Context: an optimization exercise on an open-source flow, tuned for small area and a short achievable clock period. The choices shown serve that exercise and are no tape-out recipe. Function was checked by simulation only, so behaviour that the tests miss may differ from the original. The series may have gaps, and a smaller design here may also do less where the tests do not look. Power figures rest on the tool's default switching activity, not on a simulated workload.

**flow/run.sh**
```bash
#!/bin/bash
# synth_recipe.tcl (not shown) runs the flow's synth.tcl, then flattens the netlist and writes it again
# the make line also repeats each setting of config.mk as NAME=value (left out here)
make -C /OpenROAD-flow-scripts/flow DESIGN_CONFIG=/design/flow/config.mk WORK_HOME=/design/flow/orfs CLKGATE_MAP_FILE= SYNTH_SCRIPT=/design/flow/synth_recipe.tcl finish
```
**flow/config.mk**
```make
export PLATFORM = sky130hd
export DESIGN_NAME = ysyx_25030077_top
export DESIGN_NICKNAME = ysyx_25030077_top
export VERILOG_FILES = /design/flow/design.v
export SDC_FILE = /design/flow/constraint.sdc
export NUM_CORES = 4
export LEC_CHECK = 0
export CAP_MARGIN = 20
export CORE_MARGIN = 2
export CORE_UTILIZATION = 30
export PLACE_DENSITY = 0.45
export SETUP_SLACK_MARGIN = 5
export SLEW_MARGIN = 20
```
**flow/constraint.sdc**
```tcl
create_clock -name core_clock -period 17.0 [get_ports {clock}]
set_input_delay 3.4000 -clock core_clock [delete_from_list [all_inputs] [get_ports {clock}]]
set_output_delay 3.4000 -clock core_clock [all_outputs]
set_load 0.01 [all_outputs]
```
**flow/design.v**
```verilog
module ysyx_25030077_top(
  input         clock,
  input         reset,
  output [31:0] imem_addr,
  input  [31:0] imem_rdata,
  output [31:0] dmem_addr,
  output        dmem_ren,
  input  [31:0] dmem_rdata,
  output        dmem_wen,
  output [3:0]  dmem_wmask,
  output [31:0] dmem_wdata,
  output [4:0]  wb_rd,
  output [31:0] wb_data,
  output        ebreak,
  output        illegal
);
  wire [31:0] inst = imem_rdata;
  wire [6:0]  op   = inst[6:0];
  wire [2:0]  f3   = inst[14:12];
  wire [6:0]  f7   = inst[31:25];
  wire [4:0]  rd   = inst[11:7];
  wire [4:0]  rs1  = inst[19:15];
  wire [4:0]  rs2  = inst[24:20];
  wire op_imm   = op == 7'h13;
  wire op_reg   = op == 7'h33;
  wire op_lui   = op == 7'h37;
  wire op_auipc = op == 7'h17;
  wire op_jal   = op == 7'h6f;
  wire op_jalr  = op == 7'h67;
  wire op_br    = op == 7'h63;
  wire op_ld    = op == 7'h03;
  wire op_st    = op == 7'h23;
  wire op_sys   = op == 7'h73;
  wire sh_ok    = inst[31:26] == 6'h00 || (f3 == 3'd5 && inst[31:26] == 6'h10);
  wire imm_ok   = (f3 == 3'd1 || f3 == 3'd5) ? sh_ok : 1'b1;
  wire reg_ok   = (f3 == 3'd5) ? sh_ok :
                  (f3 == 3'd0) ? (f7 == 7'h00 || f7 == 7'h20) : (f7 == 7'h00);
  wire alu_i    = op_imm & imm_ok;
  wire alu_r    = op_reg & reg_ok;
  wire alu      = alu_i | alu_r;
  wire jalr     = op_jalr & (f3 == 3'd0);
  wire br       = op_br & (f3[2:1] != 2'b01);
  wire ld       = op_ld & (f3 != 3'd3) & (f3 != 3'd6) & (f3 != 3'd7);
  wire st       = op_st & (f3[2:1] != 2'b11) & (f3 != 3'd3) & ~f3[2];
  wire csr      = op_sys & (f3 == 3'd1 || f3 == 3'd2);
  wire is_ecall = inst == 32'h00000073;
  wire is_mret  = inst == 32'h30200073;
  wire is_ebrk  = inst == 32'h00100073;
  wire writes_rd = alu | op_lui | op_auipc | op_jal | jalr | ld | csr;
  wire legal     = writes_rd | br | st | is_ecall | is_mret | is_ebrk;
  assign ebreak  = is_ebrk;
  assign illegal = ~legal;
  assign wb_rd   = writes_rd ? rd : 5'd0;
  wire [31:0] imm_i = {{20{inst[31]}}, inst[31:20]};
  wire [31:0] imm_s = {{20{inst[31]}}, inst[31:25], inst[11:7]};
  wire [31:0] imm_b = {{20{inst[31]}}, inst[7], inst[30:25], inst[11:8], 1'b0};
  wire [31:0] imm_j = {{12{inst[31]}}, inst[19:12], inst[20], inst[30:21], 1'b0};
  wire [31:0] imm_u = {inst[31:12], 12'h000};
  reg  [31:0] pc;
  wire [31:0] rd_data;
  wire        rf_we = writes_rd & ~reset;
  wire [31:0] rf_wd = reset ? 32'h0 : rd_data;
  wire [32*32-1:0] rf;
  assign rf[31:0] = 32'h0;
  genvar gi;
  generate
    for (gi = 1; gi < 32; gi = gi + 1) begin : g_rf
      reg [31:0] r;
      wire en = reset | (rf_we & (rd == gi));
      always @(posedge clock) if (en) r <= rf_wd;
      assign rf[gi*32 +: 32] = r;
    end
  endgenerate
  reg [31:0] rs1_data, rs2_data;
  integer k;
  always @(*) begin
    rs1_data = 32'h0;
    rs2_data = 32'h0;
    for (k = 1; k < 32; k = k + 1) begin
      rs1_data = rs1_data | (rf[k*32 +: 32] & {32{rs1 == k}});
      rs2_data = rs2_data | (rf[k*32 +: 32] & {32{rs2 == k}});
    end
  end
  wire use_rs2 = op_reg | op_br;
  wire [31:0] opa = rs1_data;
  wire [31:0] opb = use_rs2 ? rs2_data : (op_st ? imm_s : imm_i);
  wire cmp_op = (f3 == 3'd2) | (f3 == 3'd3);
  wire inv    = op_br | ((op_reg | op_imm) & cmp_op) | (op_reg & (f3 == 3'd0) & inst[30]);
  wire [31:0] opbx = opb ^ {32{inv}};
  wire [33:0] sum_w = {1'b0, opa, 1'b1} + {1'b0, opbx, inv};
  wire [31:0] sum = sum_w[32:1];
  wire cout = sum_w[33];
  wire ltu = ~cout;
  wire lt  = (opa[31] ^ opb[31]) ? opa[31] : sum[31];
  wire [31:0] x_r = opa ^ opb;
  wire eq  = ~|x_r;
  wire shl = ~f3[2];
  function [31:0] rev32(input [31:0] v);
    integer j;
    for (j = 0; j < 32; j = j + 1) rev32[j] = v[31-j];
  endfunction
  wire [31:0] sh_in = shl ? rev32(opa) : opa;
  wire sh_fill = ~shl & inst[30] & opa[31];
  wire [63:0] sh_ext = {{32{sh_fill}}, sh_in};
  wire [31:0] sh_out = sh_ext >> opb[4:0];
  wire [31:0] pc4 = pc + 32'd4;
  wire [31:0] pc_imm = pc + (op_jal ? imm_j : op_br ? imm_b : imm_u);
  wire [31:0] ld_data = f3[1] ? dmem_rdata :
                        f3[0] ? {{16{~f3[2] & dmem_rdata[15]}}, dmem_rdata[15:0]} :
                                {{24{~f3[2] & dmem_rdata[7]}}, dmem_rdata[7:0]};
  reg [31:0] mstatus, mtvec, mepc, mcause;
  wire [11:0] caddr = inst[31:20];
  wire c_mstatus = caddr == 12'h300;
  wire c_mtvec   = caddr == 12'h305;
  wire c_mepc    = caddr == 12'h341;
  wire c_mcause  = caddr == 12'h342;
  wire [31:0] csr_rdata = ({32{c_mstatus}} & mstatus) | ({32{c_mtvec}} & mtvec) |
                          ({32{c_mepc}} & mepc) | ({32{c_mcause}} & mcause);
  wire [31:0] csr_wd = f3[0] ? rs1_data : (csr_rdata | rs1_data);
  wire [31:0] csr_wd_r = reset ? 32'h0 : csr_wd;
  wire csr_w = csr & ~reset;
  wire ecall_w = is_ecall & ~reset;
  always @(posedge clock) begin
    if (reset | (csr_w & c_mstatus)) mstatus <= csr_wd_r;
    if (reset | (csr_w & c_mtvec))   mtvec   <= csr_wd_r;
    if (reset | ecall_w | (csr_w & c_mepc))   mepc   <= ecall_w ? pc : csr_wd_r;
    if (reset | ecall_w | (csr_w & c_mcause)) mcause <= ecall_w ? 32'd11 : csr_wd_r;
  end
  wire s_add  = alu & (f3 == 3'd0);
  wire s_sll  = alu & (f3 == 3'd1);
  wire s_slt  = alu & (f3 == 3'd2);
  wire s_sltu = alu & (f3 == 3'd3);
  wire s_xor  = alu & (f3 == 3'd4);
  wire s_srl  = alu & (f3 == 3'd5);
  wire s_or   = alu & (f3 == 3'd6);
  wire s_and  = alu & (f3 == 3'd7);
  assign rd_data = ({32{s_add}}  & sum) |
                   ({32{s_sll}}  & rev32(sh_out)) |
                   ({32{s_srl}}  & sh_out) |
                   {31'h0, (s_slt & lt) | (s_sltu & ltu)} |
                   ({32{s_xor}}  & x_r) |
                   ({32{s_or}}   & (opa | opb)) |
                   ({32{s_and}}  & (opa & opb)) |
                   ({32{op_lui}} & imm_u) |
                   ({32{op_auipc}} & pc_imm) |
                   ({32{op_jal | jalr}} & pc4) |
                   ({32{ld}}     & ld_data) |
                   ({32{csr}}    & csr_rdata);
  assign wb_data = rd_data;
  wire taken = f3[0] ^ (f3[2] ? (f3[1] ? ltu : lt) : eq);
  wire [31:0] npc = is_ecall ? mtvec :
                    is_mret  ? mepc :
                    is_ebrk  ? pc :
                    (op_jal | (br & taken)) ? pc_imm :
                    jalr ? {sum[31:1], 1'b0} : pc4;
  always @(posedge clock) begin
    if (reset) pc <= 32'h80000000;
    else pc <= npc;
  end
  assign imem_addr  = pc;
  assign dmem_addr  = sum;
  assign dmem_ren   = ld;
  assign dmem_wen   = st;
  assign dmem_wmask = {{2{st & f3[1]}}, st & (f3[1] | f3[0]), st};
  assign dmem_wdata = rs2_data;
endmodule
```
run_1/route_heat.png
23 x 23 tiles, from dark purple (low) to yellow (high), scaled to the fullest tile. Values are wire area over tile area, all layers added.
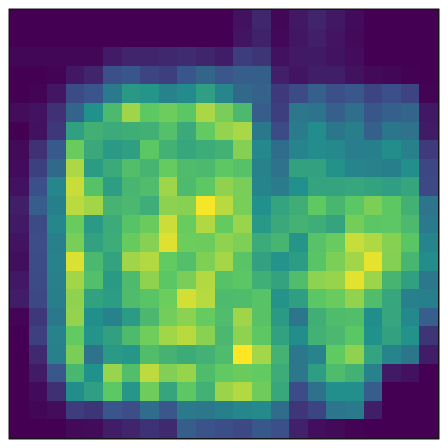
nearly empty tiles = 14%
emptiest ninth of the die = north-east
fullest tile = 0.86
densest ninth of the die = center
mean over tiles = 0.37
tiles over half the peak = 46%
via count: 61044
wire per inst: 47.9 um

run_1/m1.png
Drawn at 1 px/um. Supply wires on this layer in gray.
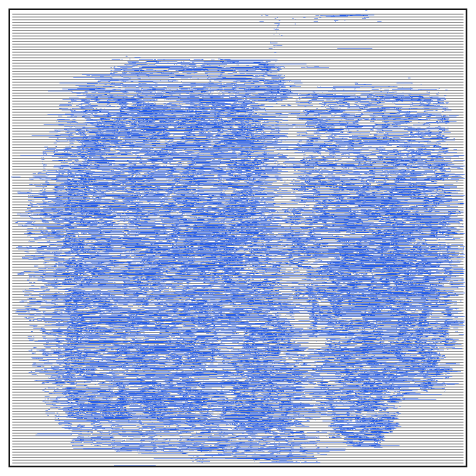
nets with wire on the layer = 5743
share of all routed wire = 34%
wire length on this layer = 141 mm
grt met1 use: 44.6%
final wirelength: 417 mm

==> flow_metrics.py, run 1 <==
metrics = {
    "run_status": {
        "status": "no timing/DRC/antenna violations",
    },
    "finish": {
        "seq_share_pct": 43.4,
        "multi_input_area_mm2": 0.0281,
        "nets": 6083,
        "dominant_cells": "flip-flops and latches",
        "regArea_mm2": 0.0343,
        "drive_gt1_share_pct": 23.0,
        "final_cells": 8700,
        "clock_area_share_pct": 5.51,
        "mostFrequentLayoutCell": "edfxtp_1",
        "synthToLayoutAreaGrowth_pct": 28.9,
        "final.fill_count": 19290,
        "final_cell_mix": "1120 x edfxtp_1, 670 x a22oi_1, 478 x buf_4",
        "top_register": "g_rf.r",
        "inv_count": 101,
    },
    "floorplan": {
        "die_w_um": 456,
        "die_h_um": 456,
        "core-area_mm2": 0.203,
    },
    "synthesis": {
        "yosysTopAreaCellShare_pct": 54.9,
        "synth-main-ff-cell": "edfxtp_1",
        "synth_edf_count": 1120,
        "synth-compound-area-share_pct": 19.8,
        "syn_inst": 5310,
        "synth_xor_area_share_pct": 1.73,
    },
    "worst_setup_path": {
        "slowest_stage": "or4_1",
        "cp-start-kind": "input pin",
        "crit_path_max_incr_delay_ns": 0.60,
        "setup.worst_path.class": "in -> out",
        "rr_endpoint": "pc[15]",
    },
    "global_routing": {
        "gr-usage-met2_pct": 54.8,
        "grtUsageTotal_pct": 38.2,
        "gr-total-overflow": 0,
        "grt_first_pass_wirelength_mm": 536,
    },
    "route": {
        "drt_iter0_markers": 11835,
        "routed_via_density": 7.02,
        "drc": 0,
    },
    "timing": {
        "final.min_clock_period_ns": 12.37,
        "fin_crit_sh_pct": 72.8,
        "setup_tns_ns": 0,
        "worst_slew_pin_slew_ns": 1.29,
        "finalSetupViolCount": 0,
    },
    "clock_tree": {
        "cts_root_buf": "clkbuf_16",
        "clockBufferDepth": 3,
        "htreeDepth": 4,
        "cts-buffers-inserted": 132,
    },
    "power_and_ir_drop": {
        "vdd_drop_max_uv": 99.1,
    },
    "worst_hold_path": {
        "hold_end": "pc[30]",
        "hp-start": "mepc[30]",
    },
    "place": {
        "gp_congestion": 1.07,
    },
}
run_1/congestion_map.png
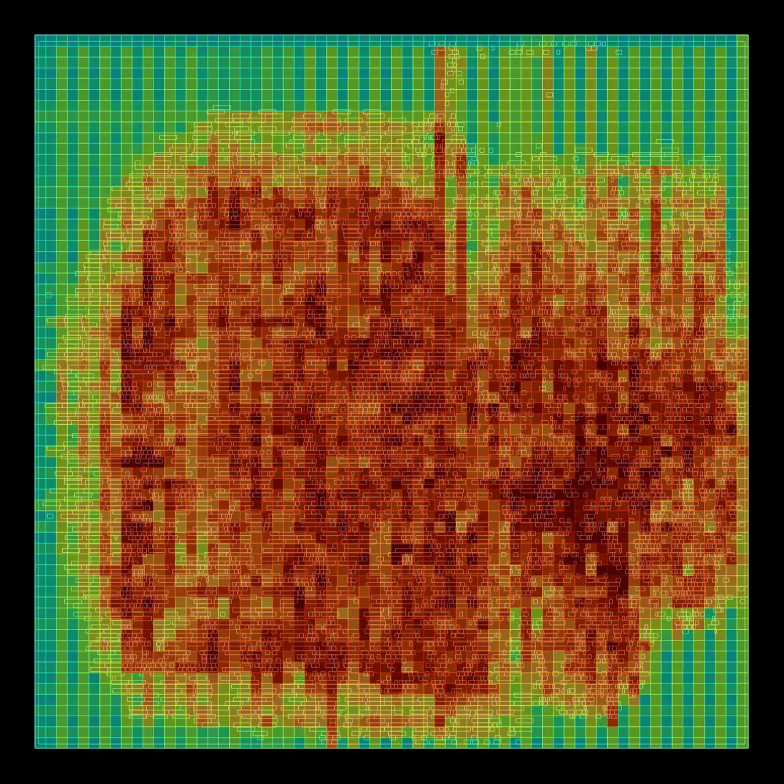
met3 GRT Util: 15.9%
gr busiest metal: met2
Layout Utilization: 39.0%

## run 1: per-stage QoR
step                      worst slack (ns)  total power, mW  hold WS, ns  area, um2  util [%]
after floorplan                       5.12             3.85        0.520      61200         -
after global placement                1.62             4.59        0.582      68000      33.6
after CTS                             4.84             7.63        0.602      77300      38.2
after global routing                  4.62             7.91        0.614      78900      38.9
after detailed placement              1.74             4.58        0.591      68100      33.6
final                                 4.63             7.80        0.598      78900      39.0
## run 1: power groups by stage
| stage | clock, mW | combinational [mW] | sequential, mW |
|---|---|---|---|
| finish | 2.90 | 1.56 | 3.33 |
| detailed placement | 0 | 1.20 | 3.38 |
| global placement | 0 | 1.20 | 3.38 |
| floorplan | 0 | 0.508 | 3.34 |
| global route | 3.03 | 1.55 | 3.33 |
| CTS | 2.91 | 1.40 | 3.32 |
## run 1: timing repair
item,CTS,global route
resized for setup,573,189
endpoints found under the setup margin,64,47
gates cloned,16,5
pin swaps,139,76
setup buffers,279,78
## run 1: metal layers
| metal | share of wire (%) | routed length, um |
|---|---|---|
| met5 | 0.048 | 201 |
| met4 | 11 | 43800 |
| met3 | 15 | 61200 |
| met2 | 41 | 170000 |
| met1 | 34 | 141000 |
--- run 2 (diff from run 1) ---
--- a/flow/design.v
+++ b/flow/design.v
@@ -59,7 +59,7 @@
   reg  [31:0] pc;
   wire [31:0] rd_data;
   wire        rf_we = writes_rd & ~reset;
-  wire [31:0] rf_wd = reset ? 32'h0 : rd_data;
+  wire [31:0] rf_wd = rd_data;    
   wire [32*32-1:0] rf;
   assign rf[31:0] = 32'h0;
   genvar gi;
@@ -126,6 +126,7 @@
     if (reset | ecall_w | (csr_w & c_mepc))   mepc   <= ecall_w ? pc : csr_wd_r;
     if (reset | ecall_w | (csr_w & c_mcause)) mcause <= ecall_w ? 32'd11 : csr_wd_r;
   end
+  wire nrst   = ~reset;
   wire s_add  = alu & (f3 == 3'd0);
   wire s_sll  = alu & (f3 == 3'd1);
   wire s_slt  = alu & (f3 == 3'd2);
@@ -134,18 +135,18 @@
   wire s_srl  = alu & (f3 == 3'd5);
   wire s_or   = alu & (f3 == 3'd6);
   wire s_and  = alu & (f3 == 3'd7);
-  assign rd_data = ({32{s_add}}  & sum) |
-                   ({32{s_sll}}  & rev32(sh_out)) |
-                   ({32{s_srl}}  & sh_out) |
-                   {31'h0, (s_slt & lt) | (s_sltu & ltu)} |
-                   ({32{s_xor}}  & x_r) |
-                   ({32{s_or}}   & (opa | opb)) |
-                   ({32{s_and}}  & (opa & opb)) |
-                   ({32{op_lui}} & imm_u) |
-                   ({32{op_auipc}} & pc_imm) |
-                   ({32{op_jal | jalr}} & pc4) |
-                   ({32{ld}}     & ld_data) |
-                   ({32{csr}}    & csr_rdata);
+  assign rd_data = ({32{s_add & nrst}}  & sum) |
+                   ({32{s_sll & nrst}}  & rev32(sh_out)) |
+                   ({32{s_srl & nrst}}  & sh_out) |
+                   {31'h0, nrst & ((s_slt & lt) | (s_sltu & ltu))} |
+                   ({32{s_xor & nrst}}  & x_r) |
+                   ({32{s_or & nrst}}   & (opa | opb)) |
+                   ({32{s_and & nrst}}  & (opa & opb)) |
+                   ({32{op_lui & nrst}} & imm_u) |
+                   ({32{op_auipc & nrst}} & pc_imm) |
+                   ({32{(op_jal | jalr) & nrst}} & pc4) |
+                   ({32{ld & nrst}}     & ld_data) |
+                   ({32{csr & nrst}}    & csr_rdata);
   assign wb_data = rd_data;
   wire taken = f3[0] ^ (f3[2] ? (f3[1] ? ltu : lt) : eq);
   wire [31:0] npc = is_ecall ? mtvec :
--- a/flow/config.mk
+++ b/flow/config.mk
@@ -7,7 +7,9 @@
 export LEC_CHECK = 0
 export CAP_MARGIN = 20
 export CORE_MARGIN = 2
-export CORE_UTILIZATION = 30
-export PLACE_DENSITY = 0.45
+export CORE_UTILIZATION = 38
+export CTS_CLUSTER_DIAMETER = 70
+export CTS_CLUSTER_SIZE = 24
+export PLACE_DENSITY = 0.5
 export SETUP_SLACK_MARGIN = 5
 export SLEW_MARGIN = 20
==> flow_metrics.py, run 2 <==
metrics = {
    "worst_setup_path": {
        "crit_path_max_incr_delay_ns": 0.59,
        "setup.worst_path.class": "in -> out",
    },
    "synthesis": {
        "yosysTopAreaCellShare_pct": 56.3,
        "synth-main-ff-cell": "edfxtp_1",
        "synth-compound-area-share_pct": 20.8,
    },
    "finish": {
        "final_cell_area_mm2": 0.0760,
        "nets": 5942,
        "synthToLayoutAreaGrowth_pct": 27.1,
        "top_register": "g_rf.r",
        "multi_input_area_mm2": 0.0265,
        "regArea_mm2": 0.0343,
        "final_cell_mix": "1120 x edfxtp_1, 903 x a22oi_1, 530 x buf_4",
    },
    "global_routing": {
        "grt_first_pass_wirelength_mm": 493,
    },
    "power_and_ir_drop": {
        "power_combinational_mw": 1.51,
        "power_leader": "sequential cells",
        "p_clk_mw": 2.31,
        "p_total_mw": 7.14,
    },
    "clock_tree": {
        "cts-buffers-inserted": 86,
        "clockBufferDepth": 3,
        "cts_setup_buffers": 317,
    },
    "route": {
        "wl_met3_mm": 54.0,
        "wl_met2_mm": 155,
        "drt_iter0_markers": 10497,
    },
    "timing": {
        "final.min_clock_period_ns": 12.55,
        "hold_ws_ns": 0.527,
        "setup_ws_ns": 4.45,
    },
    "floorplan": {
        "core-area_mm2": 0.156,
    },
    "place": {
        "dp_worst_setup_slack_ns": 1.58,
    },
    "run_status": {
        "status": "no timing/DRC/antenna violations",
    },
}
-- run 2: changes by cell type after synthesis, sizes merged, moves of 75 or more --
cell / change
a2111oi: -75
buf: +76
and3: -281
clkbuf: -108
a22oi: +235
nand2: +131
-- run 2: tightest hold or removal path, delay by kind of cell (launching register included) --
family,cells,cell delay (ns)
AO/OA/AOI/OAI,1,0.08
flip-flops,1,0.36
AND/OR/NAND/NOR,1,0.06
-- run 2: final cells by class --
cell class	count	area share, %
repair buffers	907	12.0
well taps	2058	3.39
diodes	16	0.0527
multi-input cells	3513	34.9
repair inverters	1	0.00659
clock buffers	90	2.91
inverters	87	0.456
clock inverters	71	1.24
flip-flops and latches	1152	45.1
-- run 2: worst paths after layout --
path / from / end / slack (ns) / cells past startpoint
max: imem_rdata[20] / wb_data[30] / 4.45 / 30
min: mepc[8] / pc[8] / 0.53 / 2
max reg2reg: g_rf[25].r[1] / pc[12] / 9.67 / 20
min reg2reg: mepc[8] / pc[8] / 0.53 / 2
-- run 2: metal layers --
metal	vias to the layer above	GRT usage, %
met5	-	0
li1	21730	-
met3	1899	18.1
met4	30	39.9
met1	28179	52.0
met2	5584	65.8
run_2/m1.png
Drawn at 1 px/um. Supply wires on this layer in gray.
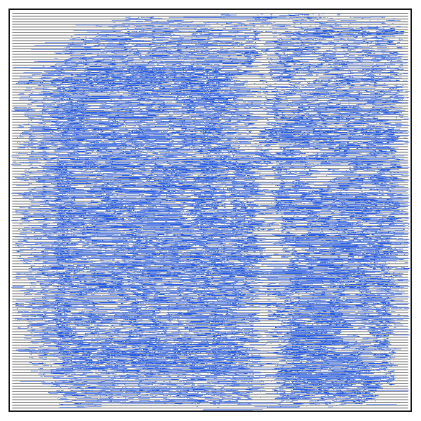
wire length on this layer = 125 mm
main direction = horizontal
share of all routed wire = 33%
longest straight run = 233 um
grt met1 use: 52.0%
final wirelength: 379 mm
via count: 57422

run_2/cts.png
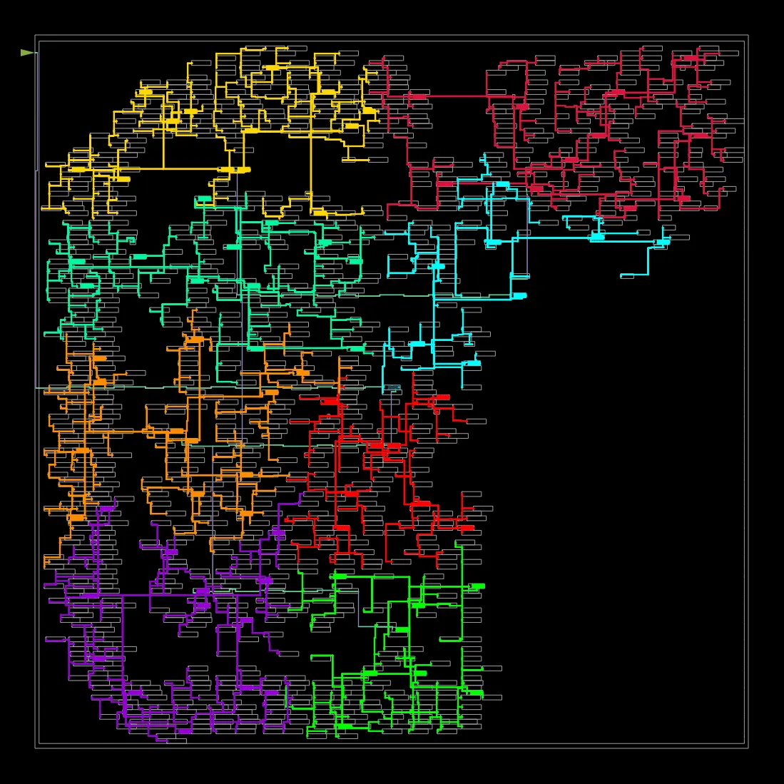
Root Driver: clkbuf_16
FF+latch count: 1152

run_2/port_trees.png
Drawn at 1.5 px/um.
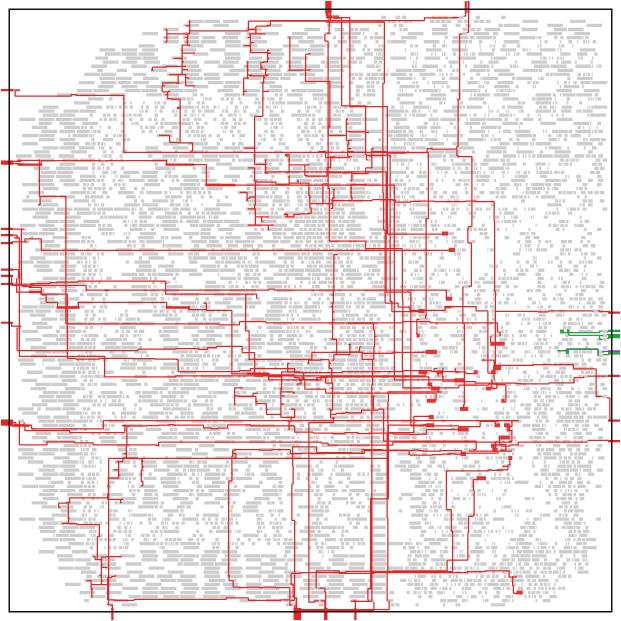
red -> wb_data  # bits 32, direction output, edge 13 west, 9 south, 6 north, 4 east, end cells 32, wire 12300 um
green -> dmem_wmask  # bits 4, direction output, edge east, end cells 3, wire 105 um
purple -> dmem_wen  # bits 1, direction output, edge east, end cells 1, wire 38.3 um
port bufs: 206
I/O pin total: 207

--- run 3 (diff from run 2) ---
==> flow/flow/run.sh (new file) <==
#!/bin/bash
# The standard ORFS layout (standard.sh), with the port buffers that
# buffer_ports inserts made plain sky130_fd_sc_hd__buf_1 cells; timing repair
# resizes the ones on critical paths as usual. make's full output goes to
# standard_make.log here; ORFS keeps each step's log under orfs/logs/.
set -euo pipefail
bash standard.sh "BUFFER_PORTS_ARGS=-buffer_cell sky130_fd_sc_hd__buf_1" finish > standard_make.log 2>&1
==> flow/standard.sh (new file) <==
#!/bin/bash
# synth_recipe.tcl (not shown) runs the flow's synth.tcl, then flattens the netlist and writes it again
# the make line also repeats each setting of config.mk as NAME=value (left out here)
make -C /OpenROAD-flow-scripts/flow DESIGN_CONFIG=/design/flow/config.mk WORK_HOME=/design/flow/orfs CLKGATE_MAP_FILE= SYNTH_SCRIPT=/design/flow/synth_recipe.tcl "${@:-finish}"
removed: flow/run.sh
==> flow_metrics.py, run 3 <==
metrics = {
    "global_routing": {
        "busiest_layer": "met2",
        "grt_first_pass_wirelength_mm": 486,
    },
    "finish": {
        "regArea_mm2": 0.0343,
        "nets": 5895,
        "clock_area_share_pct": 3.88,
        "dominant_cells": "flip-flops and latches",
        "clkbuf_count": 86,
        "multi_input_cells": 3516,
        "inv_count": 87,
        "top_register": "g_rf.r",
    },
    "worst_setup_path": {
        "rr_endpoint": "pc[23]",
        "cp-endpoint": "wb_data[30]",
    },
    "worst_hold_path": {
        "whs_path_depth": 2,
        "hold_end": "pc[8]",
        "hp-start": "mepc[8]",
    },
    "clock_tree": {
        "clockBufferDepth": 3,
    },
    "place": {
        "io_buffers": 206,
        "dp_worst_setup_slack_ns": 2.09,
    },
    "power_and_ir_drop": {
        "power_combinational_mw": 1.49,
        "power_leader": "sequential cells",
    },
    "timing": {
        "hold_ws_ns": 0.512,
    },
    "floorplan": {
        "core-area_mm2": 0.156,
        "ios": 207,
    },
    "run_status": {
        "status": "no timing/DRC/antenna violations",
    },
    "route": {
        "drt_iter0_markers": 11594,
        "wl_met2_mm": 152,
    },
    "synthesis": {
        "synth-compound-area-share_pct": 20.8,
        "synth-main-ff-cell": "edfxtp_1",
    },
}
==> run 3: changes by cell type in the layout (fill, tap and decap cells not counted), sizes merged, moves of 6 or more <==
cell | previous run | this run
clkbuf | 97 | 113
clkdlybuf4s50 | 156 | 0
dlymetal6s2s | 16 | 0
diode | 16 | 28
buf | 714 | 825
clkinvlp | 8 | 1
dlygate4sd2 | 7 | 0
bufbuf | 4 | 10
==> run 3: timing repair <==
action,4_1_cts,5_1_grt
gates cloned,19,14
buffers inserted,241,102
endpoints found under the setup margin,61,41
resized for setup,433,220
pin swaps,155,101
==> run 3: critical path, cell delays in order <==
cell and delay, ns:
buf_2 0.37, nor2b_2 0.38, and2_2 0.47, buf_4 0.50
a22oi_1 0.14, nand2_1 0.12, nor4_1 0.05, nand2_1 0.20
buf_4 0.32, ha_1 0.34, nand2_1 0.13, nor2_4 0.06
and3_4 0.18, a211o_1 0.32, a21o_1 0.20, nand3_2 0.09
nand2_2 0.07, o31a_1 0.30, o21ai_1 0.13, nand2b_1 0.14
xnor2_4 0.18, buf_12 0.15, inv_8 0.04, a221oi_4 0.29
buf_6 0.16, nand2_8 0.11, buf_6 0.16
run_3/closeup.png
Region (290, 90) to (310, 110) um. Cells in gray, sequential cells in the stronger gray; small squares are vias.
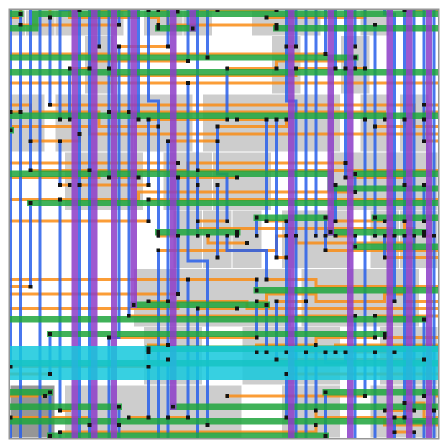
green -> M3
purple -> M4
orange -> M1
cyan -> M5
blue -> M2
cells with their middle in the window = 26
most frequent = nand2_1 (9), buf_4 (4)
sequential cells in the window = 0

run_3/m1.png
Drawn at 1 px/um. Supply wires on this layer in gray.
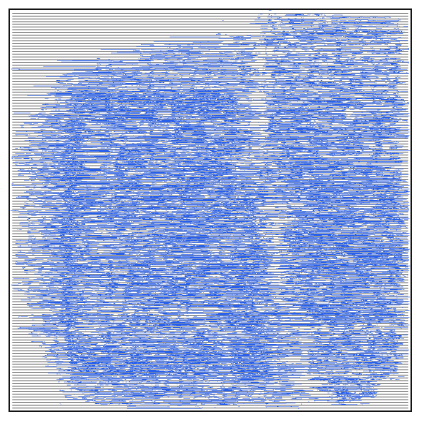
wire length on this layer = 123 mm
main direction = horizontal
grt met1 use: 51.1%
via count: 58412
final wirelength: 376 mm

run_3/congestion_map.png
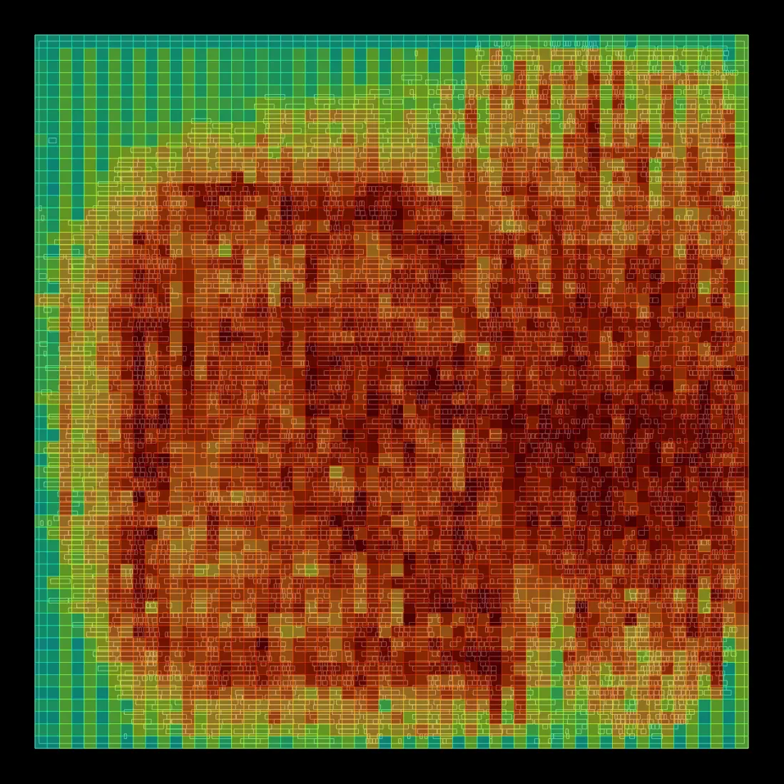
GRT met2 Usage: 63.1%
met3 GRT Util: 20.3%
wire per inst: 47.9 um
total track usage: 44.7%

--- run 4 (diff from run 3) ---
--- a/flow/config.mk
+++ b/flow/config.mk
@@ -7,9 +7,9 @@
 export LEC_CHECK = 0
 export CAP_MARGIN = 20
 export CORE_MARGIN = 2
-export CORE_UTILIZATION = 38
+export CORE_UTILIZATION = 45
 export CTS_CLUSTER_DIAMETER = 70
 export CTS_CLUSTER_SIZE = 24
-export PLACE_DENSITY = 0.5
+export PLACE_DENSITY = 0.55
 export SETUP_SLACK_MARGIN = 5
 export SLEW_MARGIN = 20
==> flow_metrics.py, run 4 <==
metrics = {
    "timing": {
        "grt_setup_unrepaired": "true",
        "hold_ws_ns": 0.518,
        "fin_crit_sh_pct": 74.5,
    },
    "floorplan": {
        "ios": 207,
        "core-area_mm2": 0.132,
        "rows": 133,
        "die_h_um": 368,
        "die_w_um": 368,
    },
    "worst_setup_path": {
        "cp_top_family": "compound AO/OA/AOI/OAI gates",
        "cp-endpoint": "dmem_addr[30]",
        "r2r_cells": 20,
        "cp_num_cells": 31,
        "rr_endpoint": "pc[12]",
        "slowest_stage": "buf_8",
        "cp_common_cell": "buf_6",
        "crit_path_max_incr_delay_ns": 0.39,
        "crit_buf_inv": 12,
    },
    "route": {
        "routed_via_density": 7.87,
        "drt_iter0_markers": 12991,
    },
    "finish": {
        "drive_gt1_share_pct": 20.5,
        "top_register": "g_rf.r",
        "nets": 5777,
    },
    "synthesis": {
        "synth_nets": 5312,
        "synth_edf_count": 1120,
        "synth-main-ff-cell": "edfxtp_1",
        "ys_async_sr_fraction_pct": 0,
        "yosys.area.top_type": "edfxtp_1",
    },
    "clock_tree": {
        "cts_resized": 409,
        "cts_root_buf": "clkbuf_16",
        "clockBufferDepth": 3,
        "cts_setup_buffers": 187,
    },
    "place": {
        "dp_worst_setup_slack_ns": 2.67,
        "dpl_cell_area_mm2": 0.0641,
        "io_buffers": 206,
    },
    "power_and_ir_drop": {
        "power_leader": "sequential cells",
        "power.density_mw_per_mm2": 96.0,
        "power_combinational_mw": 1.37,
        "power_frac_comb_pct": 19.6,
    },
    "global_routing": {
        "grt_pass1_vias": 53155,
        "grt_first_pass_wirelength_mm": 475,
    },
    "worst_hold_path": {
        "hp-start": "mepc[4]",
        "whs_path_depth": 2,
        "hold_end": "pc[4]",
    },
    "run_status": {
        "status": "no timing/DRC/antenna violations",
    },
}
-- run 4: cell types whose count changed in the layout (fill, tap and decap cells not counted), sizes merged --
cell and change:
buf -108, bufinv -1, clkbuf -7, clkinv +4, clkinvlp +3, diode +9
inv -2, nand2 -1, nand2b -1, nor2 -1
-- run 4: cell type report --
class | instances | area [um2]
Multi-Input combinational cell | 3513 | 25900
Timing Repair Buffer | 744 | 6580
Fill cell | 11144 | 59200
Tap cell | 1755 | 2200
Sequential cell | 1152 | 34300
Clock inverter | 64 | 918
Clock buffer | 89 | 2190
Inverter | 87 | 334
Antenna cell | 37 | 92.6
-- run 4: cell families (layout without fill, tap and decap cells) --
group	Yosys count	in the layout	synth area share, %
AO/OA/AOI/OAI	1686	1687	20.8
AND/OR/NAND/NOR	1451	1451	11.5
flip-flops	1152	1152	57.3
buffers and inverters	454	984	3.03
adder cells (fa/ha/maj)	128	128	2.69
multiplexers	127	127	2.84
XOR/XNOR	120	120	1.76
other	0	37	0
-- run 4: per-layer routing --
layer,up-vias,routed length [um],global-route usage (%)
li1,21418,-,-
met1,28134,115000,59.4
met2,6697,147000,73.4
met3,2285,60700,23.6
met4,26,43100,44.6
met5,-,702,0.926
run_4/cts.png
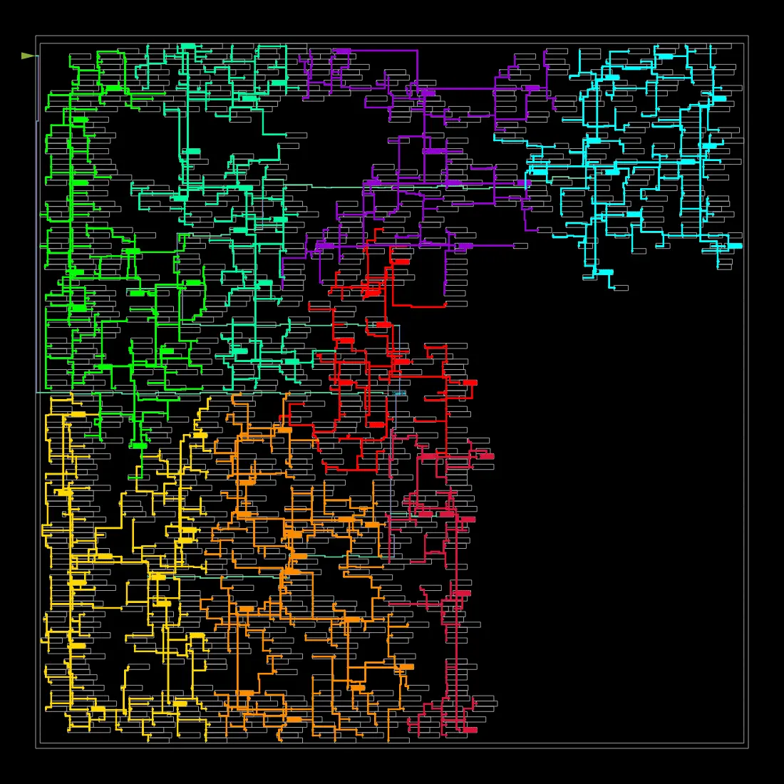
Sink Count: 1152
H-Tree Depth: 3
Num CTS Buffers: 85

run_4/route_heat.png
Drawn at 1 px/um. 37 x 37 tiles, from dark purple (low) to yellow (high), scaled to the fullest tile. Values are wire area over tile area, all layers added.
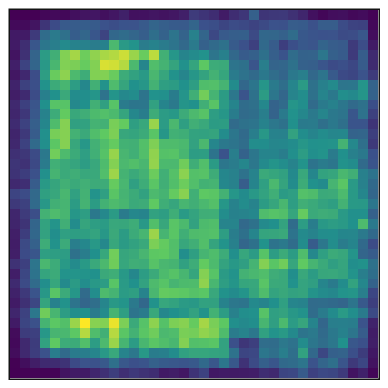
densest ninth of the die = center
nearly empty tiles = 0.90%
emptiest ninth of the die = north-east
mean over tiles = 0.52
final wirelength: 367 mm
wire per inst: 49.3 um
via count: 58560
total track usage: 51.9%

run_4/closeup.png
Region (266, 82) to (286, 102) um. Cells in gray, sequential cells in the stronger gray; small squares are vias.
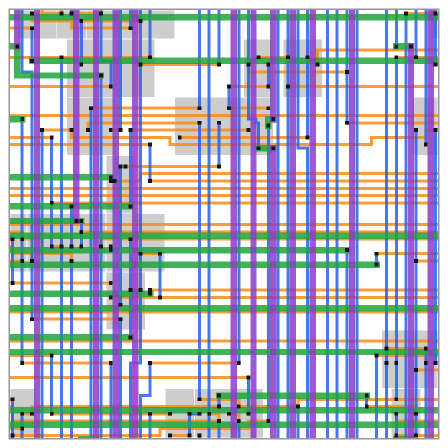
purple -> M4
green -> M3
blue -> M2
orange -> M1
cells with their middle in the window = 14
sequential cells in the window = 0
most frequent = nor2_1 (3), a221oi_1 (2)

--- run 5 (diff from run 4) ---
--- a/flow/config.mk
+++ b/flow/config.mk
@@ -7,9 +7,9 @@
 export LEC_CHECK = 0
 export CAP_MARGIN = 20
 export CORE_MARGIN = 2
-export CORE_UTILIZATION = 45
+export CORE_UTILIZATION = 42
 export CTS_CLUSTER_DIAMETER = 70
 export CTS_CLUSTER_SIZE = 24
-export PLACE_DENSITY = 0.55
+export PLACE_DENSITY = 0.52
 export SETUP_SLACK_MARGIN = 5
 export SLEW_MARGIN = 20
==> flow_metrics.py, run 5 <==
metrics = {
    "finish": {
        "nets": 5882,
        "multi_input_cells": 3514,
        "buffer_area_share_pct": 9.92,
        "drive_gt1_share_pct": 22.0,
        "clock_area_share_pct": 4.01,
        "multi_input_area_mm2": 0.0262,
        "top_register": "g_rf.r",
        "signal_buffers": 848,
        "multi_input_area_share_pct": 35.6,
        "inv_count": 87,
    },
    "power_and_ir_drop": {
        "power_combinational_mw": 1.44,
        "power_leader": "sequential cells",
    },
    "synthesis": {
        "synth-main-ff-cell": "edfxtp_1",
        "yosys.area.top_type": "edfxtp_1",
        "synth_nets": 5312,
    },
    "floorplan": {
        "rows": 138,
        "die_h_um": 381,
        "core-area_mm2": 0.141,
    },
    "place": {
        "dpl_cell_area_mm2": 0.0644,
    },
    "clock_tree": {
        "cts_resized": 406,
        "cts_sinks": 1152,
        "clockBufferDepth": 3,
        "htreeDepth": 3,
        "cts_root_buf": "clkbuf_16",
    },
    "timing": {
        "hold_ws_ns": 0.514,
        "grt_setup_unrepaired": "true",
    },
    "run_status": {
        "status": "no timing/DRC/antenna violations",
    },
    "global_routing": {
        "grt_first_pass_wirelength_mm": 475,
    },
    "worst_setup_path": {
        "crit_buf_inv": 12,
        "crit_path_max_incr_delay_ns": 0.69,
    },
    "route": {
        "drt_iter0_markers": 12226,
    },
}
==> run 5: cell counts after synthesis <==
No cell type changed its count.
==> run 5: cells by family after synthesis <==
logic type | after synthesis | share of synthesized area [%]
buffers and inverters | 454 | 3.03
XOR/XNOR | 120 | 1.76
AO/OA/AOI/OAI | 1686 | 20.8
AND/OR/NAND/NOR | 1451 | 11.5
adder cells (fa/ha/maj) | 128 | 2.69
flip-flops | 1152 | 57.3
multiplexers | 127 | 2.84
==> run 5: layer usage <==
| layer | GRT usage [%] | up-vias | wire (um) | part of all wire (%) |
|---|---|---|---|---|
| li1 | - | 21630 | - | - |
| met1 | 56.4 | 28150 | 120000 | 33 |
| met2 | 67.9 | 6329 | 148000 | 40 |
| met3 | 21.4 | 2121 | 58300 | 16 |
| met4 | 42.3 | 22 | 41800 | 11 |
| met5 | 0.794 | - | 729 | 0.20 |
==> run 5: path summary, 6_finish.rpt <==
check	start	to	slack, ns	depth (start not counted)
max	imem_rdata[21]	wb_data[21]	4.44	30
min	mepc[8]	pc[8]	0.51	2
max reg2reg	g_rf[25].r[1]	pc[19]	9.67	19
min reg2reg	mepc[8]	pc[8]	0.51	2
run_5/m1.png
Drawn at 1 px/um. Supply wires on this layer in gray.
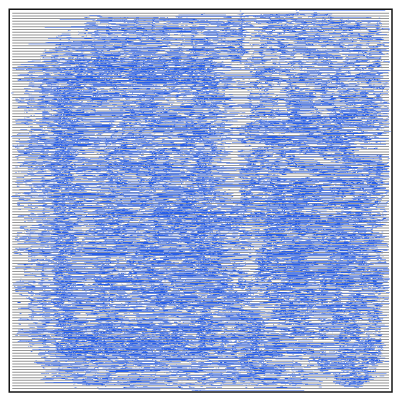
longest straight run = 118 um
share of all routed wire = 33%
nets with wire on the layer = 5528
wire length on this layer = 120 mm
main direction = horizontal
final wirelength: 369 mm
via count: 58252
grt met1 use: 56.4%

run_5/congestion_map.png
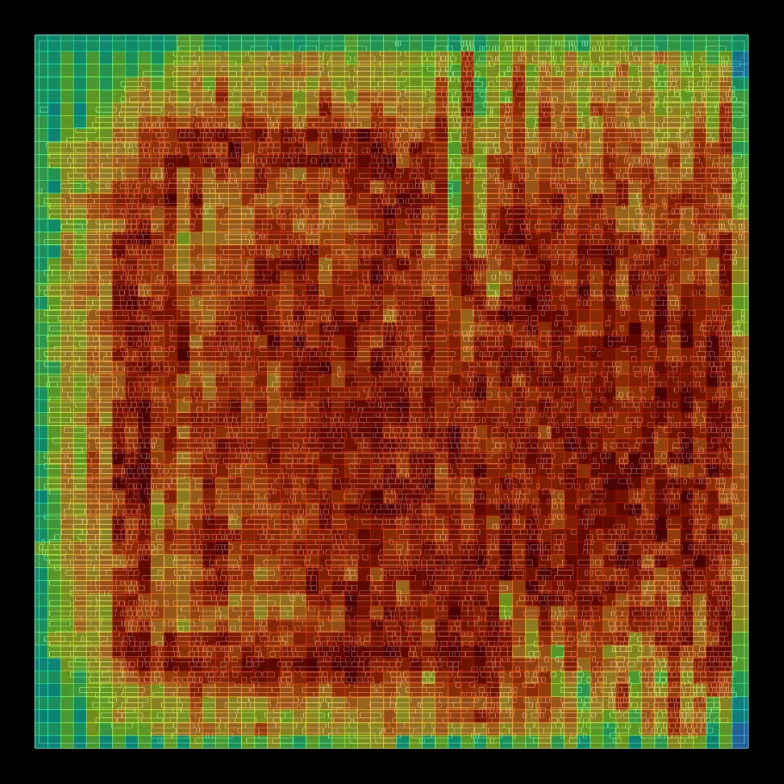
GRT met2 Usage: 67.9%
wire per inst: 48.1 um
met3 GRT Util: 21.4%
Layout Utilization: 52.0%

run_5/port_trees.png
Drawn at 1.5 px/um.
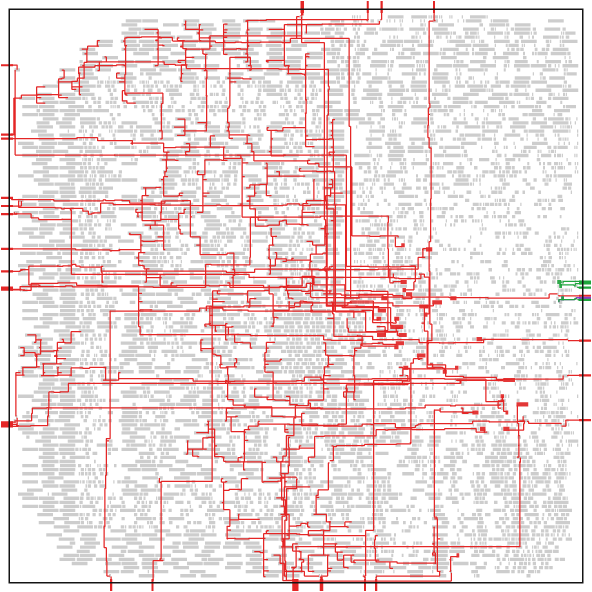
red -> wb_data  # bits 32, direction output, edge 13 west, 10 south, 5 north, 4 east, end cells 32, wire 13500 um
green -> dmem_wmask  # bits 4, direction output, edge east, end cells 3, wire 49.5 um
purple -> dmem_wen  # bits 1, direction output, edge east, end cells 1, wire 17.9 um

--- run 6 (diff from run 5) ---
--- a/flow/config.mk
+++ b/flow/config.mk
@@ -8,7 +8,7 @@
 export CAP_MARGIN = 20
 export CORE_MARGIN = 2
 export CORE_UTILIZATION = 42
-export CTS_CLUSTER_DIAMETER = 70
+export CTS_CLUSTER_DIAMETER = 80
 export CTS_CLUSTER_SIZE = 24
 export PLACE_DENSITY = 0.52
 export SETUP_SLACK_MARGIN = 5
==> flow_metrics.py, run 6 <==
metrics = {
    "worst_setup_path": {
        "rr_endpoint": "pc[12]",
        "rrSetupSlack_ns": 9.75,
        "crit_path_max_incr_delay_ns": 0.38,
        "rr_startpoint": "g_rf[21].r[1]",
        "r2r_cells": 19,
        "cp-endpoint": "wb_data[30]",
        "cp_common_cell": "buf_12",
        "crit_buf_inv": 8,
        "cp_num_cells": 29,
    },
    "power_and_ir_drop": {
        "seqPwrFrac_pct": 49.5,
        "p_total_mw": 6.71,
    },
    "floorplan": {
        "die_h_um": 381,
        "core-area_mm2": 0.141,
        "rows": 138,
        "ios": 207,
    },
    "timing": {
        "hold_ws_ns": 0.523,
        "relSlewSlack_pct": 17.4,
        "setup_tns_ns": 0,
        "finalSetupViolCount": 0,
        "fin_crit_sh_pct": 73.2,
    },
    "clock_tree": {
        "cts_sinks": 1152,
        "cts_root_buf": "clkbuf_16",
        "htreeDepth": 3,
        "cts_tree": "done",
        "cts_resized": 387,
    },
    "finish": {
        "drive_gt1_share_pct": 20.7,
        "multi_input_area_mm2": 0.0260,
        "nets": 5831,
        "final_cell_area_mm2": 0.0724,
        "top_register": "g_rf.r",
        "fin_util_pct": 51.2,
        "synthToLayoutAreaGrowth_pct": 21.1,
    },
    "route": {
        "drt_iter0_markers": 12340,
        "vias": 57644,
    },
    "synthesis": {
        "muxShareOfSynthArea_pct": 2.84,
        "yosys.area.top_type": "edfxtp_1",
        "synth-simple-area-share_pct": 11.5,
        "synth_xor_area_share_pct": 1.76,
        "synth-main-ff-cell": "edfxtp_1",
        "synth_top_family_by_area": "compound AO/OA/AOI/OAI gates",
        "ys_async_sr_fraction_pct": 0,
        "synth-compound-area-share_pct": 20.8,
    },
    "worst_hold_path": {
        "hold_end": "pc[18]",
        "whs_path_depth": 2,
        "hp-start": "mepc[18]",
    },
    "place": {
        "dpl_cell_area_mm2": 0.0644,
    },
    "global_routing": {
        "grt_first_pass_wirelength_mm": 476,
    },
    "run_status": {
        "status": "no timing/DRC/antenna violations",
    },
}
run 6: cell counts after synthesis:
Identical to the previous run, type by type.
run 6: power by group through the flow:
stage / Sequential, mW / Combinational, mW / Clock [mW]
final: 3.32 / 1.43 / 1.96
after global routing: 3.33 / 1.41 / 2.06
after CTS: 3.31 / 1.25 / 1.96
after detailed placement: 3.38 / 1.11 / 0
after global placement: 3.38 / 1.11 / 0
after floorplan: 3.34 / 0.491 / 0
run 6: metal layers:
layer	global-route usage (%)	vias to the layer above	wire length, um
met5	0	-	959
met4	41.1	34	42200
met3	21.3	2106	56900
met2	68.1	6117	147000
met1	56.8	27910	120000
li1	-	21477	-
run 6: final cells by class:
| class | instances | area share (%) |
|---|---|---|
| sequential | 1152 | 47.4 |
| multi-input combinational | 3514 | 36.0 |
| timing repair buffer | 810 | 9.51 |
| tap | 1890 | 3.27 |
| clock buffer | 80 | 2.63 |
| clock inverter | 37 | 0.716 |
| inverter | 87 | 0.475 |
| antenna | 25 | 0.0864 |
run_6/cts.png
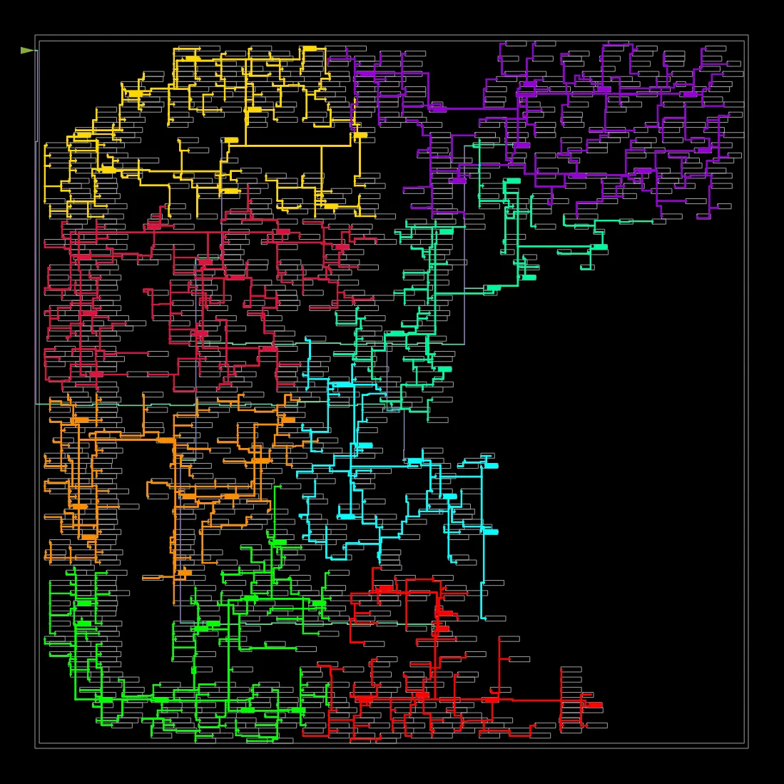
Num CTS Buffers: 72

run_6/route_heat.png
Drawn at 1 px/um. 38 x 38 tiles, from dark purple (low) to yellow (high), scaled to the fullest tile. Values are wire area over tile area, all layers added.
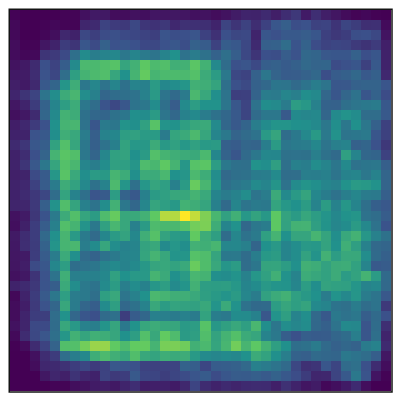
densest ninth of the die = center
nearly empty tiles = 2.6%
tiles over half the peak = 32%
fullest tile = 1.2
final wirelength: 367 mm
wire per inst: 48.3 um

run_6/closeup.png
Region (276, 85) to (296, 105) um. Cells in gray, sequential cells in the stronger gray; small squares are vias.
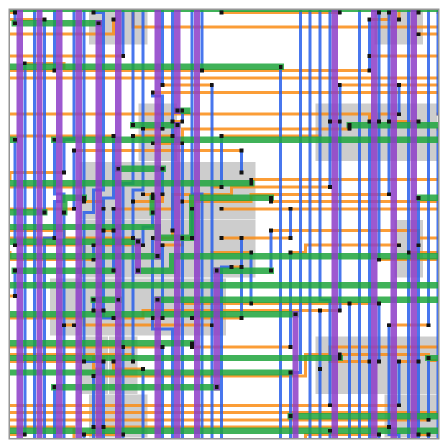
purple -> M4
orange -> M1
green -> M3
blue -> M2
cells with their middle in the window = 13
sequential cells in the window = 0
most frequent = mux4_2 (5), buf_4 (3), nand2_1 (2)

--- run 7 (diff from run 6) ---
--- a/flow/config.mk
+++ b/flow/config.mk
@@ -8,7 +8,7 @@
 export CAP_MARGIN = 20
 export CORE_MARGIN = 2
 export CORE_UTILIZATION = 42
-export CTS_CLUSTER_DIAMETER = 80
+export CTS_CLUSTER_DIAMETER = 90
 export CTS_CLUSTER_SIZE = 24
 export PLACE_DENSITY = 0.52
 export SETUP_SLACK_MARGIN = 5
==> flow_metrics.py, run 7 <==
metrics = {
    "power_and_ir_drop": {
        "power_leader": "sequential cells",
        "seqPwrFrac_pct": 52.7,
        "seq_power_mw": 3.32,
        "power_combinational_mw": 1.41,
    },
    "finish": {
        "multi_input_area_share_pct": 36.5,
        "drive_gt1_share_pct": 19.7,
        "synthToLayoutAreaGrowth_pct": 19.5,
        "nets": 5801,
        "multi_input_area_mm2": 0.0261,
        "dominant_cells": "flip-flops and latches",
        "buffer_area_share_pct": 9.38,
        "multi_input_cells": 3514,
        "signal_buffers": 796,
        "inv_count": 87,
        "antenna_cells": 36,
    },
    "clock_tree": {
        "cts_sinks": 1152,
        "cts_tree": "done",
        "cts_root_buf": "clkbuf_16",
        "htreeDepth": 2,
    },
    "synthesis": {
        "synth-simple-area-share_pct": 11.5,
        "synth_top_family_by_area": "compound AO/OA/AOI/OAI gates",
        "synth-main-ff-cell": "edfxtp_1",
        "synth-compound-area-share_pct": 20.8,
        "yosys.area.top_type": "edfxtp_1",
    },
    "run_status": {
        "status": "no timing/DRC/antenna violations",
    },
    "timing": {
        "relSlewSlack_pct": 10.6,
        "finalSetupViolCount": 0,
        "fin_crit_sh_pct": 73.2,
        "hold_ws_ns": 0.525,
        "setup_tns_ns": 0,
    },
    "worst_setup_path": {
        "crit_path_max_incr_delay_ns": 0.57,
        "rrSetupSlack_ns": 9.88,
    },
    "floorplan": {
        "core-area_mm2": 0.141,
        "nWellTaps": 1890,
        "rows": 138,
    },
    "route": {
        "drt_iter0_markers": 12063,
    },
    "global_routing": {
        "grt_first_pass_wirelength_mm": 474,
    },
}
## run 7: changes by cell type in the layout (fill, tap and decap cells not counted), sizes merged
| cell | before | now |
|---|---|---|
| inv | 102 | 88 |
| bufbuf | 8 | 6 |
| clkinv | 18 | 9 |
| clkinvlp | 3 | 0 |
| diode | 25 | 36 |
| clkbuf | 99 | 88 |
| buf | 783 | 769 |
## run 7: stage by stage
step                      area (um2)  util, %  worst slack, ns
after floorplan                59800        -             5.01
after global placement         64400     45.6             2.10
after detailed placement       64400     45.6             1.94
after CTS                      69700     49.3             4.72
after global routing           71400     50.5             4.43
final                          71400     50.5             4.56
## run 7: layer usage
metal  share of wire (%)  GRT usage (%)  vias up  wire, um
li1                    -              -    21391         -
met1                  33           56.6    27904    120000
met2                  40           68.2     6224    147000
met3                  16           20.2     2025     56800
met4                  11           40.6       22     41300
met5                0.17          0.628        -       624
## run 7: timing repair
item,in CTS,in global routing
hold buffers,0,0
resized for setup,394,168
pin swaps,121,104
endpoints found under the setup margin,61,37
setup buffers,207,88
gates cloned,9,8
## run 7: worst max-delay path: cells and delay by family
kind	cells	cell delay (ns)
compound gates	12	2.23
simple gates	6	1.26
buf+inv	11	1.55
fa+ha+maj	1	0.27
xor+xnor	2	0.25
run_7/congestion_map.png
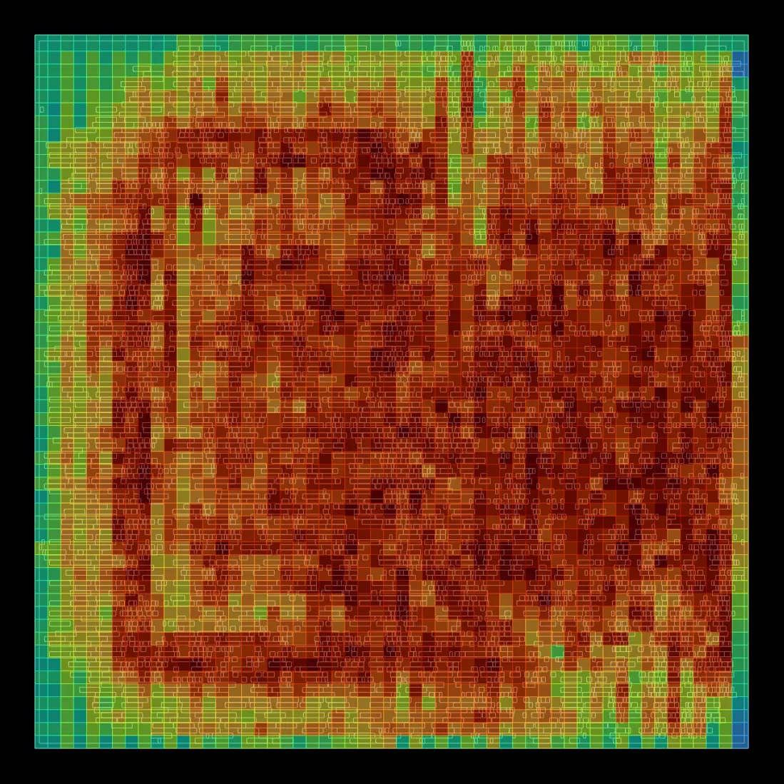
GRT met2 Usage: 68.2%
met3 GRT Util: 20.2%
grt met1 use: 56.6%
wire per inst: 48.4 um

run_7/closeup.png
Region (276, 85) to (296, 105) um. Cells in gray, sequential cells in the stronger gray; small squares are vias.
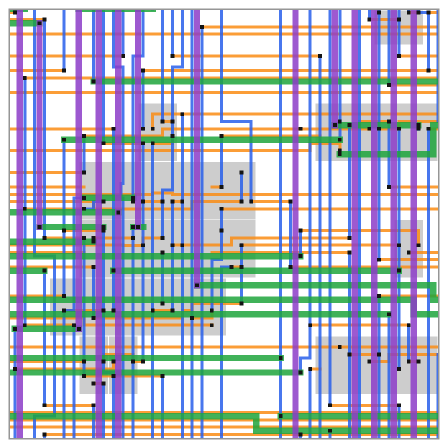
green -> M3
blue -> M2
orange -> M1
purple -> M4
cells with their middle in the window = 10
most frequent = mux4_2 (5), nand2_1 (2)
sequential cells in the window = 0

run_7/m1.png
Drawn at 1 px/um. Supply wires on this layer in gray.
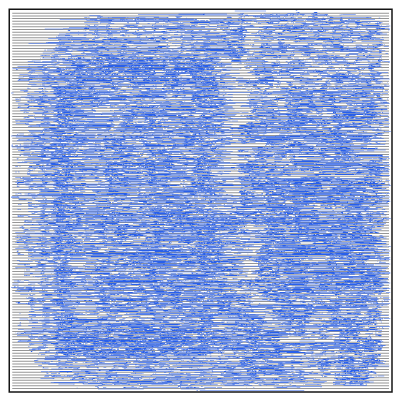
share of all routed wire = 33%
longest straight run = 155 um
main direction = horizontal
nets with wire on the layer = 5463
final wirelength: 366 mm
via count: 57566

--- run 8 (diff from run 7) ---
--- a/flow/config.mk
+++ b/flow/config.mk
@@ -7,9 +7,9 @@
 export LEC_CHECK = 0
 export CAP_MARGIN = 20
 export CORE_MARGIN = 2
-export CORE_UTILIZATION = 42
-export CTS_CLUSTER_DIAMETER = 90
+export CORE_UTILIZATION = 50
+export CTS_CLUSTER_DIAMETER = 70
 export CTS_CLUSTER_SIZE = 24
-export PLACE_DENSITY = 0.52
+export PLACE_DENSITY = 0.57
 export SETUP_SLACK_MARGIN = 5
 export SLEW_MARGIN = 20
==> flow_metrics.py, run 8 <==
metrics = {
    "floorplan": {
        "rows": 126,
        "ios": 207,
        "die_h_um": 350,
        "core-area_mm2": 0.118,
    },
    "synthesis": {
        "ys_warn_count": 1,
        "synthTopCellsByArea": "edfxtp_1 56%, a22oi_1 11%, nand2_1 3.3%",
        "seq_area_frac_synth_pct": 57.3,
        "synth_edf_count": 1120,
        "syn_area_mm2": 0.0598,
        "synth-main-ff-cell": "edfxtp_1",
        "yosys.area.top_type": "edfxtp_1",
    },
    "timing": {
        "setup_tns_ns": 0,
        "finalSetupViolCount": 0,
        "hold_ws_ns": 0.523,
        "relSlewSlack_pct": 13.5,
        "setup_ws_ns": 4.64,
        "fin_crit_sh_pct": 72.7,
        "hold_viol_final": 0,
    },
    "clock_tree": {
        "cts_root_buf": "clkbuf_16",
        "cts_tree": "done",
        "cts_sinks": 1152,
        "cts_hold_buf": 0,
        "cts_setup_buffers": 215,
        "cts_resized": 323,
        "htreeDepth": 3,
    },
    "worst_setup_path": {
        "critPathMaxFanout": 32,
        "crit_path_max_incr_delay_ns": 0.48,
        "rrSetupSlack_ns": 9.91,
        "crit_buf_inv": 9,
        "rr_endpoint": "pc[12]",
        "cp_top_family": "simple AND/OR/NAND/NOR gates",
        "cp-start-kind": "input pin",
    },
    "finish": {
        "regArea_mm2": 0.0343,
        "nets": 5799,
        "synthToLayoutAreaGrowth_pct": 20.3,
        "drive_gt1_share_pct": 20.1,
        "mostFrequentLayoutCell": "edfxtp_1",
        "final_cells": 7231,
        "final_cell_area_mm2": 0.0719,
        "multi_input_area_mm2": 0.0260,
    },
    "route": {
        "routed_via_density": 8.11,
        "routed_wl_mm": 348,
        "drt_iter0_markers": 13950,
        "vias": 58669,
        "wire_per_inst_um": 48.2,
        "wl_met2_mm": 134,
        "routed.top_layer": "met5",
        "wl_met3_mm": 62.5,
        "detail-route-antenna-nets": 0,
        "met1_length_mm": 108,
    },
    "place": {
        "dp_worst_setup_slack_ns": 2.07,
        "dpl_cell_area_mm2": 0.0637,
    },
    "run_status": {
        "status": "no timing/DRC/antenna violations",
    },
    "global_routing": {
        "met3_usage_pct": 27.4,
        "use_met1_pct": 63.7,
        "busiest_layer": "met2",
        "grt_first_pass_wirelength_mm": 454,
    },
    "power_and_ir_drop": {
        "power_frac_comb_pct": 19.7,
        "seqPwrFrac_pct": 49.4,
        "p_int_mw": 4.56,
    },
}
-- run 8: cells by family after synthesis --
group / count (synthesis) / share of synthesized area [%]
flops: 1152 / 57.3
mux: 127 / 2.84
compound gates: 1686 / 20.8
fa+ha+maj: 128 / 2.69
buf+inv: 454 / 3.03
simple gates: 1451 / 11.5
xor+xnor: 120 / 1.76
-- run 8: worst max path at each step --
stage	cells past startpoint	start	endpoint
2_1_floorplan	26	imem_rdata[24]	wb_data[23]
3_3_place_gp	26	imem_rdata[20]	wb_data[30]
3_5_place_dp	26	imem_rdata[20]	wb_data[30]
4_1_cts	29	imem_rdata[21]	wb_data[30]
5_1_grt	28	imem_rdata[24]	wb_data[28]
6_report	28	imem_rdata[24]	wb_data[28]
-- run 8: final cells by class --
type	instances	area share [%]
clock buffer	80	2.73
antenna	36	0.125
sequential	1152	47.7
timing repair buffer	772	9.17
tap	1536	2.67
clock inverter	53	0.969
inverter	87	0.463
multi-input combinational	3515	36.2
-- run 8: power groups by stage --
stage	clock network [mW]	logic [mW]	registers [mW]
after detailed placement	0	1.04	3.37
after global placement	0	1.04	3.37
after floorplan	0	0.491	3.34
final	2.07	1.32	3.31
after global routing	2.16	1.30	3.32
after CTS	2.05	1.16	3.31
run_8/congestion_map.png
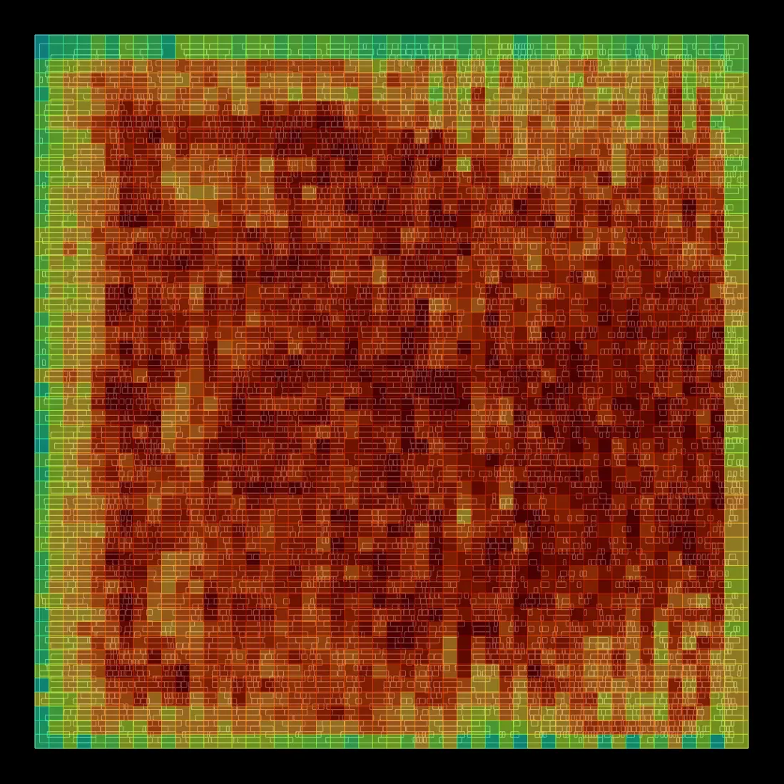
GRT met2 Usage: 74.4%
Layout Utilization: 60.8%
total track usage: 55.1%

run_8/port_trees.png
Drawn at 1.5 px/um.
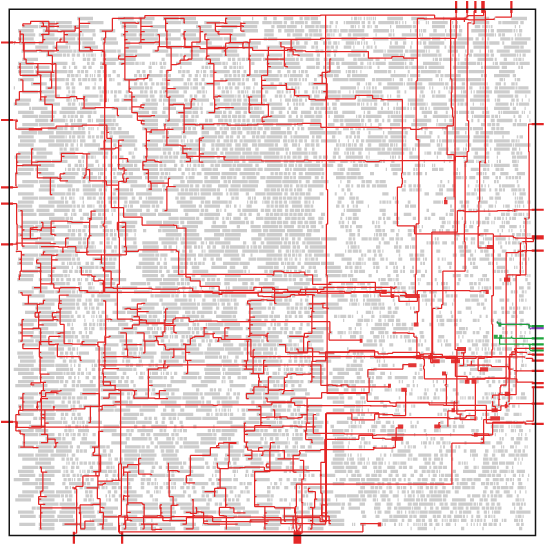
red -> wb_data  # bits 32, direction output, edge 13 east, 7 south, 6 north, 6 west, end cells 32, wire 14200 um
green -> dmem_wmask  # bits 4, direction output, edge east, end cells 3, wire 86.8 um
purple -> dmem_wen  # bits 1, direction output, edge east, end cells 1, wire 28.5 um

run_8/closeup.png
Region (252, 77) to (272, 97) um. Cells in gray, sequential cells in the stronger gray; small squares are vias.
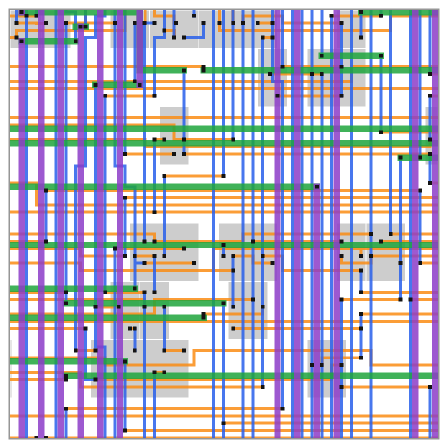
blue -> M2
purple -> M4
orange -> M1
green -> M3
most frequent = inv_1 (2), nor2_1 (2), nand2_1 (2)
sequential cells in the window = 0
cells with their middle in the window = 17

==> re-timing with driven ports <==
No port has a modelled driver above. Below, the same layouts with a new extraction and two added sets of constraints.
Step 1 assumes that a clkbuf_16 drives the clock port and a buf_2 every other input.
Step 2 moves the port delays by t, midway between the first and last clock arrival at a register: inputs arrive t later, outputs are due t later. That takes back most of the time a late clock gives input paths.
Slacks: ideal / step 1 / step 2; pairs: ideal / step 1.
run | t (ns) | setup WS [ns] | worst register clock-pin slew, ns | worst data-port slew with drivers (ns)
run 1 | 0.882 | 4.628 / 4.516 / 4.516 | 0.07 / 0.07 | 0.28
run 2 | 0.825 | 4.454 / 4.263 / 4.263 | 0.09 / 0.09 | 0.34
run 3 | 0.807 | 4.515 / 4.456 / 4.456 | 0.10 / 0.10 | 0.07
run 4 | 0.824 | 4.340 / 4.293 / 4.293 | 0.10 / 0.10 | 0.15
run 5 | 0.806 | 4.444 / 4.371 / 4.371 | 0.10 / 0.10 | 0.07
run 6 | 0.802 | 4.556 / 4.504 / 4.504 | 0.10 / 0.10 | 0.07
run 7 | 0.808 | 4.558 / 4.514 / 4.514 | 0.11 / 0.11 | 0.07
run 8 | 0.792 | 4.641 / 4.537 / 4.537 | 0.10 / 0.10 | 0.16
After both steps every run listed still meets setup and hold. The setup slack of run 2, which loses most, moves by -0.191 ns with the drivers and by -0.191 ns with both steps.
